What follows belongs to an exercise in optimizing a design on an open flow for small area, a short achievable clock period and few clock cycles per item; a production flow would make more cautious choices.
Where RTL was checked, it was by simulation tests only, not by an equivalence proof against the original.
The series may have gaps, and a smaller design here may also do less where the tests do not look.
Only the layout flow was run in runs 2 to 6; the RTL was not checked for function there.
Power figures rest on the tool's default switching activity, not on a simulated workload.

Figure 1. Wires at chosen ports, followed through buffers (run 1).
Bar = 20 um.
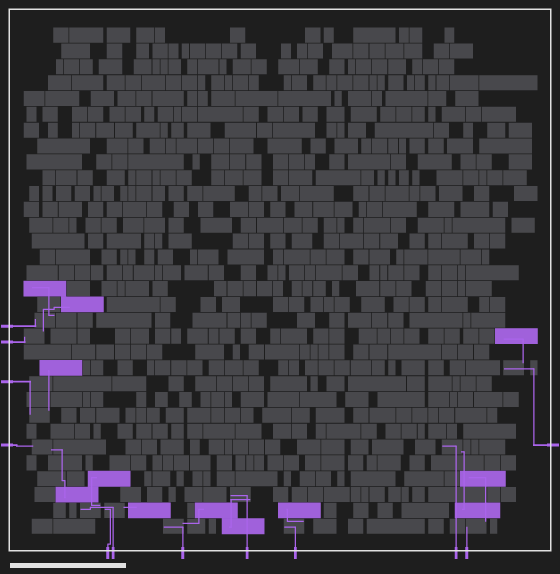
Figure 2. Congestion heat map (run 1).
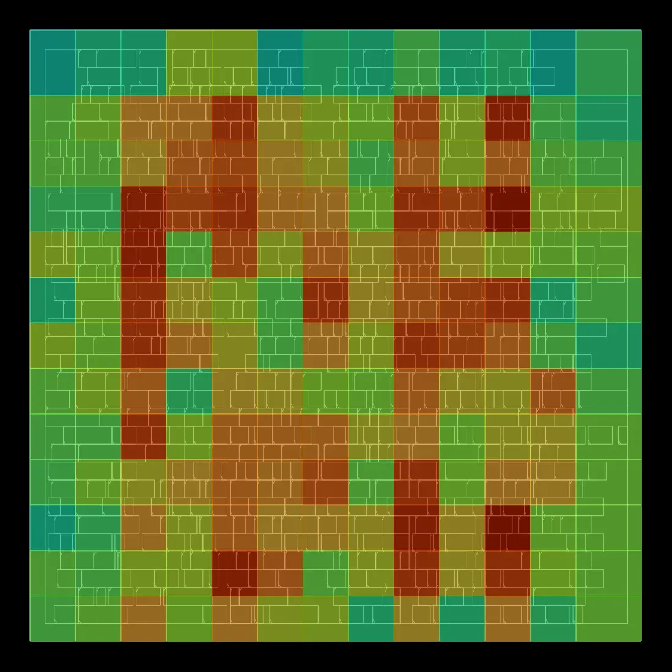
Figure 3. Placement density heat map (run 1).
The die is cut into 9 by 9 equal tiles; white is low, dark blue is high, 0 to 100% covered.
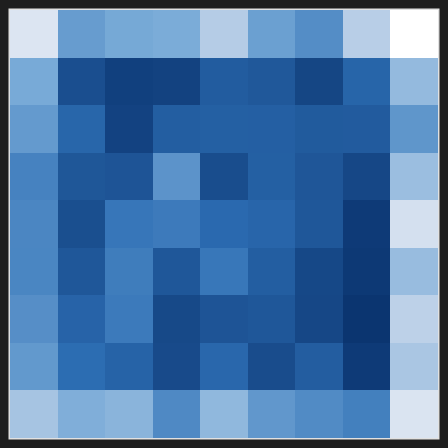
File: design/flow/config.mk
export PLATFORM = sky130hd
export DESIGN_NAME = bin2BCD
export DESIGN_NICKNAME = bin2BCD
export VERILOG_FILES = /design/flow/design.v
export SDC_FILE = /design/flow/constraint.sdc
export NUM_CORES = 4
export LEC_CHECK = 0
export CAP_MARGIN = 20
export CORE_MARGIN = 2
export CORE_UTILIZATION = 40
export SLEW_MARGIN = 20
File: design/flow/constraint.sdc
create_clock -name core_clock -period 5.0 [get_ports {clk}]
set_input_delay 1.0000 -clock core_clock [delete_from_list [all_inputs] [get_ports {clk}]]
set_output_delay 1.0000 -clock core_clock [all_outputs]
set_load 0.01 [all_outputs]
File: design/flow/design.v
`timescale 1ns / 1ps
module bin2BCD(
    input           clk,
    input           rst,
    input           en,
    input   [11:0]  bin_d_in,
    output  [15:0]  bcd_d_out,
    output          rdy
    );
    reg [11:0] bin_q;
    reg        result_rdy;
    always @(posedge clk) begin
        bin_q      <= bin_d_in;
        result_rdy <= en & ~rst;
    end
    function [3:0] add3;
        input [3:0] d;
        add3 = (d > 4) ? d + 4'd3 : d;
    endfunction
    reg [27:0] s;
    integer i;
    always @(*) begin
        s = {16'b0, bin_q};
        for (i = 0; i < 12; i = i + 1) begin
            s[15:12] = add3(s[15:12]);
            s[19:16] = add3(s[19:16]);
            s[23:20] = add3(s[23:20]);
            s[27:24] = add3(s[27:24]);
            s = s << 1;
        end
    end
    assign bcd_d_out = s[27:12];
    assign rdy       = result_rdy;
endmodule
File: design/flow/run.sh
#!/bin/bash
# synth_recipe.tcl (not shown) runs the flow's synth.tcl, then flattens the netlist and writes it again
# the make line also repeats each setting of config.mk as NAME=value (left out here)
make -C /OpenROAD-flow-scripts/flow DESIGN_CONFIG=/design/flow/config.mk WORK_HOME=/design/flow/orfs CLKGATE_MAP_FILE= SYNTH_SCRIPT=/design/flow/synth_recipe.tcl finish
==> flow_metrics.env, run 1 <==
export IMPL_status="finished with violations"
export IMPL_failed_checks="negative setup slack"
export IMPL_die_x_um=92.7
export IMPL_grt_max_degree=15
export IMPL_die_area_um2=8600
export IMPL_worst_ep_arrival_time_ns=6.00
export IMPL_path_max_fanout=7
export IMPL_p_leak_nw=2.61
export IMPL_overflow=0
export IMPL_ant_nets=0
export IMPL_drt_iter0_drc=283
export IMPL_worst_path_largest_cell_delay_ns=0.42
export IMPL_clkTransAtPathRegs_ns=0.07
export IMPL_max_cap_violations=0
export IMPL_cts_tree="done"
export IMPL_areaGrowthSynthToFinish_pct=91.6
export IMPL_wl_per_cell_um=15.3
export IMPL_p_total_w=0.00292
export IMPL_max_slew_margin=0.660
export IMPL_synth_cell_types=89
export IMPL_ctsHoldBuffers=0
export IMPL_fin_nets=696
export IMPL_p_per_area_nw_per_um2=484
export IMPL_worst_pin_slew_ns=0.509
export IMPL_cts_max_path_buffers=2
export IMPL_startpoint="bin_q[10]$_DFF_P_"
export IMPL_finalHoldViolations=0
export IMPL_ys_seq_area_frac=0.0827
export IMPL_cts_root_buf="clkbuf_8"
export IMPL_async_flop_share=0
export IMPL_fin_crit_sh=1.40
export IMPL_pre_cts_slack_ns=-2.12
export IMPL_crit_end="bcd_d_out[4]"
export IMPL_synthFlopType="dfxtp_1"
export IMPL_layout_setup_ws_ns=-2.00
export IMPL_ys_warn_count=1
export IMPL_critical_path_required_ns=4.00
export IMPL_die_height_um=92.7
export IMPL_drv_slew=0
export IMPL_grt_pass1_wl_mm=18.8
export IMPL_peakVddDrop_mv=0.611
export IMPL_post_route_min_period_ns=7.00
export IMPL_syn_inst=434
export IMPL_syn_num_nets=470
export IMPL_cp_slowest_cell="or4_4"
export IMPL_hold_path_class="in2reg"
export IMPL_drc=0
export IMPL_critPathKind="reg2out"
export IMPL_antenna_found_initial=0
export IMPL_synth_cell_area_um2=3150
export IMPL_dp_hpwl_mm=7.88
export IMPL_synth_edff_count=0
export IMPL_diodes=0
export IMPL_hold_worst_slack_ns=1.18
export IMPL_rsz0062_at_grt="yes"
export IMPL_via_count=4362
export IMPL_cpMostUsedCell="ha_4"
export IMPL_numCtsBuffers=3
export IMPL_routed_wl_mm=11.6
export IMPL_cp_start_kind="flop"
export IMPL_drive_gt1_frac=0.593
export IMPL_dr_pass1_iters=5
export IMPL_synth_avg_cell_area_um2=7.25
export IMPL_synth_seq_cells=13
export IMPL_setup_violations=14
export IMPL_gp_congestion=0.953
export IMPL_std_cell_rows=32
export IMPL_first_global_vias=4200
export IMPL_cts_max_level=1
export IMPL_endpoint_kind="primary output"
export IMPL_via_per_inst=5.73
export IMPL_cts_sinks=13
export IMPL_fmax_ghz=0.143
Testbench counts for the RTL of run 1, summed over its fixed seeds: cycles 8,000, items 4,000.
## Picture notes: Figure 1
`bin_d_in`: marked purple, bits 12, direction input, end cells 12, wire 199 um.
Buffers on Ports: 30
Ports: 32

## Picture notes: Figure 2
grt met2 use: 0.473
met3 Track Usage GR: 0.0260
Layout Utilization: 0.785
global-route total usage across every layer: 0.258
grt peak-use layer: met2

## Picture notes: Figure 3
53% of the tiles are over 75% full. The mean over all tiles is 69%. The fullest tile reaches 98%. 1.2% of the tiles are nearly empty.
Initial Util: 0.410
Core Region: 7690 um^2

-- run 1: worst min path at each step --
stage / from / to / slack, ns / depth (start not counted)
floorplan: bin_d_in[0] / bin_q[0]$_DFF_P_ / 1.03 / 0
global placement: bin_d_in[5] / bin_q[5]$_DFF_P_ / 1.45 / 1
detailed placement: bin_d_in[5] / bin_q[5]$_DFF_P_ / 1.45 / 1
CTS: bin_d_in[5] / bin_q[5]$_DFF_P_ / 1.18 / 1
global route: bin_d_in[10] / bin_q[10]$_DFF_P_ / 1.18 / 1
finish: bin_d_in[5] / bin_q[5]$_DFF_P_ / 1.18 / 1
-- run 1: where the power goes --
group	switching (W)	internal [W]
registers	0.00000494	0.000109
clock network	0.0000538	0.0000555
logic	0.00121	0.00148
-- run 1: cells in the final DEF, fill, tap and decap left out, drive strengths merged, types with 4 or more instances in the layout --
| master | n |
|---|---|
| a211oi | 4 |
| and2 | 4 |
| a221oi | 4 |
| o22ai | 6 |
| nand2b | 6 |
| nor2b | 4 |
| dfxtp | 13 |
| or2 | 4 |
| nand3 | 13 |
| nor4 | 5 |
| nor2 | 39 |
| clkdlybuf4s50 | 16 |
| a211o | 5 |
| o21ai | 21 |
| inv | 26 |
| nor3 | 18 |
| buf | 233 |
| xnor2 | 13 |
| nand2 | 39 |
| a22oi | 5 |
| a21boi | 5 |
| ha | 21 |
| a21oi | 32 |
| mux2 | 6 |
| mux2i | 13 |
| o211ai | 19 |
| nand4 | 11 |
| o21a | 4 |
-- run 1: synthesized netlist by cell type, types with 8 or more instances --
library cell,n,share of area
a21oi_1,31,0.049
buf_2,10,0.016
clkbuf_1,8,0.0095
dfxtp_1,13,0.083
ha_1,21,0.083
inv_1,26,0.031
mux2i_1,12,0.038
nand2_1,37,0.044
nand3_1,13,0.021
nand4_1,11,0.022
nor2_1,36,0.043
nor3_1,18,0.029
o211ai_1,17,0.041
o21ai_0,15,0.024
xnor2_1,12,0.033
-- run 1: layer usage --
layer / part of all wire / global-route usage / vias up
li1: - / - / 2090
met1: 0.43 / 0.335 / 2086
met3: 0.046 / 0.0260 / 23
met5: 0 / 0 / -
met4: 0.014 / 0.0368 / 0
met2: 0.51 / 0.473 / 163
-- run 1: registers in the layout, summed over array words and instances, names as in the netlist --
register / count
bin_q: 12
result_rdy: 1
-- run 1: worst max-delay path, delay by kind of cell (launching register included) --
family	cells	cell delay [ns]
XOR/XNOR	1	0.16
flip-flops	1	0.33
AND/OR/NAND/NOR	10	2.05
AO/OA/AOI/OAI	6	1.33
adder cells (fa/ha/maj)	5	0.92
multiplexers	2	0.53
buffers and inverters	4	0.41
-- run 1: cells by family (layout without fill, tap and decap cells) --
logic type,Yosys count,in the layout,share of synthesized area
flip-flops,13,13,0.0827
AND/OR/NAND/NOR,158,158,0.254
adder cells (fa/ha/maj),21,21,0.0835
other,1,1,0.00119
XOR/XNOR,16,16,0.0493
AO/OA/AOI/OAI,150,150,0.368
multiplexers,20,20,0.0739
buffers and inverters,55,280,0.0874
-- run 1: what timing repair did --
| action | CTS | global route |
|---|---|---|
| pin swaps | 55 | 33 |
| resized for setup | 119 | 54 |
| setup buffers | 41 | 15 |
| setup endpoints to repair | 14 | 14 |
| endpoints found under the hold margin | 0 | 0 |
-- run 1: through the flow --
| stage | instances | setup TNS, ns | area, um^2 |
|---|---|---|---|
| 2_1_floorplan | 434 | -20.23 | 3580 |
| 3_3_place_gp | 707 | -24.07 | 5080 |
| 3_5_place_dp | 707 | -25.98 | 5080 |
| 4_1_cts | 749 | -22.09 | 5670 |
| 5_1_grt | 761 | -27.09 | 6030 |
| 6_report | 761 | -23.66 | 6030 |
-- run 1: layout make-up --
type	count	area, um^2
clock buffers	3	41.3
flip-flops and latches	13	263
clock inverters	1	5.00
multi-input cells	366	3460
fillers	537	1660
repair buffers	249	2030
well taps	102	128
inverters	27	111
## Run 2: what changed since run 1
==> design/flow/design.v (replaced) <==
`timescale 1ns / 1ps
module bin2BCD(
    input           clk,
    input           rst,
    input           en,
    input   [11:0]  bin_d_in,
    output  [15:0]  bcd_d_out,
    output          rdy
    );
    function [3:0] add3;
        input [3:0] d;
        reg o3;
        begin
            o3 = d[3] | (d[2] & (d[1] | d[0]));
            add3[3] = o3;
            add3[2] = (d[2] & ~d[1] & ~d[0]) | (d[3] & d[0]);
            add3[1] = (d[3] & ~d[0]) | (d[1] & ~d[2]) | (d[1] & d[0]);
            add3[0] = d[0] ^ o3;
        end
    endfunction
    function [27:0] step;
        input [27:0] x;
        begin
            step = {add3(x[27:24]), add3(x[23:20]), add3(x[19:16]), add3(x[15:12]), x[11:0]} << 1;
        end
    endfunction
    reg  [27:0] s1, s2;
    reg  [21:8] mid;
    reg         result_rdy;
    integer i;
    always @(*) begin
        s1 = {16'b0, bin_d_in};
        for (i = 0; i < 8; i = i + 1)
            s1 = step(s1);
    end
    always @(posedge clk) begin
        mid        <= s1[21:8];
        result_rdy <= en & ~rst;
    end
    always @(*) begin
        s2 = 28'b0;
        s2[21:8] = mid;
        for (i = 8; i < 12; i = i + 1)
            s2 = step(s2);
    end
    assign bcd_d_out = s2[27:12];
    assign rdy       = result_rdy;
endmodule
--- a/design/flow/config.mk
+++ b/design/flow/config.mk
@@ -7,2 +7,3 @@
 export LEC_CHECK = 0
+export ABC_AREA = 1
 export CAP_MARGIN = 20
==> flow_metrics.env, run 2 <==
export IMPL_worst_path_largest_cell_delay_ns=0.53
export IMPL_largest_reg_flops=14
export IMPL_comb_power_share=0.733
export IMPL_synth_avg_cell_area_um2=6.09
export IMPL_syn_inst=218
export IMPL_gp_congestion=0.738
export IMPL_route_met3_wl_um=48
export IMPL_synth_common_cells="47 x nand2_1, 45 x inv_1, 24 x nand2_2, 16 x o22ai_1, 15 x dfxtp_1"
export IMPL_die_height_um=61.6
export IMPL_p_leak_nw=0.856
export IMPL_p_sw_w=0.000354
export IMPL_first_global_vias=1142
export IMPL_critPathKind="reg2out"
export IMPL_p_int_w=0.000430
export IMPL_routed_top_layer="met4"
export IMPL_synth_top_cell_area_share=0.226
export IMPL_ys_warn_count=1
export IMPL_initial_core_util=0.428
export IMPL_synth_cell_types=23
export IMPL_overflow=0
export IMPL_fmax_ghz=0.280
export IMPL_synth_adder_area_share=0
export IMPL_layout_setup_ws_ns=1.43
export IMPL_cts_root_buf="clkbuf_4"
export IMPL_ys_seq_area_frac=0.226
export IMPL_tns_ns=0
export IMPL_cp_slowest_cell="clkdlybuf4s50_1"
export IMPL_layout_commonest_cell="nand2_1"
export IMPL_synth_edff_count=0
export IMPL_cts_resized=0
export IMPL_areaGrowthSynthToFinish_pct=27.6
export IMPL_synth_cell_area_um2=1330
export IMPL_synthMuxAreaShare=0
export IMPL_fin_crit_sh=0.715
export IMPL_std_cell_rows=20
export IMPL_drc=0
export IMPL_endpoint_kind="primary output"
export IMPL_synth_compound_area_frac=0.191
export IMPL_cp_start_kind="flop"
export IMPL_cts_sinks=15
export IMPL_worst_ep_arrival_time_ns=2.57
export IMPL_yosys_area_share_simple=0.392
export IMPL_dp_hpwl_mm=2.32
export IMPL_ant_nets=0
export IMPL_post_route_min_period_ns=3.57
export IMPL_hold_path_class="in2reg"
export IMPL_dr_pass1_iters=4
export IMPL_top_regs="mid: 14 flops, result_rdy: 1 flops"
export IMPL_async_flop_share=0
export IMPL_hold_worst_slack_ns=1.17
export IMPL_via_per_inst=4.70
export IMPL_setup_violations=0
export IMPL_rsz0062_at_grt="no"
export IMPL_die_area_um2=3800
export IMPL_drt_iter0_drc=38
export IMPL_drv_slew=0
export IMPL_max_cap_violations=0
export IMPL_status="finished clean"
export IMPL_cts_max_path_buffers=2
export IMPL_io_pins=32
export IMPL_yosysMostFrequentCell="nand2_1"
export IMPL_clockPowerShare=0.081
export IMPL_crit_family="simple AND/OR/NAND/NOR gates"
export IMPL_p_per_area_nw_per_um2=463
export IMPL_fill_cells=341
export IMPL_finalHoldViolations=0
export IMPL_seqPwrFrac=0.186
export IMPL_grt_pass1_wl_mm=4.29
export IMPL_critical_path_required_ns=4.00
export IMPL_die_x_um=61.6
export IMPL_pre_cts_slack_ns=1.70
export IMPL_wl_met2_mm=1.34
export IMPL_peakVddDrop_mv=0.167
export IMPL_synth_top_family_by_area="simple AND/OR/NAND/NOR gates"
export IMPL_via_count=1382
export IMPL_fin_nets=266
export IMPL_yosysTopAreaCell="dfxtp_1"
export IMPL_cts_max_level=1
export IMPL_synth_seq_cells=15
export IMPL_layout_common_cells="47 x nand2_1, 45 x inv_1, 30 x clkdlybuf4s50_1"
export IMPL_wl_met1_mm=1.18
export IMPL_top_register="mid"
export IMPL_post_cts_setup_buffer_count=0
export IMPL_io_buffer_count=30
export IMPL_synthFlopType="dfxtp_1"
export IMPL_diodes=0
export IMPL_swShare=0.452
export IMPL_path_max_fanout=5
export IMPL_synth_xor_area_frac=0.0320
export IMPL_syn_num_nets=233
export IMPL_ctsHoldBuffers=0
export IMPL_routed_wl_mm=2.59
run 2: final timing paths:
path | start | endpoint | slack [ns] | depth (start not counted)
max | mid[17]$_DFF_P_ | bcd_d_out[5] | 1.43 | 18
min | bin_d_in[3] | mid[11]$_DFF_P_ | 1.17 | 1
run 2: cells by family after synthesis:
logic type | count (synthesis)
DFF | 15
other | 1
AOI/OAI and AO/OA | 42
xor gates and xnor gates | 4
and+or+nand+nor | 103
buffers and inverters | 53
run 2: layout make-up:
cell class	count	area, um^2	share of cell area
Clock buffer	4	26.3	0.0155
Inverter	51	191	0.113
Multi-Input combinational cell	150	821	0.484
Sequential cell	15	300	0.177
Tap cell	44	55.1	0.0325
Timing Repair Buffer	30	300	0.177
run 2: power by group through the flow:
stage               clock network (W)  registers, W  logic (W)
floorplan                           0      0.000147   0.000366
global placement                    0      0.000149   0.000561
detailed placement                  0      0.000149   0.000579
CTS                         0.0000676      0.000146   0.000580
global route                0.0000717      0.000148   0.000641
finish                      0.0000633      0.000146   0.000574
run 2: routing by layer:
metal,track usage,up-vias
met1,0.165,607
met3,0.0189,2
met4,0.0547,0
met5,0,-
li1,-,757
met2,0.277,16
run 2: stage by stage:
step | instances | cell area, um^2 | total power [W]
6_report | 294 | 1690 | 0.000784
4_1_cts | 294 | 1690 | 0.000794
2_1_floorplan | 218 | 1330 | 0.000513
3_5_place_dp | 290 | 1670 | 0.000728
3_3_place_gp | 290 | 1670 | 0.000710
5_1_grt | 294 | 1690 | 0.000861
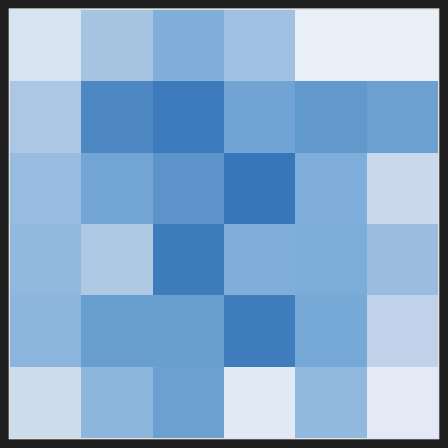
Figure 4: run 2, placement density heat map.
The die is cut into 6 by 6 equal tiles; white is low, dark blue is high, 0 to 100% covered.
The mean over all tiles is 43%. The fullest tile reaches 72%. The densest ninth of the die: centre.
Layout Utilization: 0.546
Core Region: 3100 um^2

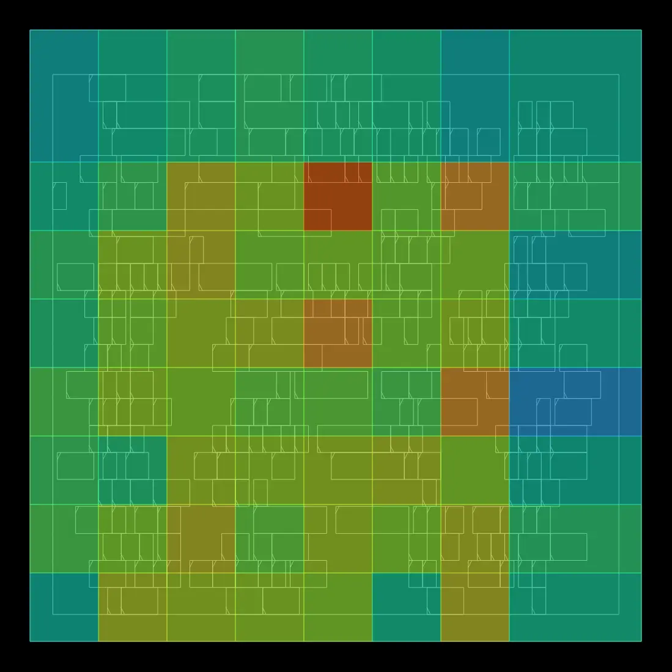
Figure 5: run 2, congestion heat map.
grt met2 use: 0.277
met3 Track Usage GR: 0.0189
global-route total usage across every layer: 0.146
drt wl/cell: 8.81 um

## Run 3: what changed since run 2
--- a/design/flow/design.v
+++ b/design/flow/design.v
@@ -27,3 +27,3 @@
     reg  [27:0] s1, s2;
-    reg  [21:8] mid;
+    reg  [18:6] mid;
     reg         result_rdy;
@@ -32,3 +32,3 @@
         s1 = {16'b0, bin_d_in};
-        for (i = 0; i < 8; i = i + 1)
+        for (i = 0; i < 6; i = i + 1)
             s1 = step(s1);
@@ -36,3 +36,3 @@
     always @(posedge clk) begin
-        mid        <= s1[21:8];
+        mid        <= s1[18:6];
         result_rdy <= en & ~rst;
@@ -41,4 +41,4 @@
         s2 = 28'b0;
-        s2[21:8] = mid;
-        for (i = 8; i < 12; i = i + 1)
+        s2[18:6] = mid;
+        for (i = 6; i < 12; i = i + 1)
             s2 = step(s2);
==> flow_metrics.env, run 3 <==
export IMPL_cts_root_buf="clkbuf_4"
export IMPL_synth_avg_cell_area_um2=6.27
export IMPL_synth_seq_cells=14
export IMPL_synth_common_cells="38 x inv_1, 37 x nand2_1, 29 x nand2_2, 18 x nand3_1, 14 x dfxtp_1"
export IMPL_tns_ns=0
export IMPL_grt_max_degree=9
export IMPL_gp_congestion=0.787
export IMPL_cts_max_path_buffers=2
export IMPL_syn_inst=220
export IMPL_layout_setup_ws_ns=0.872
export IMPL_dr_pass1_iters=4
export IMPL_post_cts_setup_buffer_count=0
export IMPL_cts_resized=0
export IMPL_syn_num_nets=235
export IMPL_fmax_ghz=0.242
export IMPL_peakVddDrop_mv=0.219
export IMPL_status="finished clean"
export IMPL_path_buf_inv=3
export IMPL_yosysTopAreaCell="dfxtp_1"
export IMPL_ant_nets=0
export IMPL_top_regs="mid: 13 flops, result_rdy: 1 flops"
export IMPL_clkTransAtPathRegs_ns=0.09
export IMPL_drive_gt1_frac=0.230
export IMPL_ctsHoldBuffers=0
export IMPL_die_x_um=62.7
export IMPL_drc=0
export IMPL_synthFlopType="dfxtp_1"
export IMPL_synth_cell_area_um2=1380
export IMPL_cts_max_level=1
export IMPL_hold_path_class="in2reg"
export IMPL_routed_wl_mm=2.38
export IMPL_worst_path_largest_cell_delay_ns=0.53
export IMPL_layout_common_cells="38 x inv_1, 37 x nand2_1, 30 x clkdlybuf4s50_1"
export IMPL_largest_reg_flops=13
export IMPL_crit_family="simple AND/OR/NAND/NOR gates"
export IMPL_yosysMostFrequentCell="inv_1"
export IMPL_ys_warn_count=1
export IMPL_drv_slew=0
export IMPL_die_height_um=62.7
export IMPL_hold_depth=1
export IMPL_antenna_found_initial=0
export IMPL_cp_start_kind="flop"
export IMPL_ys_top_cells_by_area="dfxtp_1 20%, nand2_2 13%, inv_1 10%"
export IMPL_first_global_vias=1161
export IMPL_die_area_um2=3930
export IMPL_std_cell_rows=21
export IMPL_coreArea_um2=3310
export IMPL_dp_hpwl_mm=2.08
export IMPL_io_buffer_count=30
export IMPL_hold_worst_slack_ns=1.15
export IMPL_fin_crit_sh=0.826
export IMPL_endpoint_kind="primary output"
export IMPL_via_per_inst=4.51
export IMPL_async_flop_share=0
export IMPL_io_pins=32
export IMPL_cts_sinks=14
export IMPL_cpMostUsedCell="nand2_2"
export IMPL_min_to="mid[8]$_DFF_P_"
export IMPL_fin_nets=268
export IMPL_hold_path_startpoint="bin_d_in[2]"
export IMPL_initial_core_util=0.416
export IMPL_cp_slowest_cell="clkdlybuf4s50_1"
export IMPL_overflow=0
export IMPL_crit_chain="inv_1, o22ai_2, inv_2, nand3_1, nand3_2, nand2_2, nand2_4, nand2_1, nand3_1, nand2_2, nand2_2, nand2_1, nand3_1, nand2_2, nand2_2, nand2_1, nand3_2, nand2_2, nand3_1, nand2_1, clkdlybuf4s50_1"
export IMPL_critical_path_required_ns=4.00
export IMPL_synth_cell_types=28
export IMPL_critPathKind="reg2out"
export IMPL_numCtsBuffers=3
export IMPL_via_count=1344
export IMPL_diodes=0
export IMPL_grt_pass1_wl_mm=4.40
export IMPL_p_leak_nw=0.879
export IMPL_post_route_min_period_ns=4.13
export IMPL_rsz0062_at_grt="no"
export IMPL_drt_iter0_drc=46
export IMPL_path_max_fanout=6
export IMPL_top_register="mid"
export IMPL_worst_ep_arrival_time_ns=3.13
export IMPL_p_per_area_nw_per_um2=526
export IMPL_pre_cts_slack_ns=1.17
export IMPL_setup_violations=0
export IMPL_areaGrowthSynthToFinish_pct=27.5
export IMPL_cts_tree="done"
export IMPL_ys_seq_area_frac=0.203
export IMPL_finalHoldViolations=0
export IMPL_synth_top_cell_area_share=0.203
export IMPL_layout_commonest_cell="inv_1"
export IMPL_max_cap_violations=0
export IMPL_synth_edff_count=0
[run 3: cell count changes after synthesis, moves of 3 or more]
cell and delta:
nand2_1 -10, inv_1 -7, nor2_1 +7, nand2_2 +5, nand2_4 +5, nand3_1 +5
nand3_2 -5, o22ai_1 -5, a22oi_1 -3, nor2_2 -3
[run 3: cell type report]
cell class                 count  area, um^2
sequential                    14         280
fill                         364        1550
clock buffer                   4        36.3
inverter                      46         173
tap                           46        57.6
timing repair buffer          30         300
multi-input combinational    158         911
[run 3: kinds of logic (layout without fill, tap and decap cells)]
kind of cell           Yosys count  in the layout  synth area share
AND/OR/NAND/NOR                109            109             0.415
XOR/XNOR                         4              4            0.0254
other                            1              1           0.00272
flip-flops                      14             14             0.203
AO/OA/AOI/OAI                   44             44             0.218
buffers and inverters           48             80             0.136
[run 3: worst max-delay path by stage]
stage               startpoint           end  slack (ns)  depth (start not counted)
4_1_cts        mid[12]$_DFF_P_  bcd_d_out[1]        0.84                         21
2_1_floorplan  mid[12]$_DFF_P_  bcd_d_out[9]        1.76                         22
3_3_place_gp   mid[12]$_DFF_P_  bcd_d_out[1]        1.20                         21
3_5_place_dp   mid[12]$_DFF_P_  bcd_d_out[1]        1.17                         21
6_report       mid[12]$_DFF_P_  bcd_d_out[1]        0.87                         21
5_1_grt        mid[12]$_DFF_P_  bcd_d_out[5]        0.52                         24
[run 3: metrics by stage]
step            util  total power (W)  area [um^2]  std cells
2_1_floorplan      -         0.000609         1380        220
3_3_place_gp   0.520         0.000850         1720        294
3_5_place_dp   0.520         0.000849         1720        294
4_1_cts        0.531         0.000936         1760        298
5_1_grt        0.531          0.00102         1760        298
6_report       0.531         0.000924         1760        298
[run 3: metal layers]
metal / share of wire / up-vias / global-route usage
met5: 0 / - / 0
met4: 0.0071 / 0 / 0.0500
met3: 0.021 / 2 / 0.0108
met2: 0.44 / 17 / 0.218
met1: 0.54 / 561 / 0.177
li1: - / 764 / -
[run 3: power by group]
part           internal (W)  switching (W)   total, W
registers          0.000122     0.00000773   0.000129
clock network     0.0000443      0.0000371  0.0000814
logic              0.000326       0.000388   0.000714
total              0.000491       0.000433   0.000924
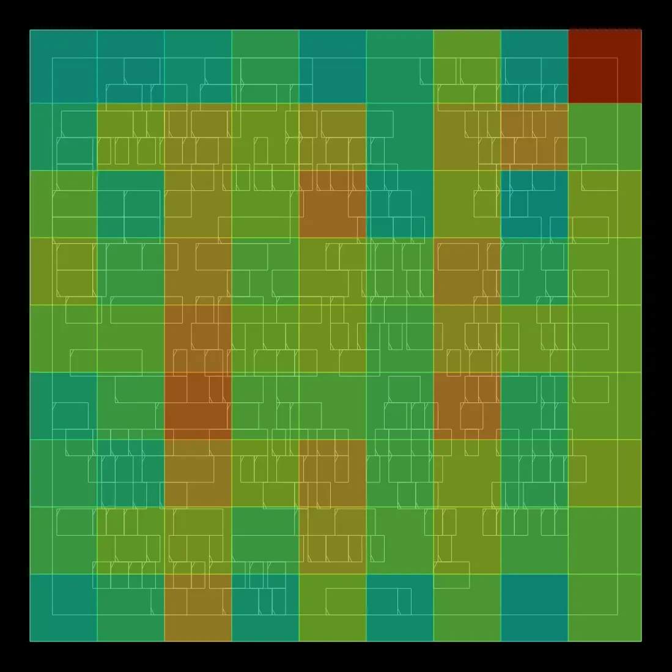
Figure 6: run 3, congestion heat map.
global-route total usage across every layer: 0.131
grt met2 use: 0.218
Layout Utilization: 0.531
met3 Track Usage GR: 0.0108
drt wl/cell: 7.99 um

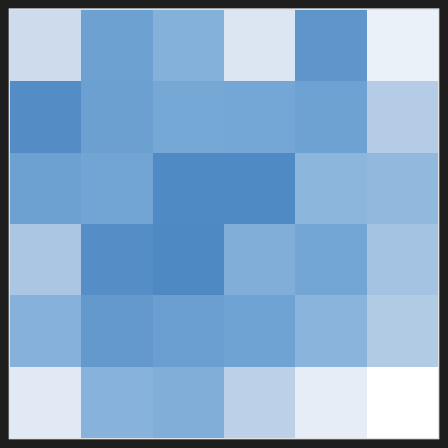
Figure 7: run 3, placement density heat map.
The die is cut into 6 by 6 equal tiles; white is low, dark blue is high, 0 to 100% covered.
The mean over all tiles is 43%. The emptiest ninth of the die: lower right. The fullest tile reaches 64%. The densest ninth of the die: centre. 2.8% of the tiles are nearly empty.

## Run 4: what changed since run 3
--- a/design/flow/design.v
+++ b/design/flow/design.v
@@ -27,3 +27,3 @@
     reg  [27:0] s1, s2;
-    reg  [18:6] mid;
+    reg  [22:9] mid;
     reg         result_rdy;
@@ -32,3 +32,3 @@
         s1 = {16'b0, bin_d_in};
-        for (i = 0; i < 6; i = i + 1)
+        for (i = 0; i < 9; i = i + 1)
             s1 = step(s1);
@@ -36,3 +36,3 @@
     always @(posedge clk) begin
-        mid        <= s1[18:6];
+        mid        <= s1[22:9];
         result_rdy <= en & ~rst;
@@ -41,4 +41,4 @@
         s2 = 28'b0;
-        s2[18:6] = mid;
-        for (i = 6; i < 12; i = i + 1)
+        s2[22:9] = mid;
+        for (i = 9; i < 12; i = i + 1)
             s2 = step(s2);
==> flow_metrics.env, run 4 <==
export IMPL_diodes=0
export IMPL_synth_xor_area_frac=0.0543
export IMPL_ys_warn_count=1
export IMPL_p_per_area_nw_per_um2=473
export IMPL_worst_ep_arrival_time_ns=2.76
export IMPL_largest_reg_flops=14
export IMPL_synth_seq_cells=15
export IMPL_synthMuxAreaShare=0
export IMPL_finalHoldViolations=0
export IMPL_top_regs="mid: 14 flops, result_rdy: 1 flops"
export IMPL_coreArea_um2=3050
export IMPL_cts_max_level=1
export IMPL_dp_hpwl_mm=2.11
export IMPL_synth_compound_area_frac=0.223
export IMPL_synth_avg_cell_area_um2=6.20
export IMPL_fin_crit_sh=0.751
export IMPL_first_global_vias=1133
export IMPL_fill_cells=318
export IMPL_drt_iter0_drc=38
export IMPL_startpoint="mid[12]$_DFF_P_"
export IMPL_synth_top_family_by_area="simple AND/OR/NAND/NOR gates"
export IMPL_post_route_min_period_ns=3.76
export IMPL_cts_resized=0
export IMPL_yosysMostFrequentCell="inv_1"
export IMPL_synth_cell_area_um2=1290
export IMPL_via_per_inst=4.66
export IMPL_std_cell_rows=20
export IMPL_post_cts_setup_buffer_count=0
export IMPL_async_flop_share=0
export IMPL_cp_start_kind="flop"
export IMPL_max_cap_violations=0
export IMPL_wl_per_cell_um=8.32
export IMPL_cts_sinks=15
export IMPL_synth_common_cells="39 x inv_1, 37 x nand2_1, 20 x nand2_2, 15 x dfxtp_1"
export IMPL_syn_inst=208
export IMPL_setup_violations=0
export IMPL_cpMostUsedCell="nand2_1"
export IMPL_synth_top_cell_area_share=0.233
export IMPL_routed_wl_mm=2.36
export IMPL_tns_ns=0
export IMPL_rsz0062_at_grt="no"
export IMPL_hold_path_class="in2reg"
export IMPL_die_x_um=60.8
export IMPL_via_count=1324
export IMPL_final_cells=284
export IMPL_drc=0
export IMPL_crit_family="buffers and inverters"
export IMPL_grt_usage=0.144
export IMPL_yosys_area_share_simple=0.339
export IMPL_status="finished clean"
export IMPL_critical_path_required_ns=4.00
export IMPL_ys_seq_area_frac=0.233
export IMPL_numCtsBuffers=3
export IMPL_dr_pass1_iters=4
export IMPL_io_pins=32
export IMPL_areaGrowthSynthToFinish_pct=28.4
export IMPL_die_height_um=60.8
export IMPL_regArea_um2=300
export IMPL_p_total_w=0.000784
export IMPL_io_buffer_count=30
export IMPL_hold_worst_slack_ns=1.16
export IMPL_cts_max_path_buffers=2
export IMPL_ant_nets=0
export IMPL_worst_path_largest_cell_delay_ns=0.55
export IMPL_path_max_fanout=7
export IMPL_drv_slew=0
export IMPL_synth_cell_types=24
export IMPL_initial_core_util=0.423
export IMPL_yosysTopAreaCell="dfxtp_1"
export IMPL_peakVddDrop_mv=0.163
export IMPL_clkTransAtPathRegs_ns=0.08
export IMPL_synth_edff_count=0
export IMPL_drive_gt1_frac=0.179
export IMPL_gp_congestion=0.770
export IMPL_grt_max_degree=9
export IMPL_cp_slowest_cell="clkdlybuf4s50_1"
export IMPL_layout_commonest_cell="inv_1"
export IMPL_critPathKind="reg2out"
export IMPL_ys_top_cells_by_area="dfxtp_1 23%, inv_1 11%, nand2_1 11%"
export IMPL_cts_tree="done"
export IMPL_path_buf_inv=2
export IMPL_crit_chain="inv_1, nand2_1, a21oi_2, xor2_1, nand2_1, nand2_1, nand2_1, xor2_1, nor2_1, o21ai_1, xor2_1, clkdlybuf4s50_1"
export IMPL_fin_nets=256
export IMPL_overflow=0
export IMPL_p_leak_nw=0.803
export IMPL_top_register="mid"
export IMPL_syn_num_nets=223
export IMPL_multi_input_area_um2=798
export IMPL_grt_pass1_wl_mm=4.13
export IMPL_fmax_ghz=0.266
export IMPL_layout_common_cells="39 x inv_1, 37 x nand2_1, 30 x clkdlybuf4s50_1"
export IMPL_antenna_found_initial=0
export IMPL_cts_root_buf="clkbuf_4"
export IMPL_hold_path_startpoint="bin_d_in[1]"
export IMPL_synth_adder_area_share=0
export IMPL_dp_cells=280
export IMPL_endpoint_kind="primary output"
export IMPL_die_area_um2=3700
export IMPL_synthFlopType="dfxtp_1"
export IMPL_ctsHoldBuffers=0
==> run 4: cells by family after synthesis <==
| family | after synthesis |
|---|---|
| AO/OA/AOI/OAI | 48 |
| buffers and inverters | 49 |
| other | 1 |
| XOR/XNOR | 8 |
| flip-flops | 15 |
| AND/OR/NAND/NOR | 87 |
==> run 4: cell type report <==
class,instances,share of cell area
clock buffers,4,0.0159
multi-input cells,144,0.482
flip-flops and latches,15,0.181
well taps,44,0.0332
inverters,47,0.106
repair buffers,30,0.181
==> run 4: per-stage QoR <==
| stage | utilization | area, um^2 | setup WS [ns] |
|---|---|---|---|
| final | 0.543 | 1660 | 1.24 |
| after global routing | 0.543 | 1660 | 0.983 |
| after global placement | 0.534 | 1630 | 1.59 |
| after floorplan | - | 1290 | 2.00 |
| after detailed placement | 0.534 | 1630 | 1.52 |
| after CTS | 0.543 | 1660 | 1.20 |
==> run 4: final timing paths <==
check	to	slack, ns	cells after the start
worst max-delay path	bcd_d_out[1]	1.24	12
worst min-delay path	mid[10]$_DFF_P_	1.16	1
==> run 4: routing by layer <==
| layer | vias to the layer above | wire (um) | track usage |
|---|---|---|---|
| met1 | 575 | 1110 | 0.171 |
| met3 | 2 | 78 | 0.0256 |
| met4 | 0 | 19 | 0.0466 |
| li1 | 722 | - | - |
| met2 | 25 | 1160 | 0.260 |
| met5 | - | 0 | 0 |
==> run 4: where the power goes <==
part | leakage [nW] | switching (W) | total, W | internal (W)
clock network | 0.0150 | 0.0000333 | 0.0000642 | 0.0000309
registers | 0.126 | 0.0000161 | 0.000158 | 0.000142
logic | 0.662 | 0.000288 | 0.000562 | 0.000274
total | 0.803 | 0.000337 | 0.000784 | 0.000447
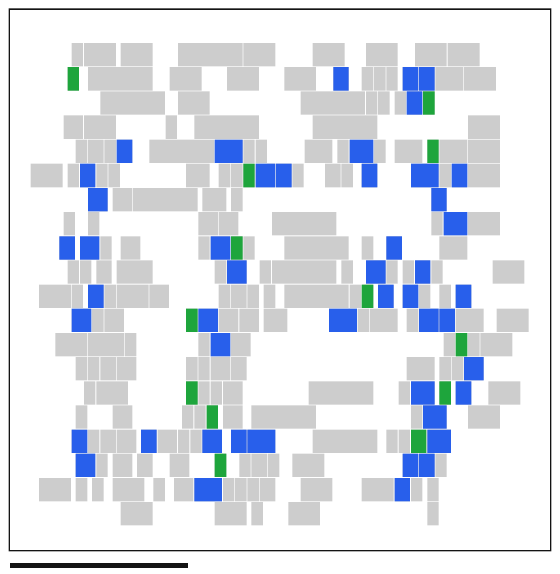
Figure 8: run 4, gate families picked out.
Bar = 20 um.
nor cells: marked green, cells 13. aoi and oai cells: marked blue, cells 48.

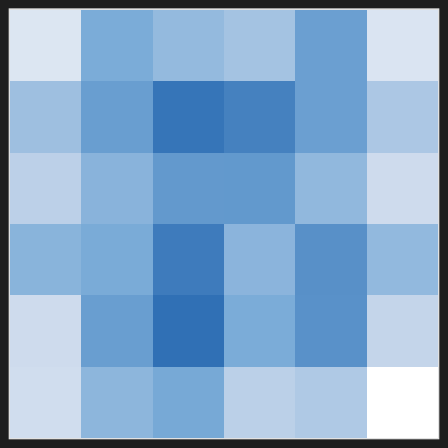
Figure 9: run 4, placement density heat map.
The die is cut into 6 by 6 equal tiles; white is low, dark blue is high, 0 to 100% covered.
2.8% of the tiles are nearly empty. The mean over all tiles is 43%. The fullest tile reaches 74%. The emptiest ninth of the die: lower right.

## Run 5: what changed since run 4
--- a/design/flow/design.v
+++ b/design/flow/design.v
@@ -27,3 +27,3 @@
     reg  [27:0] s1, s2;
-    reg  [22:9] mid;
+    reg  [26:12] mid;
     reg         result_rdy;
@@ -32,3 +32,3 @@
         s1 = {16'b0, bin_d_in};
-        for (i = 0; i < 9; i = i + 1)
+        for (i = 0; i < 12; i = i + 1)
             s1 = step(s1);
@@ -36,3 +36,3 @@
     always @(posedge clk) begin
-        mid        <= s1[22:9];
+        mid        <= s1[26:12];
         result_rdy <= en & ~rst;
@@ -41,4 +41,4 @@
         s2 = 28'b0;
-        s2[22:9] = mid;
-        for (i = 9; i < 12; i = i + 1)
+        s2[26:12] = mid;
+        for (i = 12; i < 12; i = i + 1)
             s2 = step(s2);
==> flow_metrics.env, run 5 <==
export IMPL_status="finished clean"
export IMPL_synthMuxAreaShare=0
export IMPL_diodes=0
export IMPL_yosysTopAreaCell="dfxtp_1"
export IMPL_synth_seq_cells=16
export IMPL_synth_avg_cell_area_um2=6.45
export IMPL_gp_congestion=0.745
export IMPL_std_cell_rows=21
export IMPL_synth_xor_area_frac=0.0184
export IMPL_dr_pass1_iters=4
export IMPL_max_cap_violations=0
export IMPL_grt_max_degree=9
export IMPL_numCtsBuffers=3
export IMPL_drive_gt1_frac=0.260
export IMPL_top_register="mid"
export IMPL_syn_inst=222
export IMPL_die_area_um2=4070
export IMPL_cp_slowest_cell="clkdlybuf4s50_1"
export IMPL_ys_seq_area_frac=0.224
export IMPL_die_x_um=63.8
export IMPL_drv_slew=0
export IMPL_hold_path_startpoint="bin_d_in[0]"
export IMPL_worst_ep_arrival_time_ns=4.26
export IMPL_synthFlopType="dfxtp_1"
export IMPL_synth_top_family_by_area="simple AND/OR/NAND/NOR gates"
export IMPL_ctsHoldBuffers=0
export IMPL_endpoint_kind="flop"
export IMPL_ant_nets=0
export IMPL_p_leak_nw=0.888
export IMPL_initial_core_util=0.422
export IMPL_ys_warn_count=1
export IMPL_layout_common_cells="47 x nand2_1, 36 x inv_1, 30 x clkdlybuf4s50_1"
export IMPL_coreArea_um2=3390
export IMPL_wl_per_cell_um=7.98
export IMPL_fin_crit_sh=0.818
export IMPL_cts_tree="done"
export IMPL_yosysMostFrequentCell="nand2_1"
export IMPL_rsz0062_at_grt="no"
export IMPL_synth_compound_area_frac=0.176
export IMPL_peakVddDrop_mv=0.134
export IMPL_hold_path_class="in2reg"
export IMPL_cts_max_level=1
export IMPL_io_buffer_count=30
export IMPL_overflow=0
export IMPL_synth_edff_count=0
export IMPL_crit_cells=35
export IMPL_grt_pass1_wl_mm=4.17
export IMPL_synth_cell_area_um2=1430
export IMPL_ys_top_cells_by_area="dfxtp_1 22%, nand2_2 13%, nand2_1 12%"
export IMPL_fin_nets=271
export IMPL_layout_commonest_cell="nand2_1"
export IMPL_critical_path_required_ns=5.18
export IMPL_setup_violations=0
export IMPL_io_pins=32
export IMPL_min_to="mid[12]$_DFF_P_"
export IMPL_cts_resized=0
export IMPL_synth_adder_area_share=0
export IMPL_dp_hpwl_mm=2.09
export IMPL_post_route_min_period_ns=4.09
export IMPL_syn_num_nets=237
export IMPL_crit_family="simple AND/OR/NAND/NOR gates"
export IMPL_fill_cells=344
export IMPL_final_cells=300
export IMPL_cts_sinks=16
export IMPL_top_regs="mid: 15 flops, result_rdy: 1 flops"
export IMPL_antenna_found_initial=0
export IMPL_drc=0
export IMPL_largest_reg_flops=15
export IMPL_path_buf_inv=2
export IMPL_yosys_area_share_simple=0.457
export IMPL_areaGrowthSynthToFinish_pct=26.0
export IMPL_clkTransAtPathRegs_ns=0.08
export IMPL_cts_root_buf="clkbuf_4"
export IMPL_cts_max_path_buffers=2
export IMPL_post_cts_setup_buffer_count=0
export IMPL_p_per_area_nw_per_um2=430
export IMPL_finalHoldViolations=0
export IMPL_critPathKind="in2reg"
export IMPL_drt_iter0_drc=52
export IMPL_synth_cell_types=28
export IMPL_cp_start_kind="input pin"
export IMPL_async_flop_share=0
export IMPL_dp_cells=297
export IMPL_fmax_ghz=0.245
export IMPL_grt_usage=0.121
export IMPL_synth_top_cell_area_share=0.224
export IMPL_first_global_vias=1095
export IMPL_cpMostUsedCell="nand2_2"
export IMPL_hold_depth=1
export IMPL_tns_ns=0
export IMPL_die_height_um=63.8
export IMPL_via_per_inst=4.48
export IMPL_worst_path_largest_cell_delay_ns=0.45
export IMPL_synth_common_cells="47 x nand2_1, 36 x inv_1, 29 x nand2_2, 18 x nand3_1, 16 x dfxtp_1"
export IMPL_path_max_fanout=5
==> run 5: cell types whose count changed after synthesis, moves of 3 or more <==
cell and delta:
o21ai_2 +3, a21oi_2 -3, a21oi_1 -5, nand2_1 +10
o21ai_0 -7, nand3_1 +8, xor2_1 -6, inv_1 -3
nand2_4 +5, nand2_2 +9, nor2_1 -4, o21ai_1 +3
==> run 5: through the flow <==
step / utilization / setup slack [ns] / total power (W) / hold slack [ns] / area [um^2]
after global routing: 0.532 / 0.466 / 0.000851 / 1.16 / 1800
after floorplan: - / 1.40 / 0.000572 / 1.03 / 1430
after detailed placement: 0.526 / 0.598 / 0.000721 / 1.47 / 1780
after CTS: 0.532 / 0.880 / 0.000783 / 1.17 / 1800
after global placement: 0.526 / 0.554 / 0.000719 / 1.46 / 1780
final: 0.532 / 0.910 / 0.000775 / 1.17 / 1800
==> run 5: kinds of logic (layout without fill, tap and decap cells) <==
logic type      after synthesis  count (layout)
simple gates                120             120
buf+inv                      45              77
compound gates               37              37
flops                        16              16
xor+xnor                      3               3
other cells                   1               1
==> run 5: layer usage <==
| layer | wire length (um) | share of wire | track usage |
|---|---|---|---|
| met3 | 54 | 0.023 | 0.00704 |
| met1 | 1270 | 0.53 | 0.168 |
| met5 | 0 | 0 | 0 |
| met2 | 1060 | 0.44 | 0.193 |
| met4 | 11 | 0.0046 | 0.0571 |
==> run 5: worst max path at each step <==
| stage | from | end | slack, ns |
|---|---|---|---|
| after floorplan | bin_d_in[10] | mid[13]$_DFF_P_ | 1.40 |
| after global placement | bin_d_in[10] | mid[14]$_DFF_P_ | 0.55 |
| after detailed placement | bin_d_in[10] | mid[13]$_DFF_P_ | 0.60 |
| after CTS | bin_d_in[10] | mid[17]$_DFF_P_ | 0.88 |
| after global routing | bin_d_in[10] | mid[14]$_DFF_P_ | 0.47 |
| final | bin_d_in[10] | mid[17]$_DFF_P_ | 0.91 |
==> run 5: area by class of cell <==
type,instances,area [um^2],share of cell area
Multi-Input combinational cell,161,936,0.519
Sequential cell,16,320,0.178
Timing Repair Buffer,30,300,0.166
Inverter,44,168,0.0929
Tap cell,46,57.6,0.0319
Clock buffer,3,22.5,0.0125
==> run 5: report_power, final <==
| part | internal (W) | leakage (nW) | total (W) | switching [W] |
|---|---|---|---|---|
| Combinational | 0.000228 | 0.740 | 0.000527 | 0.000299 |
| Sequential | 0.000178 | 0.134 | 0.000187 | 0.00000994 |
| Clock | 0.0000279 | 0.0138 | 0.0000606 | 0.0000327 |
| Total | 0.000433 | 0.888 | 0.000775 | 0.000342 |
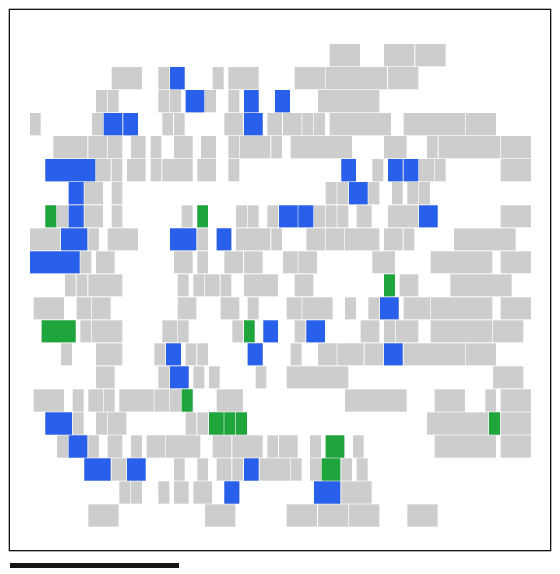
Figure 10: run 5, gate families picked out.
Bar = 20 um.
nor cells: marked green, cells 12. aoi and oai cells: marked blue, cells 35.

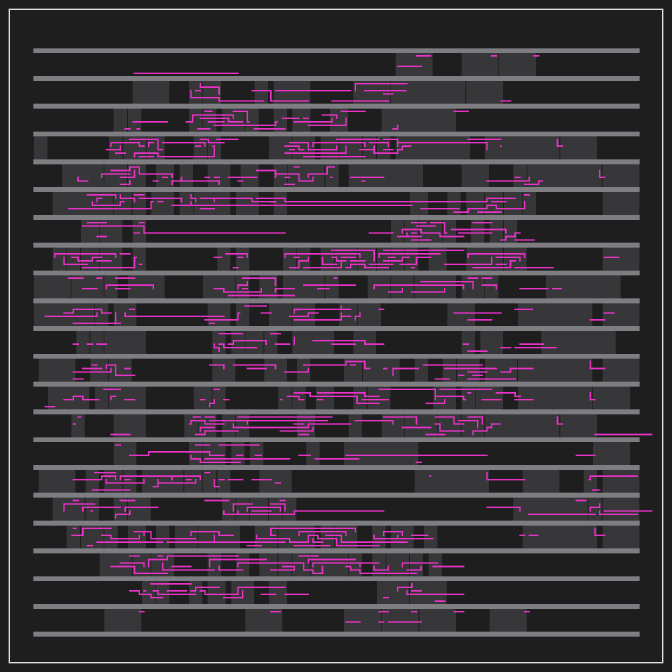
Figure 11: run 5, signal wires on met1.
Supply wires on this layer in grey.
The longest straight run is 23.5 um. The layer carries 1270 um of wire. 241 nets have wire on it. The layer holds 53% of the routed length.
Post-Route WL: 2.39 mm
met1 usage: 0.168
Vias: 1345

## Run 6: what changed since run 5
--- a/design/flow/design.v
+++ b/design/flow/design.v
@@ -27,3 +27,3 @@
     reg  [27:0] s1, s2;
-    reg  [26:12] mid;
+    reg  [25:11] mid;
     reg         result_rdy;
@@ -32,3 +32,3 @@
         s1 = {16'b0, bin_d_in};
-        for (i = 0; i < 12; i = i + 1)
+        for (i = 0; i < 11; i = i + 1)
             s1 = step(s1);
@@ -36,3 +36,3 @@
     always @(posedge clk) begin
-        mid        <= s1[26:12];
+        mid        <= s1[25:11];
         result_rdy <= en & ~rst;
@@ -41,4 +41,4 @@
         s2 = 28'b0;
-        s2[26:12] = mid;
-        for (i = 12; i < 12; i = i + 1)
+        s2[25:11] = mid;
+        for (i = 11; i < 12; i = i + 1)
             s2 = step(s2);
==> flow_metrics.env, run 6 <==
export IMPL_pre_cts_slack_ns=0.957
export IMPL_wl_per_cell_um=9.07
export IMPL_final_cells=288
export IMPL_worst_path_largest_cell_delay_ns=0.55
export IMPL_fill_cells=316
export IMPL_synth_cell_area_um2=1340
export IMPL_max_cap_violations=0
export IMPL_die_area_um2=3820
export IMPL_initial_core_util=0.427
export IMPL_gp_congestion=0.768
export IMPL_cts_max_level=1
export IMPL_ys_warn_count=1
export IMPL_ys_seq_area_frac=0.240
export IMPL_peakVddDrop_mv=0.130
export IMPL_tns_ns=0
export IMPL_largest_reg_flops=15
export IMPL_grt_pass1_wl_mm=4.49
export IMPL_drc=0
export IMPL_antenna_found_initial=0
export IMPL_cts_sinks=16
export IMPL_synth_seq_cells=16
export IMPL_grt_max_degree=10
export IMPL_cts_root_buf="clkbuf_4"
export IMPL_cts_tree="done"
export IMPL_layout_common_cells="39 x nand2_1, 33 x inv_1, 30 x clkdlybuf4s50_1"
export IMPL_layout_commonest_cell="nand2_1"
export IMPL_p_per_area_nw_per_um2=437
export IMPL_io_pins=32
export IMPL_hold_depth=1
export IMPL_synth_common_cells="39 x nand2_1, 33 x inv_1, 26 x nand2_2, 16 x dfxtp_1"
export IMPL_top_regs="mid: 15 flops, result_rdy: 1 flops"
export IMPL_min_to="mid[11]$_DFF_P_"
export IMPL_drt_iter0_drc=27
export IMPL_synth_top_cell_area_share=0.240
export IMPL_dp_hpwl_mm=2.32
export IMPL_synth_edff_count=0
export IMPL_drv_slew=0
export IMPL_syn_inst=214
export IMPL_hold_path_startpoint="bin_d_in[0]"
export IMPL_regArea_um2=320
export IMPL_die_height_um=61.8
export IMPL_path_max_fanout=6
export IMPL_yosysMostFrequentCell="nand2_1"
export IMPL_dr_pass1_iters=4
export IMPL_p_leak_nw=0.830
export IMPL_grt_usage=0.151
export IMPL_drive_gt1_frac=0.217
export IMPL_synthFlopType="dfxtp_1"
export IMPL_endpoint_kind="flop"
export IMPL_layout_setup_ws_ns=1.24
export IMPL_fin_nets=260
export IMPL_post_cts_setup_buffer_count=0
export IMPL_finalHoldViolations=0
export IMPL_multi_input_area_um2=825
export IMPL_critical_path_required_ns=5.18
export IMPL_dp_cells=284
export IMPL_ctsHoldBuffers=0
export IMPL_setup_violations=0
export IMPL_hold_worst_slack_ns=1.16
export IMPL_placed_area_um2=1670
export IMPL_io_buffer_count=30
export IMPL_via_count=1365
export IMPL_syn_num_nets=229
export IMPL_std_cell_rows=20
export IMPL_synth_avg_cell_area_um2=6.24
export IMPL_coreArea_um2=3130
export IMPL_synth_cell_types=26
export IMPL_fin_crit_sh=0.751
export IMPL_rsz0062_at_grt="no"
export IMPL_clkTransAtPathRegs_ns=0.08
export IMPL_hold_path_class="in2reg"
export IMPL_cts_resized=0
export IMPL_yosysTopAreaCell="dfxtp_1"
export IMPL_final_cell_area_um2=1700
export IMPL_areaGrowthSynthToFinish_pct=27.3
export IMPL_critPathKind="in2reg"
export IMPL_cp_start_kind="input pin"
export IMPL_async_flop_share=0
export IMPL_post_route_min_period_ns=3.76
export IMPL_routed_wl_mm=2.61
export IMPL_via_per_inst=4.74
export IMPL_ys_top_cells_by_area="dfxtp_1 24%, nand2_2 12%, nand2_1 11%"
export IMPL_top_register="mid"
export IMPL_cts_max_path_buffers=2
export IMPL_numCtsBuffers=3
export IMPL_cp_slowest_cell="clkdlybuf4s50_1"
export IMPL_overflow=0
export IMPL_ant_nets=0
export IMPL_cpMostUsedCell="nand2_2"
export IMPL_diodes=0
export IMPL_first_global_vias=1223
export IMPL_fmax_ghz=0.266
export IMPL_worst_ep_arrival_time_ns=3.93
export IMPL_status="finished clean"
export IMPL_die_x_um=61.8
[run 6: cell count changes after synthesis, moves of 4 or more]
cell	delta
inv_2	+4
nand3_1	-4
o21ai_0	+9
nand2_4	-5
nand2_1	-8
[run 6: final cells by class]
type | instances | share of cell area
Sequential cell | 16 | 0.188
Clock buffer | 4 | 0.0213
Multi-Input combinational cell | 150 | 0.485
Tap cell | 44 | 0.0324
Timing Repair Buffer | 30 | 0.176
Inverter | 44 | 0.0971
[run 6: metrics by stage]
step,util,total power [W]
after floorplan,-,0.000486
after global placement,0.532,0.000650
after detailed placement,0.532,0.000670
after CTS,0.544,0.000752
after global routing,0.544,0.000820
final,0.544,0.000743
[run 6: routing by layer]
| metal | track usage | wire length, um | vias to the layer above |
|---|---|---|---|
| met5 | 0 | 0 | - |
| met1 | 0.154 | 1140 | 597 |
| li1 | - | - | 740 |
| met4 | 0.0456 | 27 | 0 |
| met3 | 0.0145 | 77 | 4 |
| met2 | 0.314 | 1360 | 24 |
[run 6: logic make-up after synthesis]
group,Yosys count,synth area share
simple gates,102,0.392
buf+inv,48,0.143
compound gates,43,0.196
flops,16,0.240
xor+xnor,4,0.0262
other cells,1,0.00281
[run 6: where the power goes]
group          switching [W]  leakage [nW]  total [W]  internal [W]
registers          0.0000252         0.134   0.000195      0.000170
logic               0.000244         0.675   0.000466      0.000222
clock network      0.0000374        0.0210  0.0000817     0.0000443
[run 6: worst max-delay path by stage]
stage | from | to | slack (ns) | cells after the start
detailed placement | bin_d_in[9] | mid[13]$_DFF_P_ | 0.96 | 32
CTS | bin_d_in[9] | mid[13]$_DFF_P_ | 1.24 | 32
finish | bin_d_in[9] | mid[13]$_DFF_P_ | 1.24 | 32
floorplan | bin_d_in[11] | mid[21]$_DFF_P_ | 1.80 | 28
global placement | bin_d_in[9] | mid[21]$_DFF_P_ | 1.06 | 32
global route | bin_d_in[11] | mid[17]$_DFF_P_ | 0.89 | 30
[run 6: critical path: cells and delay by family]
family	cells	cell delay (ns)
buffers and inverters	2	0.60
AND/OR/NAND/NOR	30	2.32
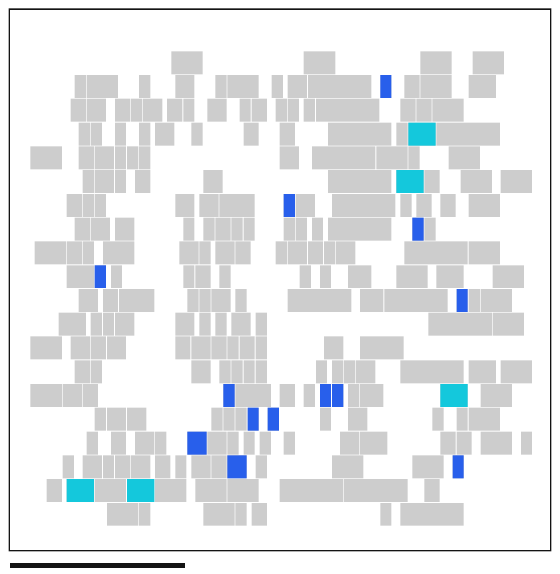
Figure 12: run 6, gate families picked out.
Bar = 20 um.
nor cells: marked blue, cells 13. non-inverting ao/oa cells: marked cyan, cells 5, where spread over the die.

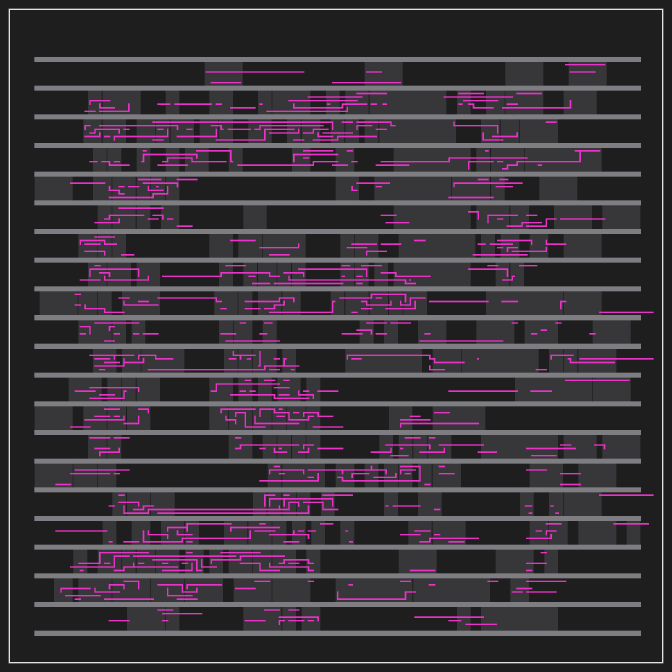
Figure 13: run 6, signal wires on met1.
Supply wires on this layer in grey.
The layer carries 1140 um of wire. The wires run mostly horizontal. 231 nets have wire on it. The layer holds 44% of the routed length. The longest straight run is 17.0 um.

## Run 7: what changed since run 6
--- a/design/flow/design.v
+++ b/design/flow/design.v
@@ -27,3 +27,3 @@
     reg  [27:0] s1, s2;
-    reg  [25:11] mid;
+    reg  [24:10] mid;
     reg         result_rdy;
@@ -32,3 +32,3 @@
         s1 = {16'b0, bin_d_in};
-        for (i = 0; i < 11; i = i + 1)
+        for (i = 0; i < 10; i = i + 1)
             s1 = step(s1);
@@ -36,3 +36,3 @@
     always @(posedge clk) begin
-        mid        <= s1[25:11];
+        mid        <= s1[24:10];
         result_rdy <= en & ~rst;
@@ -41,4 +41,4 @@
         s2 = 28'b0;
-        s2[25:11] = mid;
-        for (i = 11; i < 12; i = i + 1)
+        s2[24:10] = mid;
+        for (i = 10; i < 12; i = i + 1)
             s2 = step(s2);
==> flow_metrics.env, run 7 <==
export IMPL_crit_cells=20
export IMPL_p_int_w=0.000442
export IMPL_routed_wl_mm=2.66
export IMPL_first_global_vias=1140
export IMPL_p_leak_nw=0.861
export IMPL_drive_gt1_frac=0.143
export IMPL_p_per_area_nw_per_um2=459
export IMPL_min_to="mid[11]$_DFF_P_"
export IMPL_yosysMostFrequentCell="inv_1"
export IMPL_layout_setup_ws_ns=1.60
export IMPL_dr_pass1_iters=4
export IMPL_synth_cell_types=23
export IMPL_tns_ns=0
export IMPL_top_register="mid"
export IMPL_die_area_um2=3780
export IMPL_yosysTopAreaCell="dfxtp_1"
export IMPL_synthFlopType="dfxtp_1"
export IMPL_cts_root_buf="clkbuf_4"
export IMPL_path_max_fanout=5
export IMPL_p_sw_w=0.000330
export IMPL_hold_path_startpoint="bin_d_in[1]"
export IMPL_coreArea_um2=3100
export IMPL_crit_family="simple AND/OR/NAND/NOR gates"
export IMPL_ys_warn_count=1
export IMPL_setup_violations=0
export IMPL_layout_commonest_cell="inv_1"
export IMPL_post_cts_setup_buffer_count=0
export IMPL_pre_cts_slack_ns=1.27
export IMPL_final_cell_area_um2=1680
export IMPL_fin_nets=262
export IMPL_fmax_ghz=0.294
export IMPL_placed_area_um2=1660
export IMPL_peakVddDrop_mv=0.140
export IMPL_drt_iter0_drc=33
export IMPL_hold_path_class="in2reg"
export IMPL_endpoint_kind="flop"
export IMPL_worst_ep_arrival_time_ns=3.58
export IMPL_cpMostUsedCell="nand2_2"
export IMPL_diodes=0
export IMPL_synth_cell_area_um2=1320
export IMPL_finalHoldViolations=0
export IMPL_numCtsBuffers=3
export IMPL_syn_inst=215
export IMPL_via_count=1343
export IMPL_crit_chain="clkdlybuf4s50_1, nand3_1, o21ai_1, inv_2, o22ai_1, nand2_1, nand2_1, o21ai_0, nand2_2, nand2_4, nand2_2, nand3_2, nand2_2, nand2_4, nand2_2, nand3_2, nand2_2, nand2_2, nand2_1, nand2_1"
export IMPL_clockPowerShare=0.083
export IMPL_antenna_found_initial=0
export IMPL_io_buffer_count=30
export IMPL_largest_reg_flops=15
export IMPL_comb_power_share=0.683
export IMPL_rsz0062_at_grt="no"
export IMPL_post_route_min_period_ns=3.40
export IMPL_drc=0
export IMPL_critPathKind="in2reg"
export IMPL_worst_path_largest_cell_delay_ns=0.54
export IMPL_cp_start_kind="input pin"
export IMPL_ys_top_cells_by_area="dfxtp_1 24%, inv_1 13%, nand2_1 12%"
export IMPL_synth_seq_cells=16
export IMPL_die_x_um=61.5
export IMPL_cts_sinks=16
export IMPL_std_cell_rows=20
export IMPL_cts_resized=0
export IMPL_grt_max_degree=9
export IMPL_dp_hpwl_mm=2.37
export IMPL_synth_avg_cell_area_um2=6.15
export IMPL_wl_per_cell_um=9.21
export IMPL_max_cap_violations=0
export IMPL_status="finished clean"
export IMPL_initial_core_util=0.426
export IMPL_layout_common_cells="47 x inv_1, 42 x nand2_1, 30 x clkdlybuf4s50_1"
export IMPL_cp_slowest_cell="clkdlybuf4s50_1"
export IMPL_die_height_um=61.5
export IMPL_ctsHoldBuffers=0
export IMPL_path_buf_inv=2
export IMPL_async_flop_share=0
export IMPL_ant_nets=0
export IMPL_top_regs="mid: 15 flops, result_rdy: 1 flops"
export IMPL_gp_congestion=0.745
export IMPL_areaGrowthSynthToFinish_pct=27.2
export IMPL_ys_seq_area_frac=0.242
export IMPL_fin_crit_sh=0.679
export IMPL_hold_depth=1
export IMPL_seqPwrFrac=0.235
export IMPL_cts_max_path_buffers=2
export IMPL_syn_num_nets=230
export IMPL_cts_tree="done"
export IMPL_synth_top_cell_area_share=0.242
export IMPL_via_per_inst=4.65
export IMPL_swShare=0.428
export IMPL_grt_pass1_wl_mm=4.40
export IMPL_synth_common_cells="47 x inv_1, 42 x nand2_1, 18 x o22ai_1, 16 x dfxtp_1"
export IMPL_critical_path_required_ns=5.19
export IMPL_synth_edff_count=0
export IMPL_overflow=0
export IMPL_cts_max_level=1
export IMPL_drv_slew=0
export IMPL_io_pins=32
export IMPL_clkTransAtPathRegs_ns=0.08
Testbench counts for the RTL of run 7, summed over its fixed seeds: cycles 8,000, items 4,000.
[run 7: per-layer routing]
layer / global-route usage / share of wire / up-vias
li1: - / - / 739
met1: 0.175 / 0.46 / 583
met2: 0.283 / 0.50 / 17
met3: 0.0315 / 0.030 / 4
met4: 0.0638 / 0.013 / 0
met5: 0 / 0 / -
[run 7: power groups by stage]
stage          combinational, W  sequential (W)  clock [W]
3_3_place_gp           0.000515        0.000184          0
3_5_place_dp           0.000531        0.000185          0
5_1_grt                0.000587        0.000186  0.0000720
4_1_cts                0.000531        0.000182  0.0000666
6_report               0.000527        0.000181  0.0000639
2_1_floorplan          0.000321        0.000179          0
[run 7: cell type report]
cell class                      count  area [um^2]
Sequential cell                    16          320
Tap cell                           44         55.1
Timing Repair Buffer               30          300
Inverter                           52          195
Clock buffer                        3         22.5
Fill cell                         333         1420
Multi-Input combinational cell    144          787
[run 7: kinds of logic (layout without fill, tap and decap cells)]
group                     count (synthesis)  in the layout  share of synthesized area
AOI/OAI and AO/OA                        44             44                      0.215
xor gates and xnor gates                  6              6                     0.0398
buffers and inverters                    55             85                      0.162
DFF                                      16             16                      0.242
other                                     1              1                    0.00284
and+or+nand+nor                          93             93                      0.338
[run 7: how the worst max path moves through the flow]
stage                            endpoint  slack [ns]    startpoint
after floorplan           mid[13]$_DFF_P_        2.07   bin_d_in[9]
after global placement    mid[13]$_DFF_P_        1.40  bin_d_in[11]
after detailed placement  mid[13]$_DFF_P_        1.27  bin_d_in[11]
after CTS                 mid[13]$_DFF_P_        1.59  bin_d_in[11]
after global routing      mid[13]$_DFF_P_        1.28   bin_d_in[9]
final                     mid[13]$_DFF_P_        1.60  bin_d_in[11]
[run 7: metrics by stage]
stage / power (W) / util / std cells / hold WS, ns
CTS: 0.000780 / 0.542 / 289 / 1.15
global placement: 0.000698 / 0.534 / 286 / 1.45
global route: 0.000844 / 0.542 / 289 / 1.14
floorplan: 0.000501 / - / 215 / 1.03
finish: 0.000772 / 0.542 / 289 / 1.16
detailed placement: 0.000715 / 0.534 / 286 / 1.45
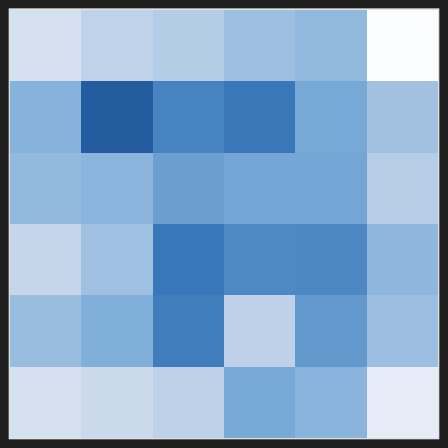
Figure 14: run 7, placement density heat map.
The die is cut into 6 by 6 equal tiles; white is low, dark blue is high, 0 to 100% covered.
The mean over all tiles is 43%. 2.8% of the tiles are nearly empty. The densest ninth of the die: centre. 2.8% of the tiles are over 75% full. The fullest tile reaches 82%.

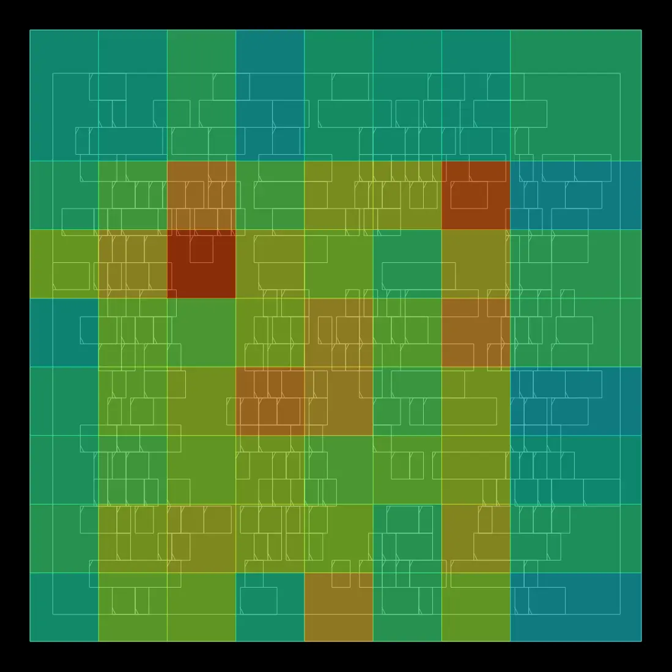
Figure 15: run 7, congestion heat map.
Layout Utilization: 0.542
global-route total usage across every layer: 0.155
grt met2 use: 0.283
met3 Track Usage GR: 0.0315

## Run 8: what changed since run 7
==> design/flow/flow/run.sh (new file) <==
#!/bin/bash
# Standard ORFS layout, with the smallest buffer (buf_1) as the port buffer.
set -euo pipefail
export BUFFER_PORTS_ARGS="-buffer_cell sky130_fd_sc_hd__buf_1"
bash standard.sh finish > flow_make.log 2>&1
==> design/flow/standard.sh (new file) <==
#!/bin/bash
# synth_recipe.tcl (not shown) runs the flow's synth.tcl, then flattens the netlist and writes it again
# the make line also repeats each setting of config.mk as NAME=value (left out here)
make -C /OpenROAD-flow-scripts/flow DESIGN_CONFIG=/design/flow/config.mk WORK_HOME=/design/flow/orfs CLKGATE_MAP_FILE= SYNTH_SCRIPT=/design/flow/synth_recipe.tcl "${@:-finish}"
--- a/design/flow/config.mk
+++ b/design/flow/config.mk
@@ -11,2 +11,3 @@
 export CORE_UTILIZATION = 40
+export SETUP_SLACK_MARGIN = 2.4
 export SLEW_MARGIN = 20
removed: design/flow/run.sh
==> flow_metrics.env, run 8 <==
export IMPL_status="finished clean"
export IMPL_fin_nets=280
export IMPL_ys_warn_count=1
export IMPL_crit_end="mid[13]$_DFF_P_"
export IMPL_antenna_found_initial=0
export IMPL_via_per_inst=4.63
export IMPL_clkTransAtPathRegs_ns=0.09
export IMPL_pre_cts_slack_ns=1.57
export IMPL_critPathKind="in2reg"
export IMPL_setup_violations=0
export IMPL_cts_max_path_buffers=2
export IMPL_io_pins=32
export IMPL_startpoint="bin_d_in[9]"
export IMPL_ant_nets=0
export IMPL_top_register="mid"
export IMPL_syn_inst=215
export IMPL_areaGrowthSynthToFinish_pct=45.9
export IMPL_crit_cells=24
export IMPL_die_height_um=61.5
export IMPL_drive_gt1_frac=0.424
export IMPL_cts_tree="done"
export IMPL_drc=0
export IMPL_layout_setup_ws_ns=2.16
export IMPL_yosysMostFrequentCell="inv_1"
export IMPL_grt_max_degree=10
export IMPL_first_global_vias=1105
export IMPL_drv_slew=0
export IMPL_yosysTopAreaCell="dfxtp_1"
export IMPL_cpMostUsedCell="nand2_2"
export IMPL_ys_seq_area_frac=0.242
export IMPL_tns_ns=0
export IMPL_grt_pass1_wl_mm=4.15
export IMPL_cts_max_level=1
export IMPL_endpoint_kind="flop"
export IMPL_async_flop_share=0
export IMPL_fmax_ghz=0.352
export IMPL_p_per_area_nw_per_um2=436
export IMPL_layout_commonest_cell="inv_1"
export IMPL_finalHoldViolations=0
export IMPL_fill_cells=307
export IMPL_via_count=1425
export IMPL_initial_core_util=0.426
export IMPL_drt_iter0_drc=27
export IMPL_path_max_fanout=6
export IMPL_cts_sinks=16
export IMPL_critical_path_required_ns=5.19
export IMPL_synth_avg_cell_area_um2=6.15
export IMPL_synth_top_cell_area_share=0.242
export IMPL_p_leak_nw=0.975
export IMPL_diodes=0
export IMPL_gp_congestion=0.756
export IMPL_numCtsBuffers=3
export IMPL_std_cell_rows=20
export IMPL_fin_crit_sh=0.568
export IMPL_cp_start_kind="input pin"
export IMPL_grt_usage=0.143
export IMPL_post_route_min_period_ns=2.84
export IMPL_crit_chain="buf_8, inv_8, buf_4, nand3_4, o21ai_4, inv_2, nand3_1, nand3_2, nand2_2, nand2_4, nand2_2, nand3_2, nand2_2, nand2_4, nand2_4, nand3_2, nand2_2, nand2_4, nand2_4, nand3_2, nand2_2, nand2_2, nand2_1, nand2_1"
export IMPL_die_area_um2=3780
export IMPL_ys_top_cells_by_area="dfxtp_1 24%, inv_1 13%, nand2_1 12%"
export IMPL_largest_reg_flops=15
export IMPL_max_cap_violations=0
export IMPL_synth_common_cells="47 x inv_1, 42 x nand2_1, 18 x o22ai_1, 16 x dfxtp_1"
export IMPL_die_x_um=61.5
export IMPL_dp_hpwl_mm=1.94
export IMPL_rsz0062_at_grt="yes"
export IMPL_synth_cell_types=23
export IMPL_layout_common_cells="38 x inv_1, 31 x nand2_1, 20 x nand2_2, 20 x buf_1, 17 x buf_4"
export IMPL_multi_input_area_um2=1000
export IMPL_syn_num_nets=230
export IMPL_io_buffer_count=30
export IMPL_overflow=0
export IMPL_synth_seq_cells=16
export IMPL_worst_ep_arrival_time_ns=3.03
export IMPL_hold_path_class="in2reg"
export IMPL_peakVddDrop_mv=0.130
export IMPL_path_buf_inv=4
export IMPL_synth_edff_count=0
export IMPL_coreArea_um2=3100
export IMPL_cts_root_buf="clkbuf_4"
export IMPL_top_regs="mid: 15 flops, result_rdy: 1 flops"
export IMPL_cp_slowest_cell="o21ai_4"
export IMPL_crit_family="simple AND/OR/NAND/NOR gates"
export IMPL_dr_pass1_iters=5
export IMPL_routed_wl_mm=2.80
export IMPL_wl_per_cell_um=9.07
export IMPL_worst_path_largest_cell_delay_ns=0.21
export IMPL_synth_cell_area_um2=1320
export IMPL_regArea_um2=332
export IMPL_synthFlopType="dfxtp_1"
==> run 8: cell counts after synthesis <==
Identical to the previous run, type by type.
==> run 8: report_power, final <==
part           internal (W)  switching, W  total (W)  leakage, nW
clock             0.0000443     0.0000371  0.0000814       0.0210
combinational      0.000251      0.000319   0.000570        0.819
sequential         0.000165     0.0000254   0.000190        0.135
==> run 8: cells by family (layout without fill, tap and decap cells) <==
group	Yosys count	count (layout)	synth area share
buffers and inverters	55	104	0.162
AO/OA/AOI/OAI	44	44	0.215
AND/OR/NAND/NOR	93	93	0.338
XOR/XNOR	6	6	0.0398
flip-flops	16	16	0.242
other	1	1	0.00284
==> run 8: how the worst min path moves through the flow <==
stage	startpoint	to	slack, ns	cells past startpoint
final	bin_d_in[1]	mid[11]$_DFF_P_	0.80	1
after global routing	bin_d_in[2]	mid[12]$_DFF_P_	0.79	1
after CTS	bin_d_in[1]	mid[11]$_DFF_P_	0.79	1
after detailed placement	bin_d_in[1]	mid[11]$_DFF_P_	1.09	1
after global placement	bin_d_in[1]	mid[11]$_DFF_P_	1.09	1
after floorplan	bin_d_in[0]	mid[10]$_DFF_P_	1.03	0
==> run 8: layout make-up <==
| type | count | share of cell area |
|---|---|---|
| Multi-Input combinational cell | 144 | 0.519 |
| Timing Repair Buffer | 48 | 0.155 |
| Sequential cell | 16 | 0.172 |
| Inverter | 52 | 0.106 |
| Tap cell | 44 | 0.0286 |
| Clock buffer | 4 | 0.0188 |
==> run 8: repair_timing <==
item	CTS	global route
hold buffers	0	0
resized for setup	45	40
pin swaps	18	22
setup endpoints to repair	18	22
endpoints found under the hold margin	0	0
buffers inserted	11	7
cloned	0	0
==> run 8: per-layer routing <==
metal	wire (um)	global-route usage
met1	1280	0.185
met2	1420	0.239
met3	65	0.0315
met4	31	0.0456
met5	0	0
==> run 8: metrics by stage <==
| stage | power [W] | cells | cell area [um^2] | utilization | hold slack [ns] |
|---|---|---|---|---|---|
| after floorplan | 0.000504 | 215 | 1350 | - | 1.03 |
| after global placement | 0.000601 | 286 | 1500 | 0.484 | 1.09 |
| after detailed placement | 0.000601 | 286 | 1500 | 0.484 | 1.09 |
| after CTS | 0.000758 | 301 | 1770 | 0.570 | 0.790 |
| after global routing | 0.000932 | 308 | 1930 | 0.621 | 0.787 |
| final | 0.000841 | 308 | 1930 | 0.621 | 0.800 |
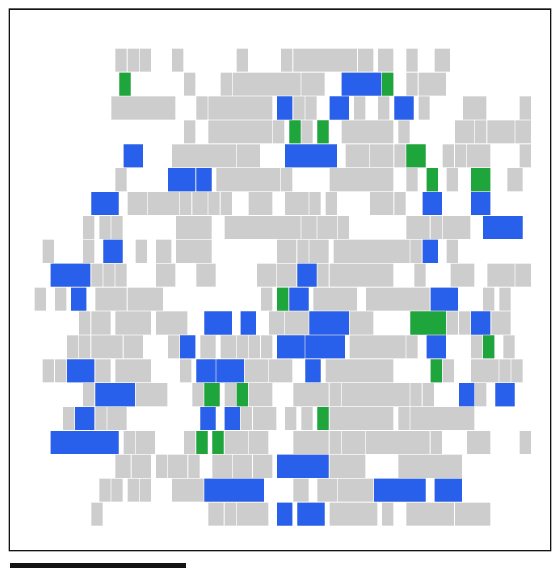
Figure 16: run 8, gate families picked out.
Bar = 20 um.
aoi and oai cells: marked blue, cells 44, where spread over the die. nor cells: marked green, cells 16.

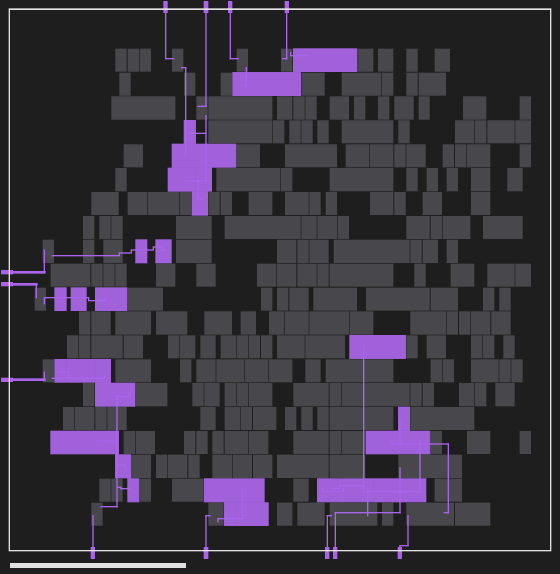
Figure 17: run 8, wires at chosen ports, followed through buffers.
Bar = 20 um.
`bin_d_in`: marked purple, bits 12, direction input, end cells 28, wire 222 um.

## Run 9: what changed since run 8
--- a/design/flow/config.mk
+++ b/design/flow/config.mk
@@ -7,3 +7,2 @@
 export LEC_CHECK = 0
-export ABC_AREA = 1
 export CAP_MARGIN = 20
@@ -11,3 +10,2 @@
 export CORE_UTILIZATION = 40
-export SETUP_SLACK_MARGIN = 2.4
 export SLEW_MARGIN = 20
==> flow_metrics.env, run 9 <==
export IMPL_worst_path_largest_cell_delay_ns=0.75
export IMPL_cts_max_level=1
export IMPL_use_met3=0.0120
export IMPL_use_met1=0.212
export IMPL_status="finished clean"
export IMPL_via_per_inst=5.58
export IMPL_max_slew_margin=0.310
export IMPL_p_leak_nw=0.744
export IMPL_synthFlopType="dfxtp_1"
export IMPL_die_area_um2=5590
export IMPL_path_buf_inv=2
export IMPL_crit_chain="buf_1, clkinv_1, xnor2_1, o2111ai_2, nand2_2, maj3_2, a211oi_4, o21bai_1, a211o_1"
export IMPL_post_cts_setup_buffer_count=0
export IMPL_multi_input_area_um2=1490
export IMPL_io_buffer_count=30
export IMPL_die_x_um=74.8
export IMPL_grt_pass1_wl_mm=7.02
export IMPL_overflow=0
export IMPL_syn_num_nets=292
export IMPL_yosysTopAreaCell="dfxtp_1"
export IMPL_async_flop_share=0
export IMPL_synth_avg_cell_area_um2=7.23
export IMPL_synth_cell_area_um2=2000
export IMPL_initial_core_util=0.419
export IMPL_dr_pass1_iters=4
export IMPL_die_height_um=74.8
export IMPL_endpoint_kind="flop"
export IMPL_regArea_um2=320
export IMPL_rsz0062_at_grt="no"
export IMPL_numCtsBuffers=3
export IMPL_dp_hpwl_mm=2.95
export IMPL_ys_seq_area_frac=0.160
export IMPL_grt_max_degree=30
export IMPL_io_pins=32
export IMPL_antenna_found_initial=0
export IMPL_critical_path_required_ns=5.13
export IMPL_cp_slowest_cell="buf_1"
export IMPL_fin_crit_sh=0.748
export IMPL_cp_start_kind="input pin"
export IMPL_drc=0
export IMPL_coreArea_um2=4790
export IMPL_worst_ep_arrival_time_ns=3.87
export IMPL_drive_gt1_frac=0.0750
export IMPL_areaGrowthSynthToFinish_pct=4.00
export IMPL_path_max_fanout=27
export IMPL_synth_common_cells="23 x nand2_1, 21 x nor2_1, 16 x a21oi_1, 16 x dfxtp_1"
export IMPL_gp_congestion=0.800
export IMPL_peakVddDrop_mv=0.110
export IMPL_max_cap_violations=0
export IMPL_cts_root_buf="clkbuf_8"
export IMPL_hold_path_class="in2reg"
export IMPL_p_per_area_nw_per_um2=277
export IMPL_grt_usage=0.154
export IMPL_routed_wl_mm=4.20
export IMPL_yosysMostFrequentCell="nand2_1"
export IMPL_tns_ns=0
export IMPL_layout_common_cells="30 x buf_1, 23 x nand2_1, 21 x nor2_1"
export IMPL_drt_iter0_drc=75
export IMPL_layout_setup_ws_ns=1.26
export IMPL_fmax_ghz=0.268
export IMPL_ys_warn_count=1
export IMPL_synth_seq_cells=16
export IMPL_ctsHoldBuffers=0
export IMPL_cts_resized=0
export IMPL_fill_cells=513
export IMPL_p_total_w=0.000578
export IMPL_fin_nets=297
export IMPL_synth_top_cell_area_share=0.160
export IMPL_grt_busiest_layer="met2"
export IMPL_drv_slew=0
export IMPL_via_count=1936
export IMPL_ant_nets=0
export IMPL_setup_violations=0
export IMPL_crit_family="buffers and inverters"
export IMPL_largest_reg_flops=15
export IMPL_syn_inst=277
export IMPL_first_global_vias=1580
export IMPL_ys_top_cells_by_area="dfxtp_1 16%, nand2_1 4.3%, a21oi_1 4.0%"
export IMPL_top_regs="mid: 15 flops, result_rdy: 1 flops"
export IMPL_top_register="mid"
export IMPL_synth_cell_types=73
export IMPL_post_route_min_period_ns=3.74
export IMPL_diodes=0
export IMPL_cts_tree="done"
export IMPL_synth_edff_count=0
export IMPL_worst_pin_slew_ns=1.04
export IMPL_cts_sinks=16
export IMPL_cts_max_path_buffers=2
export IMPL_clkTransAtPathRegs_ns=0.05
export IMPL_pre_cts_slack_ns=1.01
export IMPL_std_cell_rows=25
export IMPL_critPathKind="in2reg"
export IMPL_finalHoldViolations=0
export IMPL_use_met2=0.251
export IMPL_wl_per_cell_um=12.1
==> run 9: cell count changes after synthesis, moves of 7 or more <==
| cell | delta |
|---|---|
| clkbuf_1 | +12 |
| xnor2_1 | +8 |
| inv_1 | -40 |
| a21oi_1 | +10 |
| nand2_1 | -19 |
| o22ai_1 | -15 |
| buf_2 | +9 |
| nor2b_1 | +7 |
| nand2b_1 | +12 |
| a31oi_1 | +8 |
| nand2_2 | -14 |
==> run 9: report_power, final <==
group / internal (W) / leakage, nW / switching (W)
combinational: 0.000130 / 0.588 / 0.000177
sequential: 0.000148 / 0.134 / 0.0000313
clock: 0.0000533 / 0.0216 / 0.0000380
total: 0.000331 / 0.744 / 0.000246
==> run 9: cell families (layout without fill, tap and decap cells) <==
| group | after synthesis | after routing | share of synthesized area |
|---|---|---|---|
| DFF | 16 | 16 | 0.160 |
| other | 1 | 1 | 0.00187 |
| buffers and inverters | 39 | 42 | 0.0974 |
| AOI/OAI and AO/OA | 94 | 94 | 0.344 |
| xor gates and xnor gates | 8 | 8 | 0.0350 |
| muxes | 7 | 7 | 0.0356 |
| and+or+nand+nor | 108 | 108 | 0.305 |
| adders and majority gates | 4 | 4 | 0.0206 |
==> run 9: layout make-up <==
type | instances | area share
inverter | 8 | 0.0144
timing repair buffer | 31 | 0.0577
clock buffer | 3 | 0.0198
multi-input combinational | 222 | 0.714
tap | 67 | 0.0402
sequential | 16 | 0.154
==> run 9: through the flow <==
stage	util	instances	hold slack [ns]	area, um^2
3_5_place_dp	0.427	344	1.10	2040
5_1_grt	0.435	347	0.839	2080
4_1_cts	0.435	347	0.841	2080
2_1_floorplan	-	277	1.03	2000
6_report	0.435	347	0.844	2080
3_3_place_gp	0.427	344	1.09	2040
==> run 9: path summary, 6_finish.rpt <==
kind,cells after the start,slack [ns],to,start
max,9,1.26,mid[20]$_DFF_P_,bin_d_in[11]
min,1,0.84,mid[12]$_DFF_P_,bin_d_in[2]
==> run 9: routing by layer <==
metal  wire length (um)  vias up  share of wire
met5                  0        -              0
met4                 65        0          0.015
met3                106        6          0.025
met2               1840       31           0.44
met1               2190      867           0.52
li1                   -     1032              -
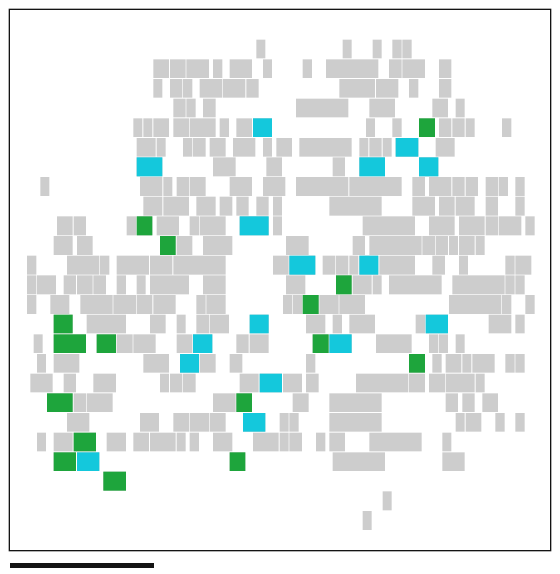
Figure 18: run 9, gate families picked out.
Bar = 20 um.
non-inverting ao/oa cells: marked cyan, cells 16. and/or cells: marked green, cells 16.
commonest non-fill, non-tap cell in the layout: buf_1
fraction of area in multi-input gates: 0.714
final cell count without fillers: 347

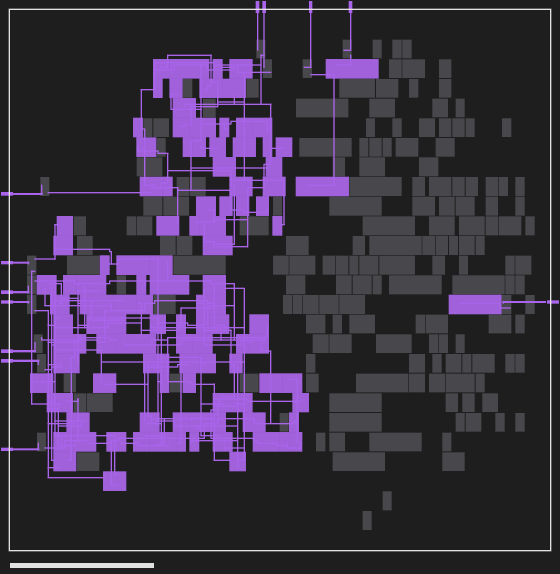
Figure 19: run 9, wires at chosen ports, followed through buffers.
Bar = 20 um.
`bin_d_in`: marked purple, bits 12, direction input, end cells 111, wire 1240 um.

## Run 10: what changed since run 9
--- a/design/flow/config.mk
+++ b/design/flow/config.mk
@@ -7,2 +7,3 @@
 export LEC_CHECK = 0
+export ABC_AREA = 1
 export CAP_MARGIN = 20
==> flow_metrics.env, run 10 <==
export IMPL_status="finished clean"
export IMPL_comb_power_share=0.611
export IMPL_p_per_area_nw_per_um2=444
export IMPL_seqPwrFrac=0.268
export IMPL_fill_cells=362
export IMPL_fin_crit_sh=0.593
export IMPL_io_pins=32
export IMPL_worst_path_largest_cell_delay_ns=0.33
export IMPL_cts_root_buf="clkbuf_4"
export IMPL_dr_pass1_iters=4
export IMPL_diodes=0
export IMPL_peakVddDrop_mv=0.119
export IMPL_dp_hpwl_mm=1.92
export IMPL_via_per_inst=4.46
export IMPL_clkTransAtPathRegs_ns=0.09
export IMPL_fmax_ghz=0.337
export IMPL_io_buffer_count=30
export IMPL_use_met1=0.159
export IMPL_synth_avg_cell_area_um2=6.15
export IMPL_ctsHoldBuffers=0
export IMPL_synth_seq_cells=16
export IMPL_p_leak_nw=0.789
export IMPL_ys_top_cells_by_area="dfxtp_1 24%, inv_1 13%, nand2_1 12%"
export IMPL_synthFlopType="dfxtp_1"
export IMPL_syn_num_nets=230
export IMPL_grt_max_degree=10
export IMPL_die_x_um=61.5
export IMPL_p_int_w=0.000351
export IMPL_cts_resized=0
export IMPL_clockPowerShare=0.121
export IMPL_worst_ep_arrival_time_ns=3.15
export IMPL_first_global_vias=1019
export IMPL_syn_inst=215
export IMPL_path_buf_inv=3
export IMPL_std_cell_rows=20
export IMPL_post_cts_setup_buffer_count=0
export IMPL_synth_cell_types=23
export IMPL_numCtsBuffers=3
export IMPL_coreArea_um2=3100
export IMPL_path_max_fanout=4
export IMPL_cts_tree="done"
export IMPL_max_cap_violations=0
export IMPL_cp_start_kind="input pin"
export IMPL_cp_slowest_cell="o21ai_1"
export IMPL_min_to="mid[12]$_DFF_P_"
export IMPL_ys_warn_count=1
export IMPL_die_area_um2=3780
export IMPL_finalHoldViolations=0
export IMPL_hold_path_startpoint="bin_d_in[2]"
export IMPL_hold_depth=1
export IMPL_top_register="mid"
export IMPL_critPathKind="in2reg"
export IMPL_endpoint_kind="flop"
export IMPL_post_route_min_period_ns=2.97
export IMPL_p_sw_w=0.000319
export IMPL_ant_nets=0
export IMPL_yosysTopAreaCell="dfxtp_1"
export IMPL_initial_core_util=0.426
export IMPL_setup_violations=0
export IMPL_dp_cells=286
export IMPL_synth_edff_count=0
export IMPL_synth_top_cell_area_share=0.242
export IMPL_cts_max_level=1
export IMPL_cts_sinks=16
export IMPL_synth_cell_area_um2=1320
export IMPL_top_regs="mid: 15 flops, result_rdy: 1 flops"
export IMPL_ys_seq_area_frac=0.242
export IMPL_drc=0
export IMPL_async_flop_share=0
export IMPL_antenna_found_initial=0
export IMPL_critical_path_required_ns=5.19
export IMPL_gp_congestion=0.774
export IMPL_grt_busiest_layer="met2"
export IMPL_swShare=0.476
export IMPL_tns_ns=0
export IMPL_areaGrowthSynthToFinish_pct=14.0
export IMPL_synth_common_cells="47 x inv_1, 42 x nand2_1, 18 x o22ai_1, 16 x dfxtp_1"
export IMPL_overflow=0
export IMPL_die_height_um=61.5
export IMPL_grt_pass1_wl_mm=3.68
export IMPL_routed_wl_mm=2.17
export IMPL_crit_family="compound AO/OA/AOI/OAI gates"
export IMPL_drt_iter0_drc=47
export IMPL_drive_gt1_frac=0.146
export IMPL_via_count=1292
export IMPL_hold_path_class="in2reg"
export IMPL_fin_nets=262
export IMPL_largest_reg_flops=15
export IMPL_yosysMostFrequentCell="inv_1"
export IMPL_rsz0062_at_grt="no"
export IMPL_cts_max_path_buffers=2
export IMPL_layout_common_cells="47 x inv_1, 42 x nand2_1, 30 x buf_1"
export IMPL_crit_chain="buf_1, nand3_1, o21ai_1, inv_2, o22ai_1, nand2_1, o22ai_1, inv_1, o21ai_0, nand2_2, nand3_1, nand3_2, nand2_2, nand2_2, nand2_1, nand2_1"
export IMPL_drv_slew=0
-- run 10: changes by cell type in the layout (fill, tap and decap cells not counted), sizes merged, moves of 7 or more --
| cell | before | now |
|---|---|---|
| nand2 | 24 | 60 |
| nor2b | 7 | 0 |
| o22ai | 3 | 18 |
| nand2b | 12 | 0 |
| xnor2 | 8 | 0 |
| inv | 7 | 52 |
| nand3 | 9 | 17 |
| a21oi | 16 | 7 |
| a31oi | 8 | 0 |
-- run 10: through the flow --
step	total power, W	hold WS, ns	cell area, um^2	setup WS [ns]
finish	0.000669	0.803	1510	2.03
global route	0.000755	0.783	1510	1.64
CTS	0.000679	0.794	1510	2.02
detailed placement	0.000596	1.10	1470	1.72
global placement	0.000595	1.09	1470	1.68
floorplan	0.000501	1.03	1320	2.07
-- run 10: area by class of cell --
class                   instances  area (um^2)  share of cell area
clock buffers                   4         36.3              0.0241
inverters                      52          195               0.130
multi-input cells             144          787               0.522
flip-flops and latches         16          320               0.213
well taps                      44         55.1              0.0365
repair buffers                 30          113              0.0748
-- run 10: routing by layer --
layer | share of wire | routed length, um | up-vias
met3 | 0.025 | 55 | 4
met1 | 0.52 | 1130 | 525
met2 | 0.44 | 949 | 19
li1 | - | - | 744
met5 | 0 | 0 | -
met4 | 0.016 | 34 | 0
-- run 10: kinds of logic after synthesis --
family                 count (synthesis)  synth area share
buffers and inverters                 55             0.162
XOR/XNOR                               6            0.0398
AND/OR/NAND/NOR                       93             0.338
flip-flops                            16             0.242
AO/OA/AOI/OAI                         44             0.215
other                                  1           0.00284
-- run 10: how the worst max path moves through the flow --
stage                  from         endpoint  slack, ns  cells past startpoint
2_1_floorplan   bin_d_in[9]  mid[13]$_DFF_P_       2.07                     16
3_3_place_gp    bin_d_in[9]  mid[13]$_DFF_P_       1.68                     17
3_5_place_dp   bin_d_in[11]  mid[13]$_DFF_P_       1.72                     16
4_1_cts         bin_d_in[9]  mid[13]$_DFF_P_       2.02                     17
5_1_grt        bin_d_in[11]  mid[14]$_DFF_P_       1.64                     21
6_report       bin_d_in[11]  mid[13]$_DFF_P_       2.03                     16
-- run 10: power groups by stage --
stage               sequential [W]  combinational (W)  clock (W)
floorplan                 0.000179           0.000321          0
global placement          0.000183           0.000412          0
detailed placement        0.000183           0.000413          0
CTS                       0.000180           0.000414  0.0000852
global route              0.000184           0.000480  0.0000907
finish                    0.000179           0.000409  0.0000811
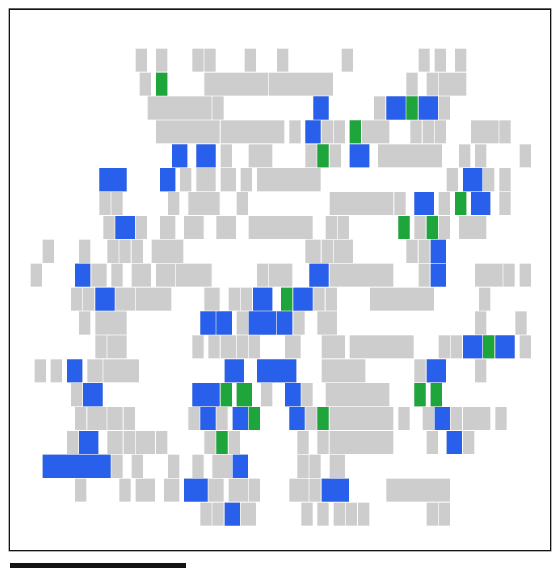
Figure 20: run 10, gate families picked out.
Bar = 20 um.
nor cells: marked green, cells 16. aoi and oai cells: marked blue, cells 44.
final cell count without fillers: 290
fraction of area in multi-input gates: 0.522
commonest non-fill, non-tap cell in the layout: inv_1

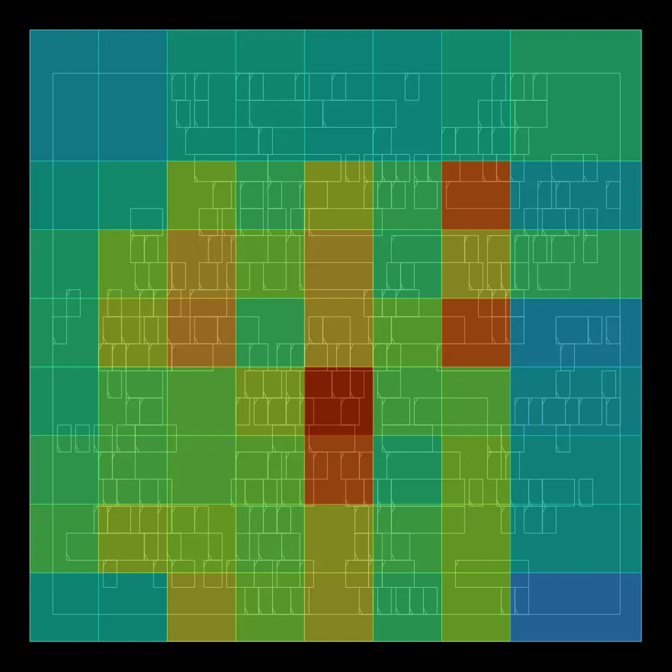
Figure 21: run 10, congestion heat map.
met3 Track Usage GR: 0.0189
Layout Utilization: 0.485
drt wl/cell: 7.50 um
global-route total usage across every layer: 0.126
grt met2 use: 0.213

## Run 11: what changed since run 10
--- a/design/flow/config.mk
+++ b/design/flow/config.mk
@@ -11,2 +11,4 @@
 export CORE_UTILIZATION = 40
+export CTS_CLUSTER_DIAMETER = 200
+export CTS_CLUSTER_SIZE = 40
 export SLEW_MARGIN = 20
==> flow_metrics.env, run 11 <==
export IMPL_grt_pass1_wl_mm=3.68
export IMPL_antenna_found_initial=0
export IMPL_overflow=0
export IMPL_status="finished clean"
export IMPL_clkTransAtPathRegs_ns=0.09
export IMPL_via_per_inst=4.46
export IMPL_top_register="mid"
export IMPL_fill_cells=362
export IMPL_peakVddDrop_mv=0.119
export IMPL_ys_warn_count=1
export IMPL_rsz0062_at_grt="no"
export IMPL_syn_inst=215
export IMPL_endpoint_kind="flop"
export IMPL_cts_sinks=16
export IMPL_final_cell_area_um2=1510
export IMPL_critical_path_required_ns=5.19
export IMPL_numCtsBuffers=3
export IMPL_synth_cell_types=23
export IMPL_cts_resized=0
export IMPL_dr_pass1_iters=4
export IMPL_areaGrowthSynthToFinish_pct=14.0
export IMPL_p_per_area_nw_per_um2=444
export IMPL_async_flop_share=0
export IMPL_drive_gt1_frac=0.146
export IMPL_crit_cells=16
export IMPL_setup_violations=0
export IMPL_synth_common_cells="47 x inv_1, 42 x nand2_1, 18 x o22ai_1, 16 x dfxtp_1"
export IMPL_yosysMostFrequentCell="inv_1"
export IMPL_synth_seq_cells=16
export IMPL_fmax_ghz=0.337
export IMPL_min_to="mid[12]$_DFF_P_"
export IMPL_dp_cells=286
export IMPL_drv_slew=0
export IMPL_worst_path_largest_cell_delay_ns=0.33
export IMPL_crit_chain="buf_1, nand3_1, o21ai_1, inv_2, o22ai_1, nand2_1, o22ai_1, inv_1, o21ai_0, nand2_2, nand3_1, nand3_2, nand2_2, nand2_2, nand2_1, nand2_1"
export IMPL_post_route_min_period_ns=2.97
export IMPL_io_pins=32
export IMPL_dp_hpwl_mm=1.92
export IMPL_die_height_um=61.5
export IMPL_critPathKind="in2reg"
export IMPL_ys_top_cells_by_area="dfxtp_1 24%, inv_1 13%, nand2_1 12%"
export IMPL_synth_edff_count=0
export IMPL_synthFlopType="dfxtp_1"
export IMPL_synth_cell_area_um2=1320
export IMPL_ys_seq_area_frac=0.242
export IMPL_ant_nets=0
export IMPL_hold_worst_slack_ns=0.803
export IMPL_coreArea_um2=3100
export IMPL_first_global_vias=1019
export IMPL_std_cell_rows=20
export IMPL_routed_wl_mm=2.17
export IMPL_syn_num_nets=230
export IMPL_fin_crit_sh=0.593
export IMPL_path_max_fanout=4
export IMPL_path_buf_inv=3
export IMPL_finalHoldViolations=0
export IMPL_cts_root_buf="clkbuf_4"
export IMPL_cp_slowest_cell="o21ai_1"
export IMPL_synth_avg_cell_area_um2=6.15
export IMPL_diodes=0
export IMPL_ctsHoldBuffers=0
export IMPL_die_x_um=61.5
export IMPL_die_area_um2=3780
export IMPL_synth_top_cell_area_share=0.242
export IMPL_tns_ns=0
export IMPL_cts_max_path_buffers=2
export IMPL_p_leak_nw=0.789
export IMPL_grt_max_degree=10
export IMPL_max_cap_violations=0
export IMPL_io_buffer_count=30
export IMPL_cp_start_kind="input pin"
export IMPL_worst_ep_arrival_time_ns=3.15
export IMPL_wl_per_cell_um=7.50
export IMPL_placed_area_um2=1470
export IMPL_via_count=1292
export IMPL_final_cells=290
export IMPL_top_regs="mid: 15 flops, result_rdy: 1 flops"
export IMPL_gp_congestion=0.774
export IMPL_hold_path_class="in2reg"
export IMPL_grt_usage=0.126
export IMPL_post_cts_setup_buffer_count=0
export IMPL_layout_commonest_cell="inv_1"
==> run 11: cell counts in the layout (fill, tap and decap cells not counted) <==
Identical to the previous run, type by type.
==> run 11: area by class of cell <==
class / count / area [um^2] / share of cell area
multi-input cells: 144 / 787 / 0.522
flip-flops and latches: 16 / 320 / 0.213
inverters: 52 / 195 / 0.130
repair buffers: 30 / 113 / 0.0748
well taps: 44 / 55.1 / 0.0365
clock buffers: 4 / 36.3 / 0.0241
==> run 11: how the worst max path moves through the flow <==
stage	startpoint	to	slack, ns
floorplan	bin_d_in[9]	mid[13]$_DFF_P_	2.07
global placement	bin_d_in[9]	mid[13]$_DFF_P_	1.68
detailed placement	bin_d_in[11]	mid[13]$_DFF_P_	1.72
CTS	bin_d_in[9]	mid[13]$_DFF_P_	2.02
global route	bin_d_in[11]	mid[14]$_DFF_P_	1.64
finish	bin_d_in[11]	mid[13]$_DFF_P_	2.03
==> run 11: power breakdown <==
group / leakage, nW / switching (W) / internal, W
logic: 0.634 / 0.000262 / 0.000147
clock network: 0.0210 / 0.0000368 / 0.0000443
registers: 0.134 / 0.0000195 / 0.000160
==> run 11: cell families (layout without fill, tap and decap cells) <==
| group | count (synthesis) | after routing | synth area share |
|---|---|---|---|
| AND/OR/NAND/NOR | 93 | 93 | 0.338 |
| buffers and inverters | 55 | 86 | 0.162 |
| AO/OA/AOI/OAI | 44 | 44 | 0.215 |
| flip-flops | 16 | 16 | 0.242 |
| XOR/XNOR | 6 | 6 | 0.0398 |
| other | 1 | 1 | 0.00284 |
==> run 11: per-layer routing <==
metal | part of all wire | global-route usage | vias to the layer above
met5 | 0 | 0 | -
met4 | 0.016 | 0.0547 | 0
met3 | 0.025 | 0.0189 | 4
met2 | 0.44 | 0.213 | 19
met1 | 0.52 | 0.159 | 525
li1 | - | - | 744
==> run 11: per-stage QoR <==
step                      worst slack [ns]  utilization  total power (W)
after floorplan                       2.07            -         0.000501
after global placement                1.68        0.474         0.000595
after detailed placement              1.72        0.474         0.000596
after CTS                             2.02        0.485         0.000679
after global routing                  1.64        0.485         0.000755
final                                 2.03        0.485         0.000669
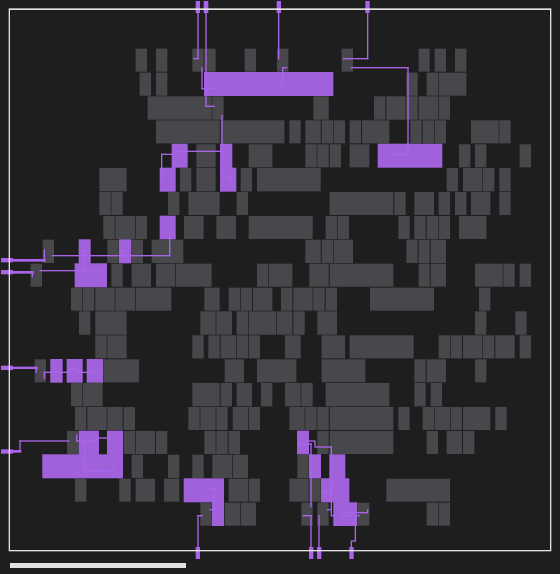
Figure 22: run 11, wires at chosen ports, followed through buffers.
Bar = 20 um.
`bin_d_in`: marked purple, bits 12, direction input, end cells 28, wire 188 um.

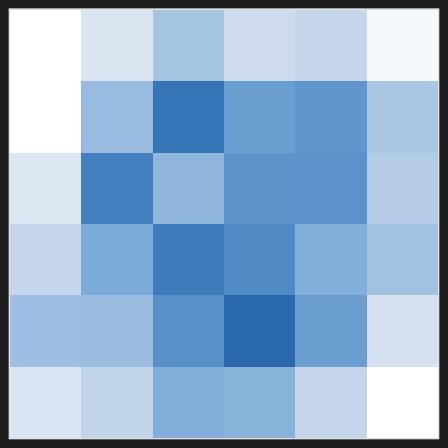
Figure 23: run 11, placement density heat map.
The die is cut into 6 by 6 equal tiles; white is low, dark blue is high, 0 to 100% covered.
The mean over all tiles is 38%. 8.3% of the tiles are nearly empty. The fullest tile reaches 77%.
Initial Util: 0.426

## Run 12: what changed since run 11
--- a/design/flow/config.mk
+++ b/design/flow/config.mk
@@ -11,4 +11,3 @@
 export CORE_UTILIZATION = 40
-export CTS_CLUSTER_DIAMETER = 200
-export CTS_CLUSTER_SIZE = 40
+export SETUP_SLACK_MARGIN = 2.1
 export SLEW_MARGIN = 20
==> flow_metrics.env, run 12 <==
export IMPL_status="finished clean"
export IMPL_synth_cell_area_um2=1320
export IMPL_largest_reg_flops=15
export IMPL_grt_usage=0.131
export IMPL_finalHoldViolations=0
export IMPL_ys_seq_area_frac=0.242
export IMPL_first_global_vias=1080
export IMPL_use_met2=0.240
export IMPL_synth_avg_cell_area_um2=6.15
export IMPL_overflow=0
export IMPL_ant_nets=0
export IMPL_drv_slew=0
export IMPL_p_int_w=0.000384
export IMPL_endpoint_kind="flop"
export IMPL_clockPowerShare=0.109
export IMPL_synthFlopType="dfxtp_1"
export IMPL_ys_warn_count=1
export IMPL_dp_hpwl_mm=1.93
export IMPL_drive_gt1_frac=0.285
export IMPL_top_register="mid"
export IMPL_layout_setup_ws_ns=2.12
export IMPL_setup_violations=0
export IMPL_seqPwrFrac=0.256
export IMPL_synth_seq_cells=16
export IMPL_cts_sinks=16
export IMPL_worst_path_largest_cell_delay_ns=0.16
export IMPL_synth_adder_area_share=0
export IMPL_comb_power_share=0.634
export IMPL_synthMuxAreaShare=0
export IMPL_pre_cts_slack_ns=1.73
export IMPL_layout_commonest_cell="inv_1"
export IMPL_post_route_min_period_ns=2.88
export IMPL_ctsHoldBuffers=0
export IMPL_areaGrowthSynthToFinish_pct=29.4
export IMPL_use_met1=0.152
export IMPL_std_cell_rows=20
export IMPL_swShare=0.474
export IMPL_cts_root_buf="clkbuf_4"
export IMPL_multi_input_area_um2=901
export IMPL_synth_top_cell_area_share=0.242
export IMPL_fmax_ghz=0.347
export IMPL_grt_max_degree=10
export IMPL_initial_core_util=0.426
export IMPL_drc=0
export IMPL_clkTransAtPathRegs_ns=0.08
export IMPL_fin_nets=269
export IMPL_drt_iter0_drc=47
export IMPL_p_per_area_nw_per_um2=427
export IMPL_utilization=0.551
export IMPL_async_flop_share=0
export IMPL_crit_end="mid[17]$_DFF_P_"
export IMPL_worst_ep_arrival_time_ns=3.06
export IMPL_critical_path_required_ns=5.18
export IMPL_fin_crit_sh=0.577
export IMPL_coreArea_um2=3100
export IMPL_die_height_um=61.5
export IMPL_cp_start_kind="input pin"
export IMPL_wl_per_cell_um=8.53
export IMPL_cp_slowest_cell="o21ai_2"
export IMPL_tns_ns=0
export IMPL_peakVddDrop_mv=0.123
export IMPL_die_area_um2=3780
export IMPL_diodes=0
export IMPL_placed_area_um2=1470
export IMPL_io_buffer_count=30
export IMPL_critPathKind="in2reg"
export IMPL_p_leak_nw=0.867
export IMPL_syn_inst=215
export IMPL_ys_top_cells_by_area="dfxtp_1 24%, inv_1 13%, nand2_1 12%"
export IMPL_use_met3=0.0189
export IMPL_die_x_um=61.5
export IMPL_io_pins=32
export IMPL_antenna_found_initial=0
export IMPL_final_cell_area_um2=1710
export IMPL_dr_pass1_iters=4
export IMPL_synth_top_family_by_area="simple AND/OR/NAND/NOR gates"
export IMPL_path_max_fanout=6
export IMPL_path_buf_inv=2
export IMPL_cts_max_level=1
export IMPL_numCtsBuffers=3
export IMPL_grt_pass1_wl_mm=3.82
export IMPL_startpoint="bin_d_in[11]"
export IMPL_cts_tree="done"
export IMPL_fill_cells=342
export IMPL_crit_cells=27
export IMPL_syn_num_nets=230
export IMPL_dp_cells=286
export IMPL_gp_congestion=0.794
export IMPL_max_cap_violations=0
export IMPL_rsz0062_at_grt="yes"
export IMPL_crit_family="simple AND/OR/NAND/NOR gates"
export IMPL_layout_common_cells="41 x inv_1, 35 x nand2_1, 27 x buf_1"
export IMPL_cts_max_path_buffers=2
export IMPL_synth_cell_types=23
export IMPL_synth_xor_area_frac=0.0398
export IMPL_yosysMostFrequentCell="inv_1"
export IMPL_synth_compound_area_frac=0.215
export IMPL_via_per_inst=4.64
export IMPL_synth_common_cells="47 x inv_1, 42 x nand2_1, 18 x o22ai_1, 16 x dfxtp_1"
export IMPL_yosysTopAreaCell="dfxtp_1"
export IMPL_hold_path_class="in2reg"
export IMPL_p_sw_w=0.000346
export IMPL_regArea_um2=322
export IMPL_synth_edff_count=0
export IMPL_top_regs="mid: 15 flops, result_rdy: 1 flops"
export IMPL_via_count=1378
export IMPL_yosys_area_share_simple=0.338
export IMPL_cpMostUsedCell="nand2_2"
export IMPL_grt_busiest_layer="met2"
export IMPL_routed_wl_mm=2.53
[run 12: final cells by class]
class,count,area share
inverters,52,0.117
repair buffers,37,0.114
flip-flops and latches,16,0.188
clock buffers,4,0.0212
well taps,44,0.0322
multi-input cells,144,0.527
[run 12: cell families (layout without fill, tap and decap cells)]
kind of cell | Yosys count | count (layout)
buffers and inverters | 55 | 93
flip-flops | 16 | 16
other | 1 | 1
AO/OA/AOI/OAI | 44 | 44
XOR/XNOR | 6 | 6
AND/OR/NAND/NOR | 93 | 93
[run 12: power by group through the flow]
stage | combinational (W) | sequential [W] | clock [W]
floorplan | 0.000322 | 0.000179 | 0
global placement | 0.000413 | 0.000183 | 0
detailed placement | 0.000414 | 0.000183 | 0
CTS | 0.000424 | 0.000180 | 0.0000838
global route | 0.000530 | 0.000192 | 0.0000896
finish | 0.000463 | 0.000187 | 0.0000799
[run 12: how the worst min path moves through the flow]
stage                            from               to  slack [ns]  depth (start not counted)
after floorplan           bin_d_in[0]  mid[10]$_DFF_P_        1.03                          0
after global placement    bin_d_in[2]  mid[12]$_DFF_P_        1.09                          1
after detailed placement  bin_d_in[2]  mid[12]$_DFF_P_        1.10                          1
after CTS                 bin_d_in[2]  mid[12]$_DFF_P_        0.80                          1
after global routing      bin_d_in[2]  mid[12]$_DFF_P_        0.79                          1
final                     bin_d_in[2]  mid[12]$_DFF_P_        0.81                          1
[run 12: per-layer routing]
| metal | up-vias | part of all wire |
|---|---|---|
| li1 | 751 | - |
| met1 | 600 | 0.47 |
| met2 | 25 | 0.48 |
| met3 | 2 | 0.033 |
| met4 | 0 | 0.0099 |
| met5 | - | 0 |
[run 12: metrics by stage]
stage               power (W)  hold slack, ns
finish               0.000730           0.809
global route         0.000812           0.789
CTS                  0.000688           0.798
detailed placement   0.000596            1.10
global placement     0.000595            1.09
floorplan            0.000501            1.03
[run 12: repair_timing]
item                                    CTS  global route
pin swaps                                 6            14
endpoints found under the setup margin    3            13
gates resized for setup                   7            42
setup buffers                             3             4
gates cloned                              0             0
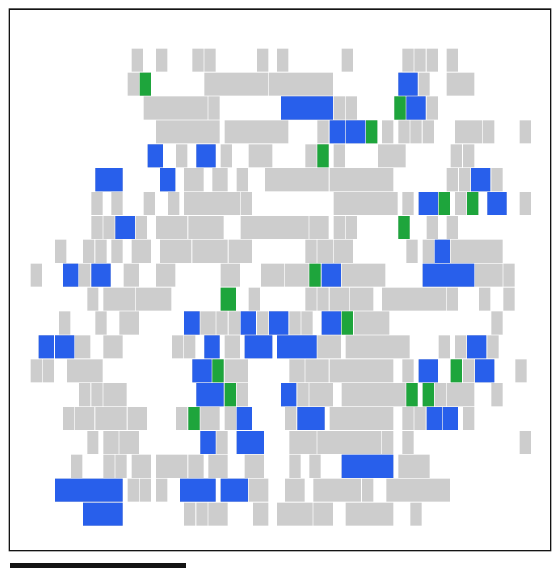
Figure 24: run 12, gate families picked out.
Bar = 20 um.
nor cells: marked green, cells 16. aoi and oai cells: marked blue, cells 44.
final cell count without fillers: 297
fraction of area in multi-input gates: 0.527

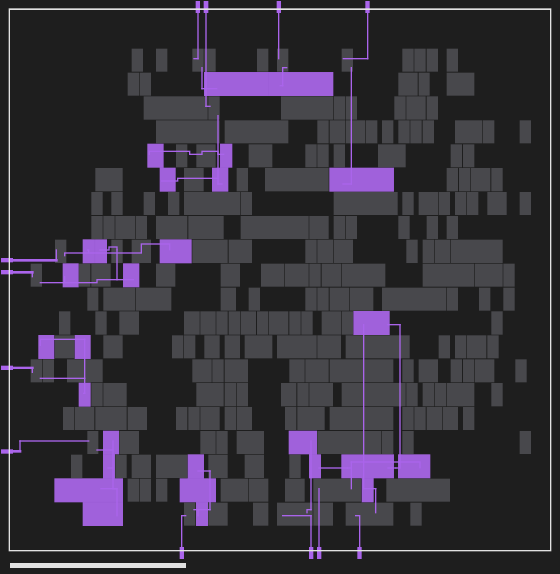
Figure 25: run 12, wires at chosen ports, followed through buffers.
Bar = 20 um.
`bin_d_in`: marked purple, bits 12, direction input, end cells 28, wire 255 um.

## Run 13: what changed since run 12
--- a/design/flow/config.mk
+++ b/design/flow/config.mk
@@ -11,3 +11,3 @@
 export CORE_UTILIZATION = 40
-export SETUP_SLACK_MARGIN = 2.1
+export SETUP_SLACK_MARGIN = 2.2
 export SLEW_MARGIN = 20
==> flow_metrics.env, run 13 <==
export IMPL_rsz0062_at_grt="yes"
export IMPL_crit_family="simple AND/OR/NAND/NOR gates"
export IMPL_coreArea_um2=3100
export IMPL_dp_hpwl_mm=1.87
export IMPL_utilization=0.590
export IMPL_grt_pass1_wl_mm=3.77
export IMPL_grt_max_degree=10
export IMPL_top_register="mid"
export IMPL_finalHoldViolations=0
export IMPL_syn_num_nets=230
export IMPL_yosysTopAreaCell="dfxtp_1"
export IMPL_cpMostUsedCell="nand2_2"
export IMPL_syn_inst=215
export IMPL_cts_max_level=1
export IMPL_via_count=1364
export IMPL_ys_top_cells_by_area="dfxtp_1 24%, inv_1 13%, nand2_1 12%"
export IMPL_first_global_vias=1039
export IMPL_cts_max_path_buffers=2
export IMPL_synth_common_cells="47 x inv_1, 42 x nand2_1, 18 x o22ai_1, 16 x dfxtp_1"
export IMPL_p_total_w=0.000780
export IMPL_via_per_inst=4.49
export IMPL_areaGrowthSynthToFinish_pct=38.4
export IMPL_fin_nets=276
export IMPL_ys_seq_area_frac=0.242
export IMPL_synth_cell_types=23
export IMPL_gp_congestion=0.718
export IMPL_clkTransAtPathRegs_ns=0.09
export IMPL_ys_warn_count=1
export IMPL_initial_core_util=0.426
export IMPL_fin_crit_sh=0.565
export IMPL_status="finished clean"
export IMPL_peakVddDrop_mv=0.123
export IMPL_critical_path_required_ns=5.19
export IMPL_grt_usage=0.130
export IMPL_startpoint="bin_d_in[9]"
export IMPL_max_cap_violations=0
export IMPL_largest_reg_flops=15
export IMPL_fmax_ghz=0.354
export IMPL_p_leak_nw=0.927
export IMPL_ant_nets=0
export IMPL_routed_wl_mm=2.50
export IMPL_wl_per_cell_um=8.21
export IMPL_async_flop_share=0
export IMPL_placed_area_um2=1500
export IMPL_final_cell_area_um2=1830
export IMPL_cp_slowest_cell="a22oi_2"
export IMPL_synth_edff_count=0
export IMPL_setup_violations=0
export IMPL_worst_ep_arrival_time_ns=3.02
export IMPL_cts_sinks=16
export IMPL_drv_slew=0
export IMPL_std_cell_rows=20
export IMPL_cts_tree="done"
export IMPL_drc=0
export IMPL_antenna_found_initial=0
export IMPL_path_max_fanout=6
export IMPL_crit_end="mid[17]$_DFF_P_"
export IMPL_overflow=0
export IMPL_hold_path_startpoint="bin_d_in[1]"
export IMPL_worst_path_largest_cell_delay_ns=0.23
export IMPL_top_regs="mid: 15 flops, result_rdy: 1 flops"
export IMPL_die_area_um2=3780
export IMPL_critPathKind="in2reg"
export IMPL_dr_pass1_iters=4
export IMPL_numCtsBuffers=3
export IMPL_drt_iter0_drc=32
export IMPL_synth_seq_cells=16
export IMPL_io_buffer_count=30
export IMPL_synth_cell_area_um2=1320
export IMPL_cts_root_buf="clkbuf_4"
export IMPL_p_per_area_nw_per_um2=427
export IMPL_path_buf_inv=4
export IMPL_crit_cells=27
export IMPL_tns_ns=0
export IMPL_synthFlopType="dfxtp_1"
export IMPL_die_height_um=61.5
export IMPL_layout_commonest_cell="inv_1"
export IMPL_die_x_um=61.5
export IMPL_post_route_min_period_ns=2.82
export IMPL_layout_common_cells="41 x inv_1, 34 x nand2_1, 24 x buf_1"
export IMPL_hold_path_class="in2reg"
export IMPL_cp_start_kind="input pin"
export IMPL_endpoint_kind="flop"
export IMPL_io_pins=32
export IMPL_synth_top_cell_area_share=0.242
export IMPL_yosysMostFrequentCell="inv_1"
export IMPL_drive_gt1_frac=0.346
export IMPL_synth_avg_cell_area_um2=6.15
export IMPL_diodes=0
[run 13: cell counts after synthesis]
No cell type changed its count.
[run 13: power breakdown]
group / switching, W / leakage, nW / total [W] / internal (W)
clock network: 0.0000380 / 0.0210 / 0.0000823 / 0.0000443
registers: 0.0000273 / 0.134 / 0.000188 / 0.000161
logic: 0.000298 / 0.772 / 0.000510 / 0.000212
[run 13: final cells by class]
cell class	count	area [um^2]
clock buffer	4	36.3
inverter	52	203
timing repair buffer	44	260
tap	44	55.1
fill	322	1270
multi-input combinational	144	952
sequential	16	323
[run 13: kinds of logic after synthesis]
family,count (synthesis),share of synthesized area
AOI/OAI and AO/OA,44,0.215
xor gates and xnor gates,6,0.0398
buffers and inverters,55,0.162
DFF,16,0.242
other,1,0.00284
and+or+nand+nor,93,0.338
[run 13: metrics by stage]
stage	hold slack [ns]	setup slack, ns	instances
floorplan	1.03	2.12	215
global placement	1.09	1.57	286
detailed placement	1.10	1.58	286
CTS	0.792	2.20	296
global route	0.777	1.96	304
finish	0.798	2.18	304
[run 13: how the worst min path moves through the flow]
stage | end | slack, ns | cells after the start
global route | mid[10]$_DFF_P_ | 0.78 | 1
finish | mid[11]$_DFF_P_ | 0.80 | 1
detailed placement | mid[10]$_DFF_P_ | 1.10 | 1
floorplan | mid[10]$_DFF_P_ | 1.03 | 0
CTS | mid[11]$_DFF_P_ | 0.79 | 1
global placement | mid[11]$_DFF_P_ | 1.09 | 1
[run 13: routing by layer]
metal	routed length [um]	vias up	GRT usage
li1	-	768	-
met1	1230	577	0.171
met2	1160	17	0.208
met3	73	2	0.0252
met4	27	0	0.0547
met5	0	-	0
[run 13: timing repair]
item,4_1_cts,5_1_grt
setup endpoints to repair,11,13
setup buffers,6,8
resized for setup,22,37
gates cloned,0,0
pin swaps,9,16
hold buffers,0,0
endpoints found under the hold margin,0,0
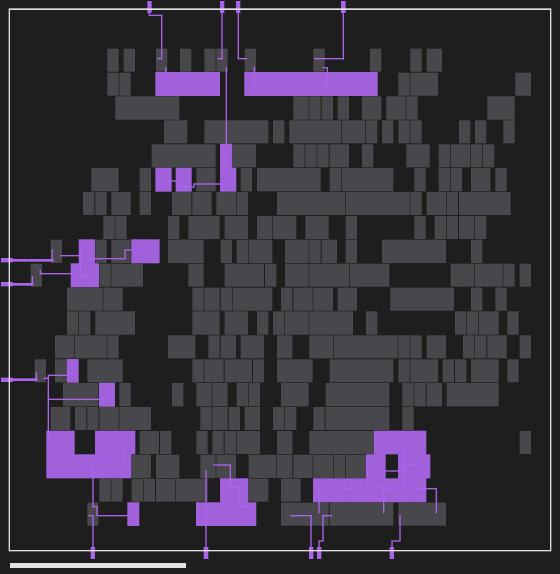
Figure 26: run 13, wires at chosen ports, followed through buffers.
Bar = 20 um.
`bin_d_in`: marked purple, bits 12, direction input, end cells 28, wire 201 um.

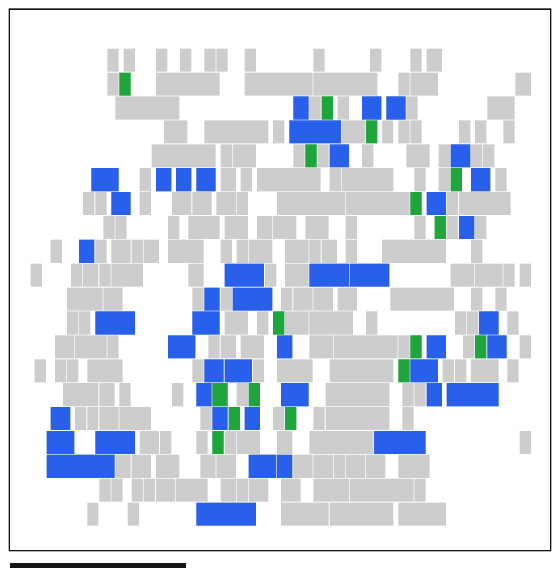
Figure 27: run 13, gate families picked out.
Bar = 20 um.
aoi and oai cells: marked blue, cells 44. nor cells: marked green, cells 16.


## Gallery

Congestion heat map.
picture 1
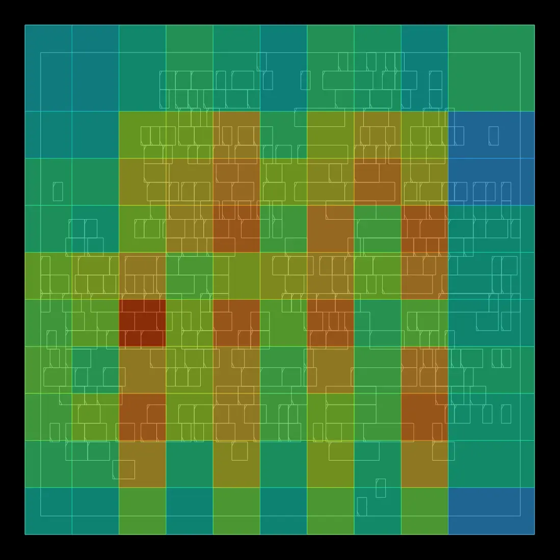
picture 2
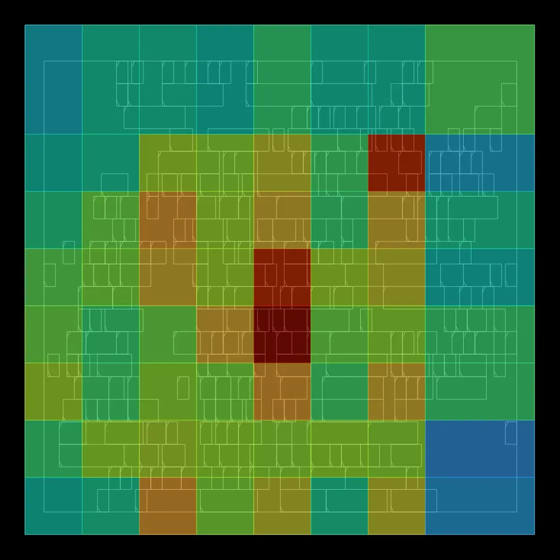
picture 3
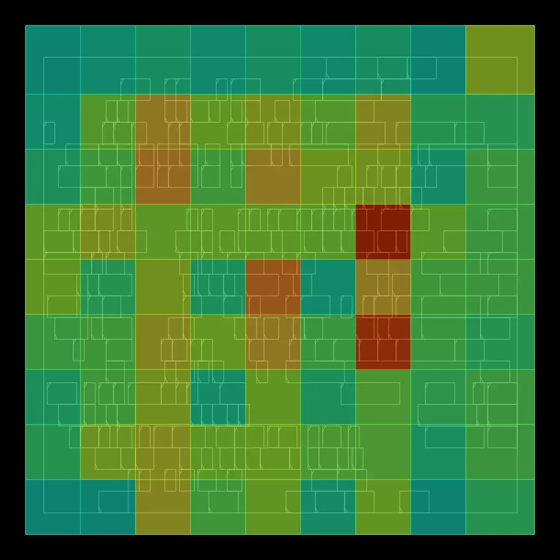
picture 4
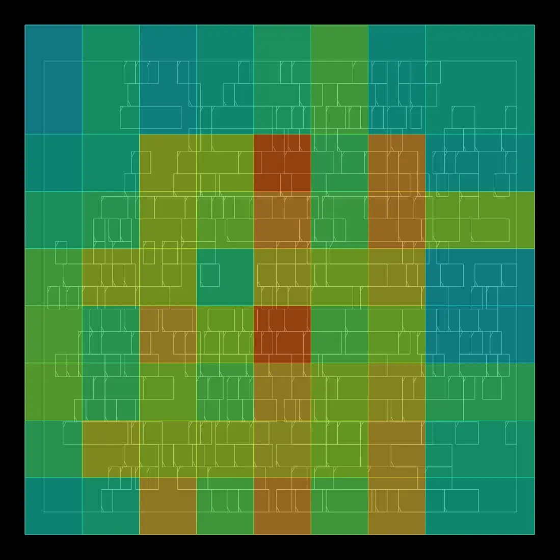
For run 9, see picture 1.
For run 8, see picture 4.
For run 5, see picture 3.
For run 13, see picture 2.
- most wire per cell: picture 1
- lowest utilization: picture 1


==> notes/layouts.md <==
Pictures saved along the way, in no particular order.

Wires at chosen ports, followed through buffers.
Bar = 20 um.
Plate I
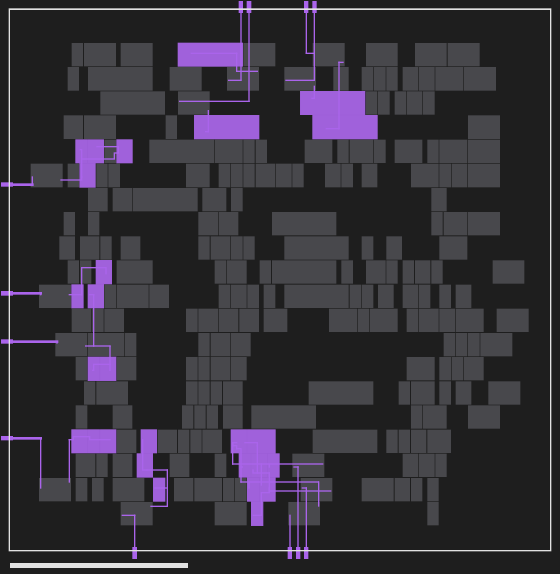
Plate II
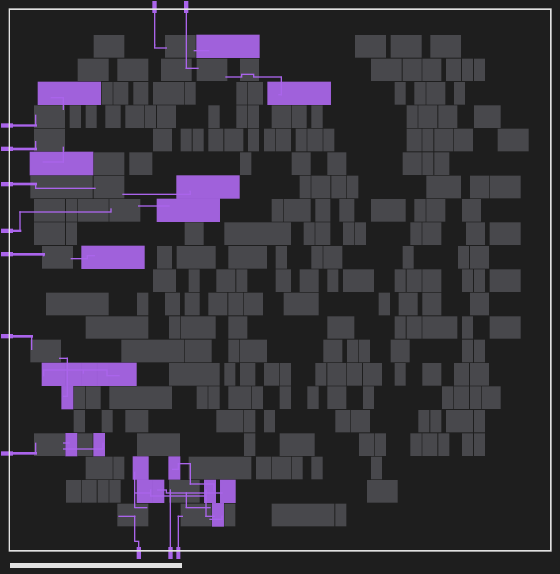
Plate III
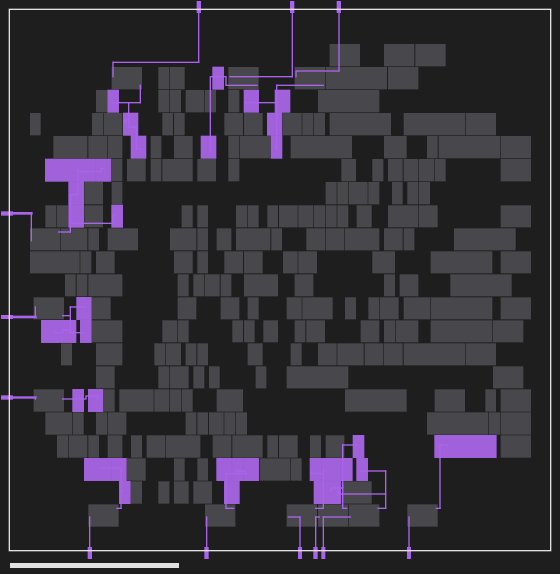
Plate IV
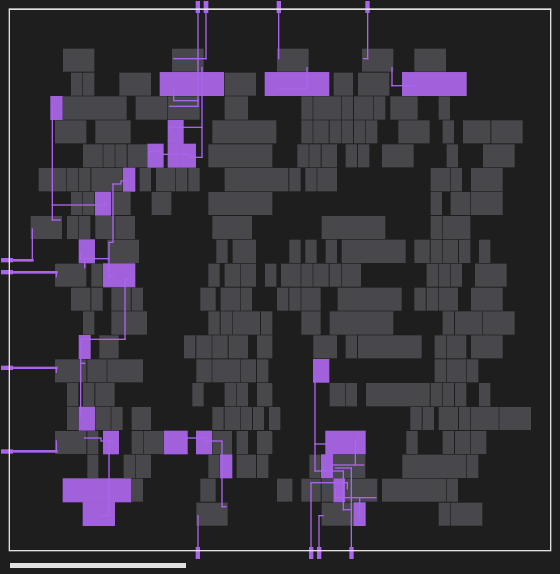
Plate V
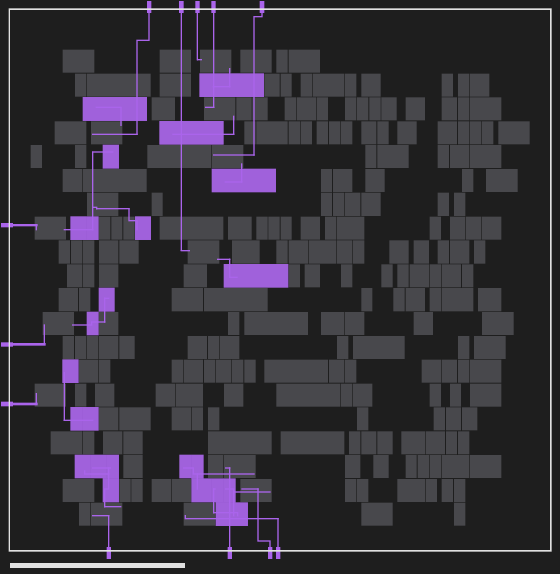
Plate VI
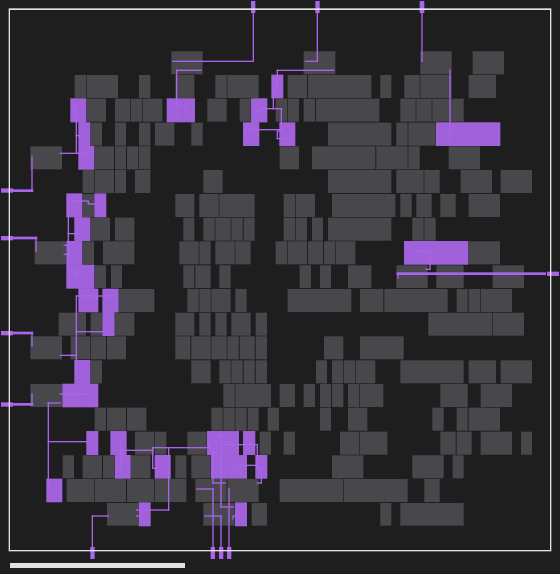
For run 5, see Plate III.
For run 2, see Plate V.
For run 4, see Plate I.
For run 6, see Plate VI.
For run 7, see Plate IV.
For run 3, see Plate II.

Key to Plate VI:
`bin_d_in`: marked purple, bits 12, direction input, end cells 35, wire 259 um.

==> re-timing with driven ports <==
The results above use ideal ports. As a check the final layouts listed here were re-extracted and re-timed, cells and wires unchanged. Step 1 sets driving cells, clkbuf_16 on the clock port and buf_2 on the other inputs (assumed; they add their load-dependent delay and slew). Step 2 times the ports against the registers' clock, not the clock port: input delays grow and output delays shrink by t, the midpoint of the rising clock arrivals with the driver on. a / b / c = ideal ports / drivers / drivers and shift; a / b = the first two.
run | t, ns | setup WS [ns] | latest minus earliest clock arrival (ns) | worst slew at a driven data input, ns
run 1 | 0.284 | -1.998 / -2.025 / -1.740 | 0.003 / 0.003 | 0.03
run 2 | 0.287 | 1.427 / 1.407 / 1.694 | 0.001 / 0.001 | 0.04
run 3 | 0.295 | 0.872 / 0.854 / 1.149 | 0.009 / 0.009 | 0.03
run 4 | 0.289 | 1.245 / 1.225 / 1.515 | 0.003 / 0.003 | 0.04
run 5 | 0.288 | 0.910 / 0.909 / 0.621 | 0.003 / 0.003 | 0.04
run 6 | 0.296 | 1.244 / 1.241 / 0.944 | 0.005 / 0.005 | 0.03
run 7 | 0.301 | 1.604 / 1.598 / 1.297 | 0.005 / 0.005 | 0.04
run 8 | 0.298 | 2.159 / 2.130 / 1.832 | 0.006 / 0.007 | 0.07
run 9 | 0.268 | 1.262 / 1.259 / 0.991 | 0.000 / 0.000 | 0.03
run 10 | 0.298 | 2.033 / 2.035 / 1.736 | 0.007 / 0.007 | 0.03
run 11 | 0.298 | 2.033 / 2.035 / 1.736 | 0.007 / 0.007 | 0.03
run 12 | 0.297 | 2.117 / 2.102 / 1.805 | 0.002 / 0.002 | 0.05
run 13 | 0.304 | 2.177 / 2.158 / 1.854 | 0.008 / 0.008 | 0.06
The setup slack of run 8, which loses most, moves by -0.029 ns with the drivers and by -0.327 ns with both steps.
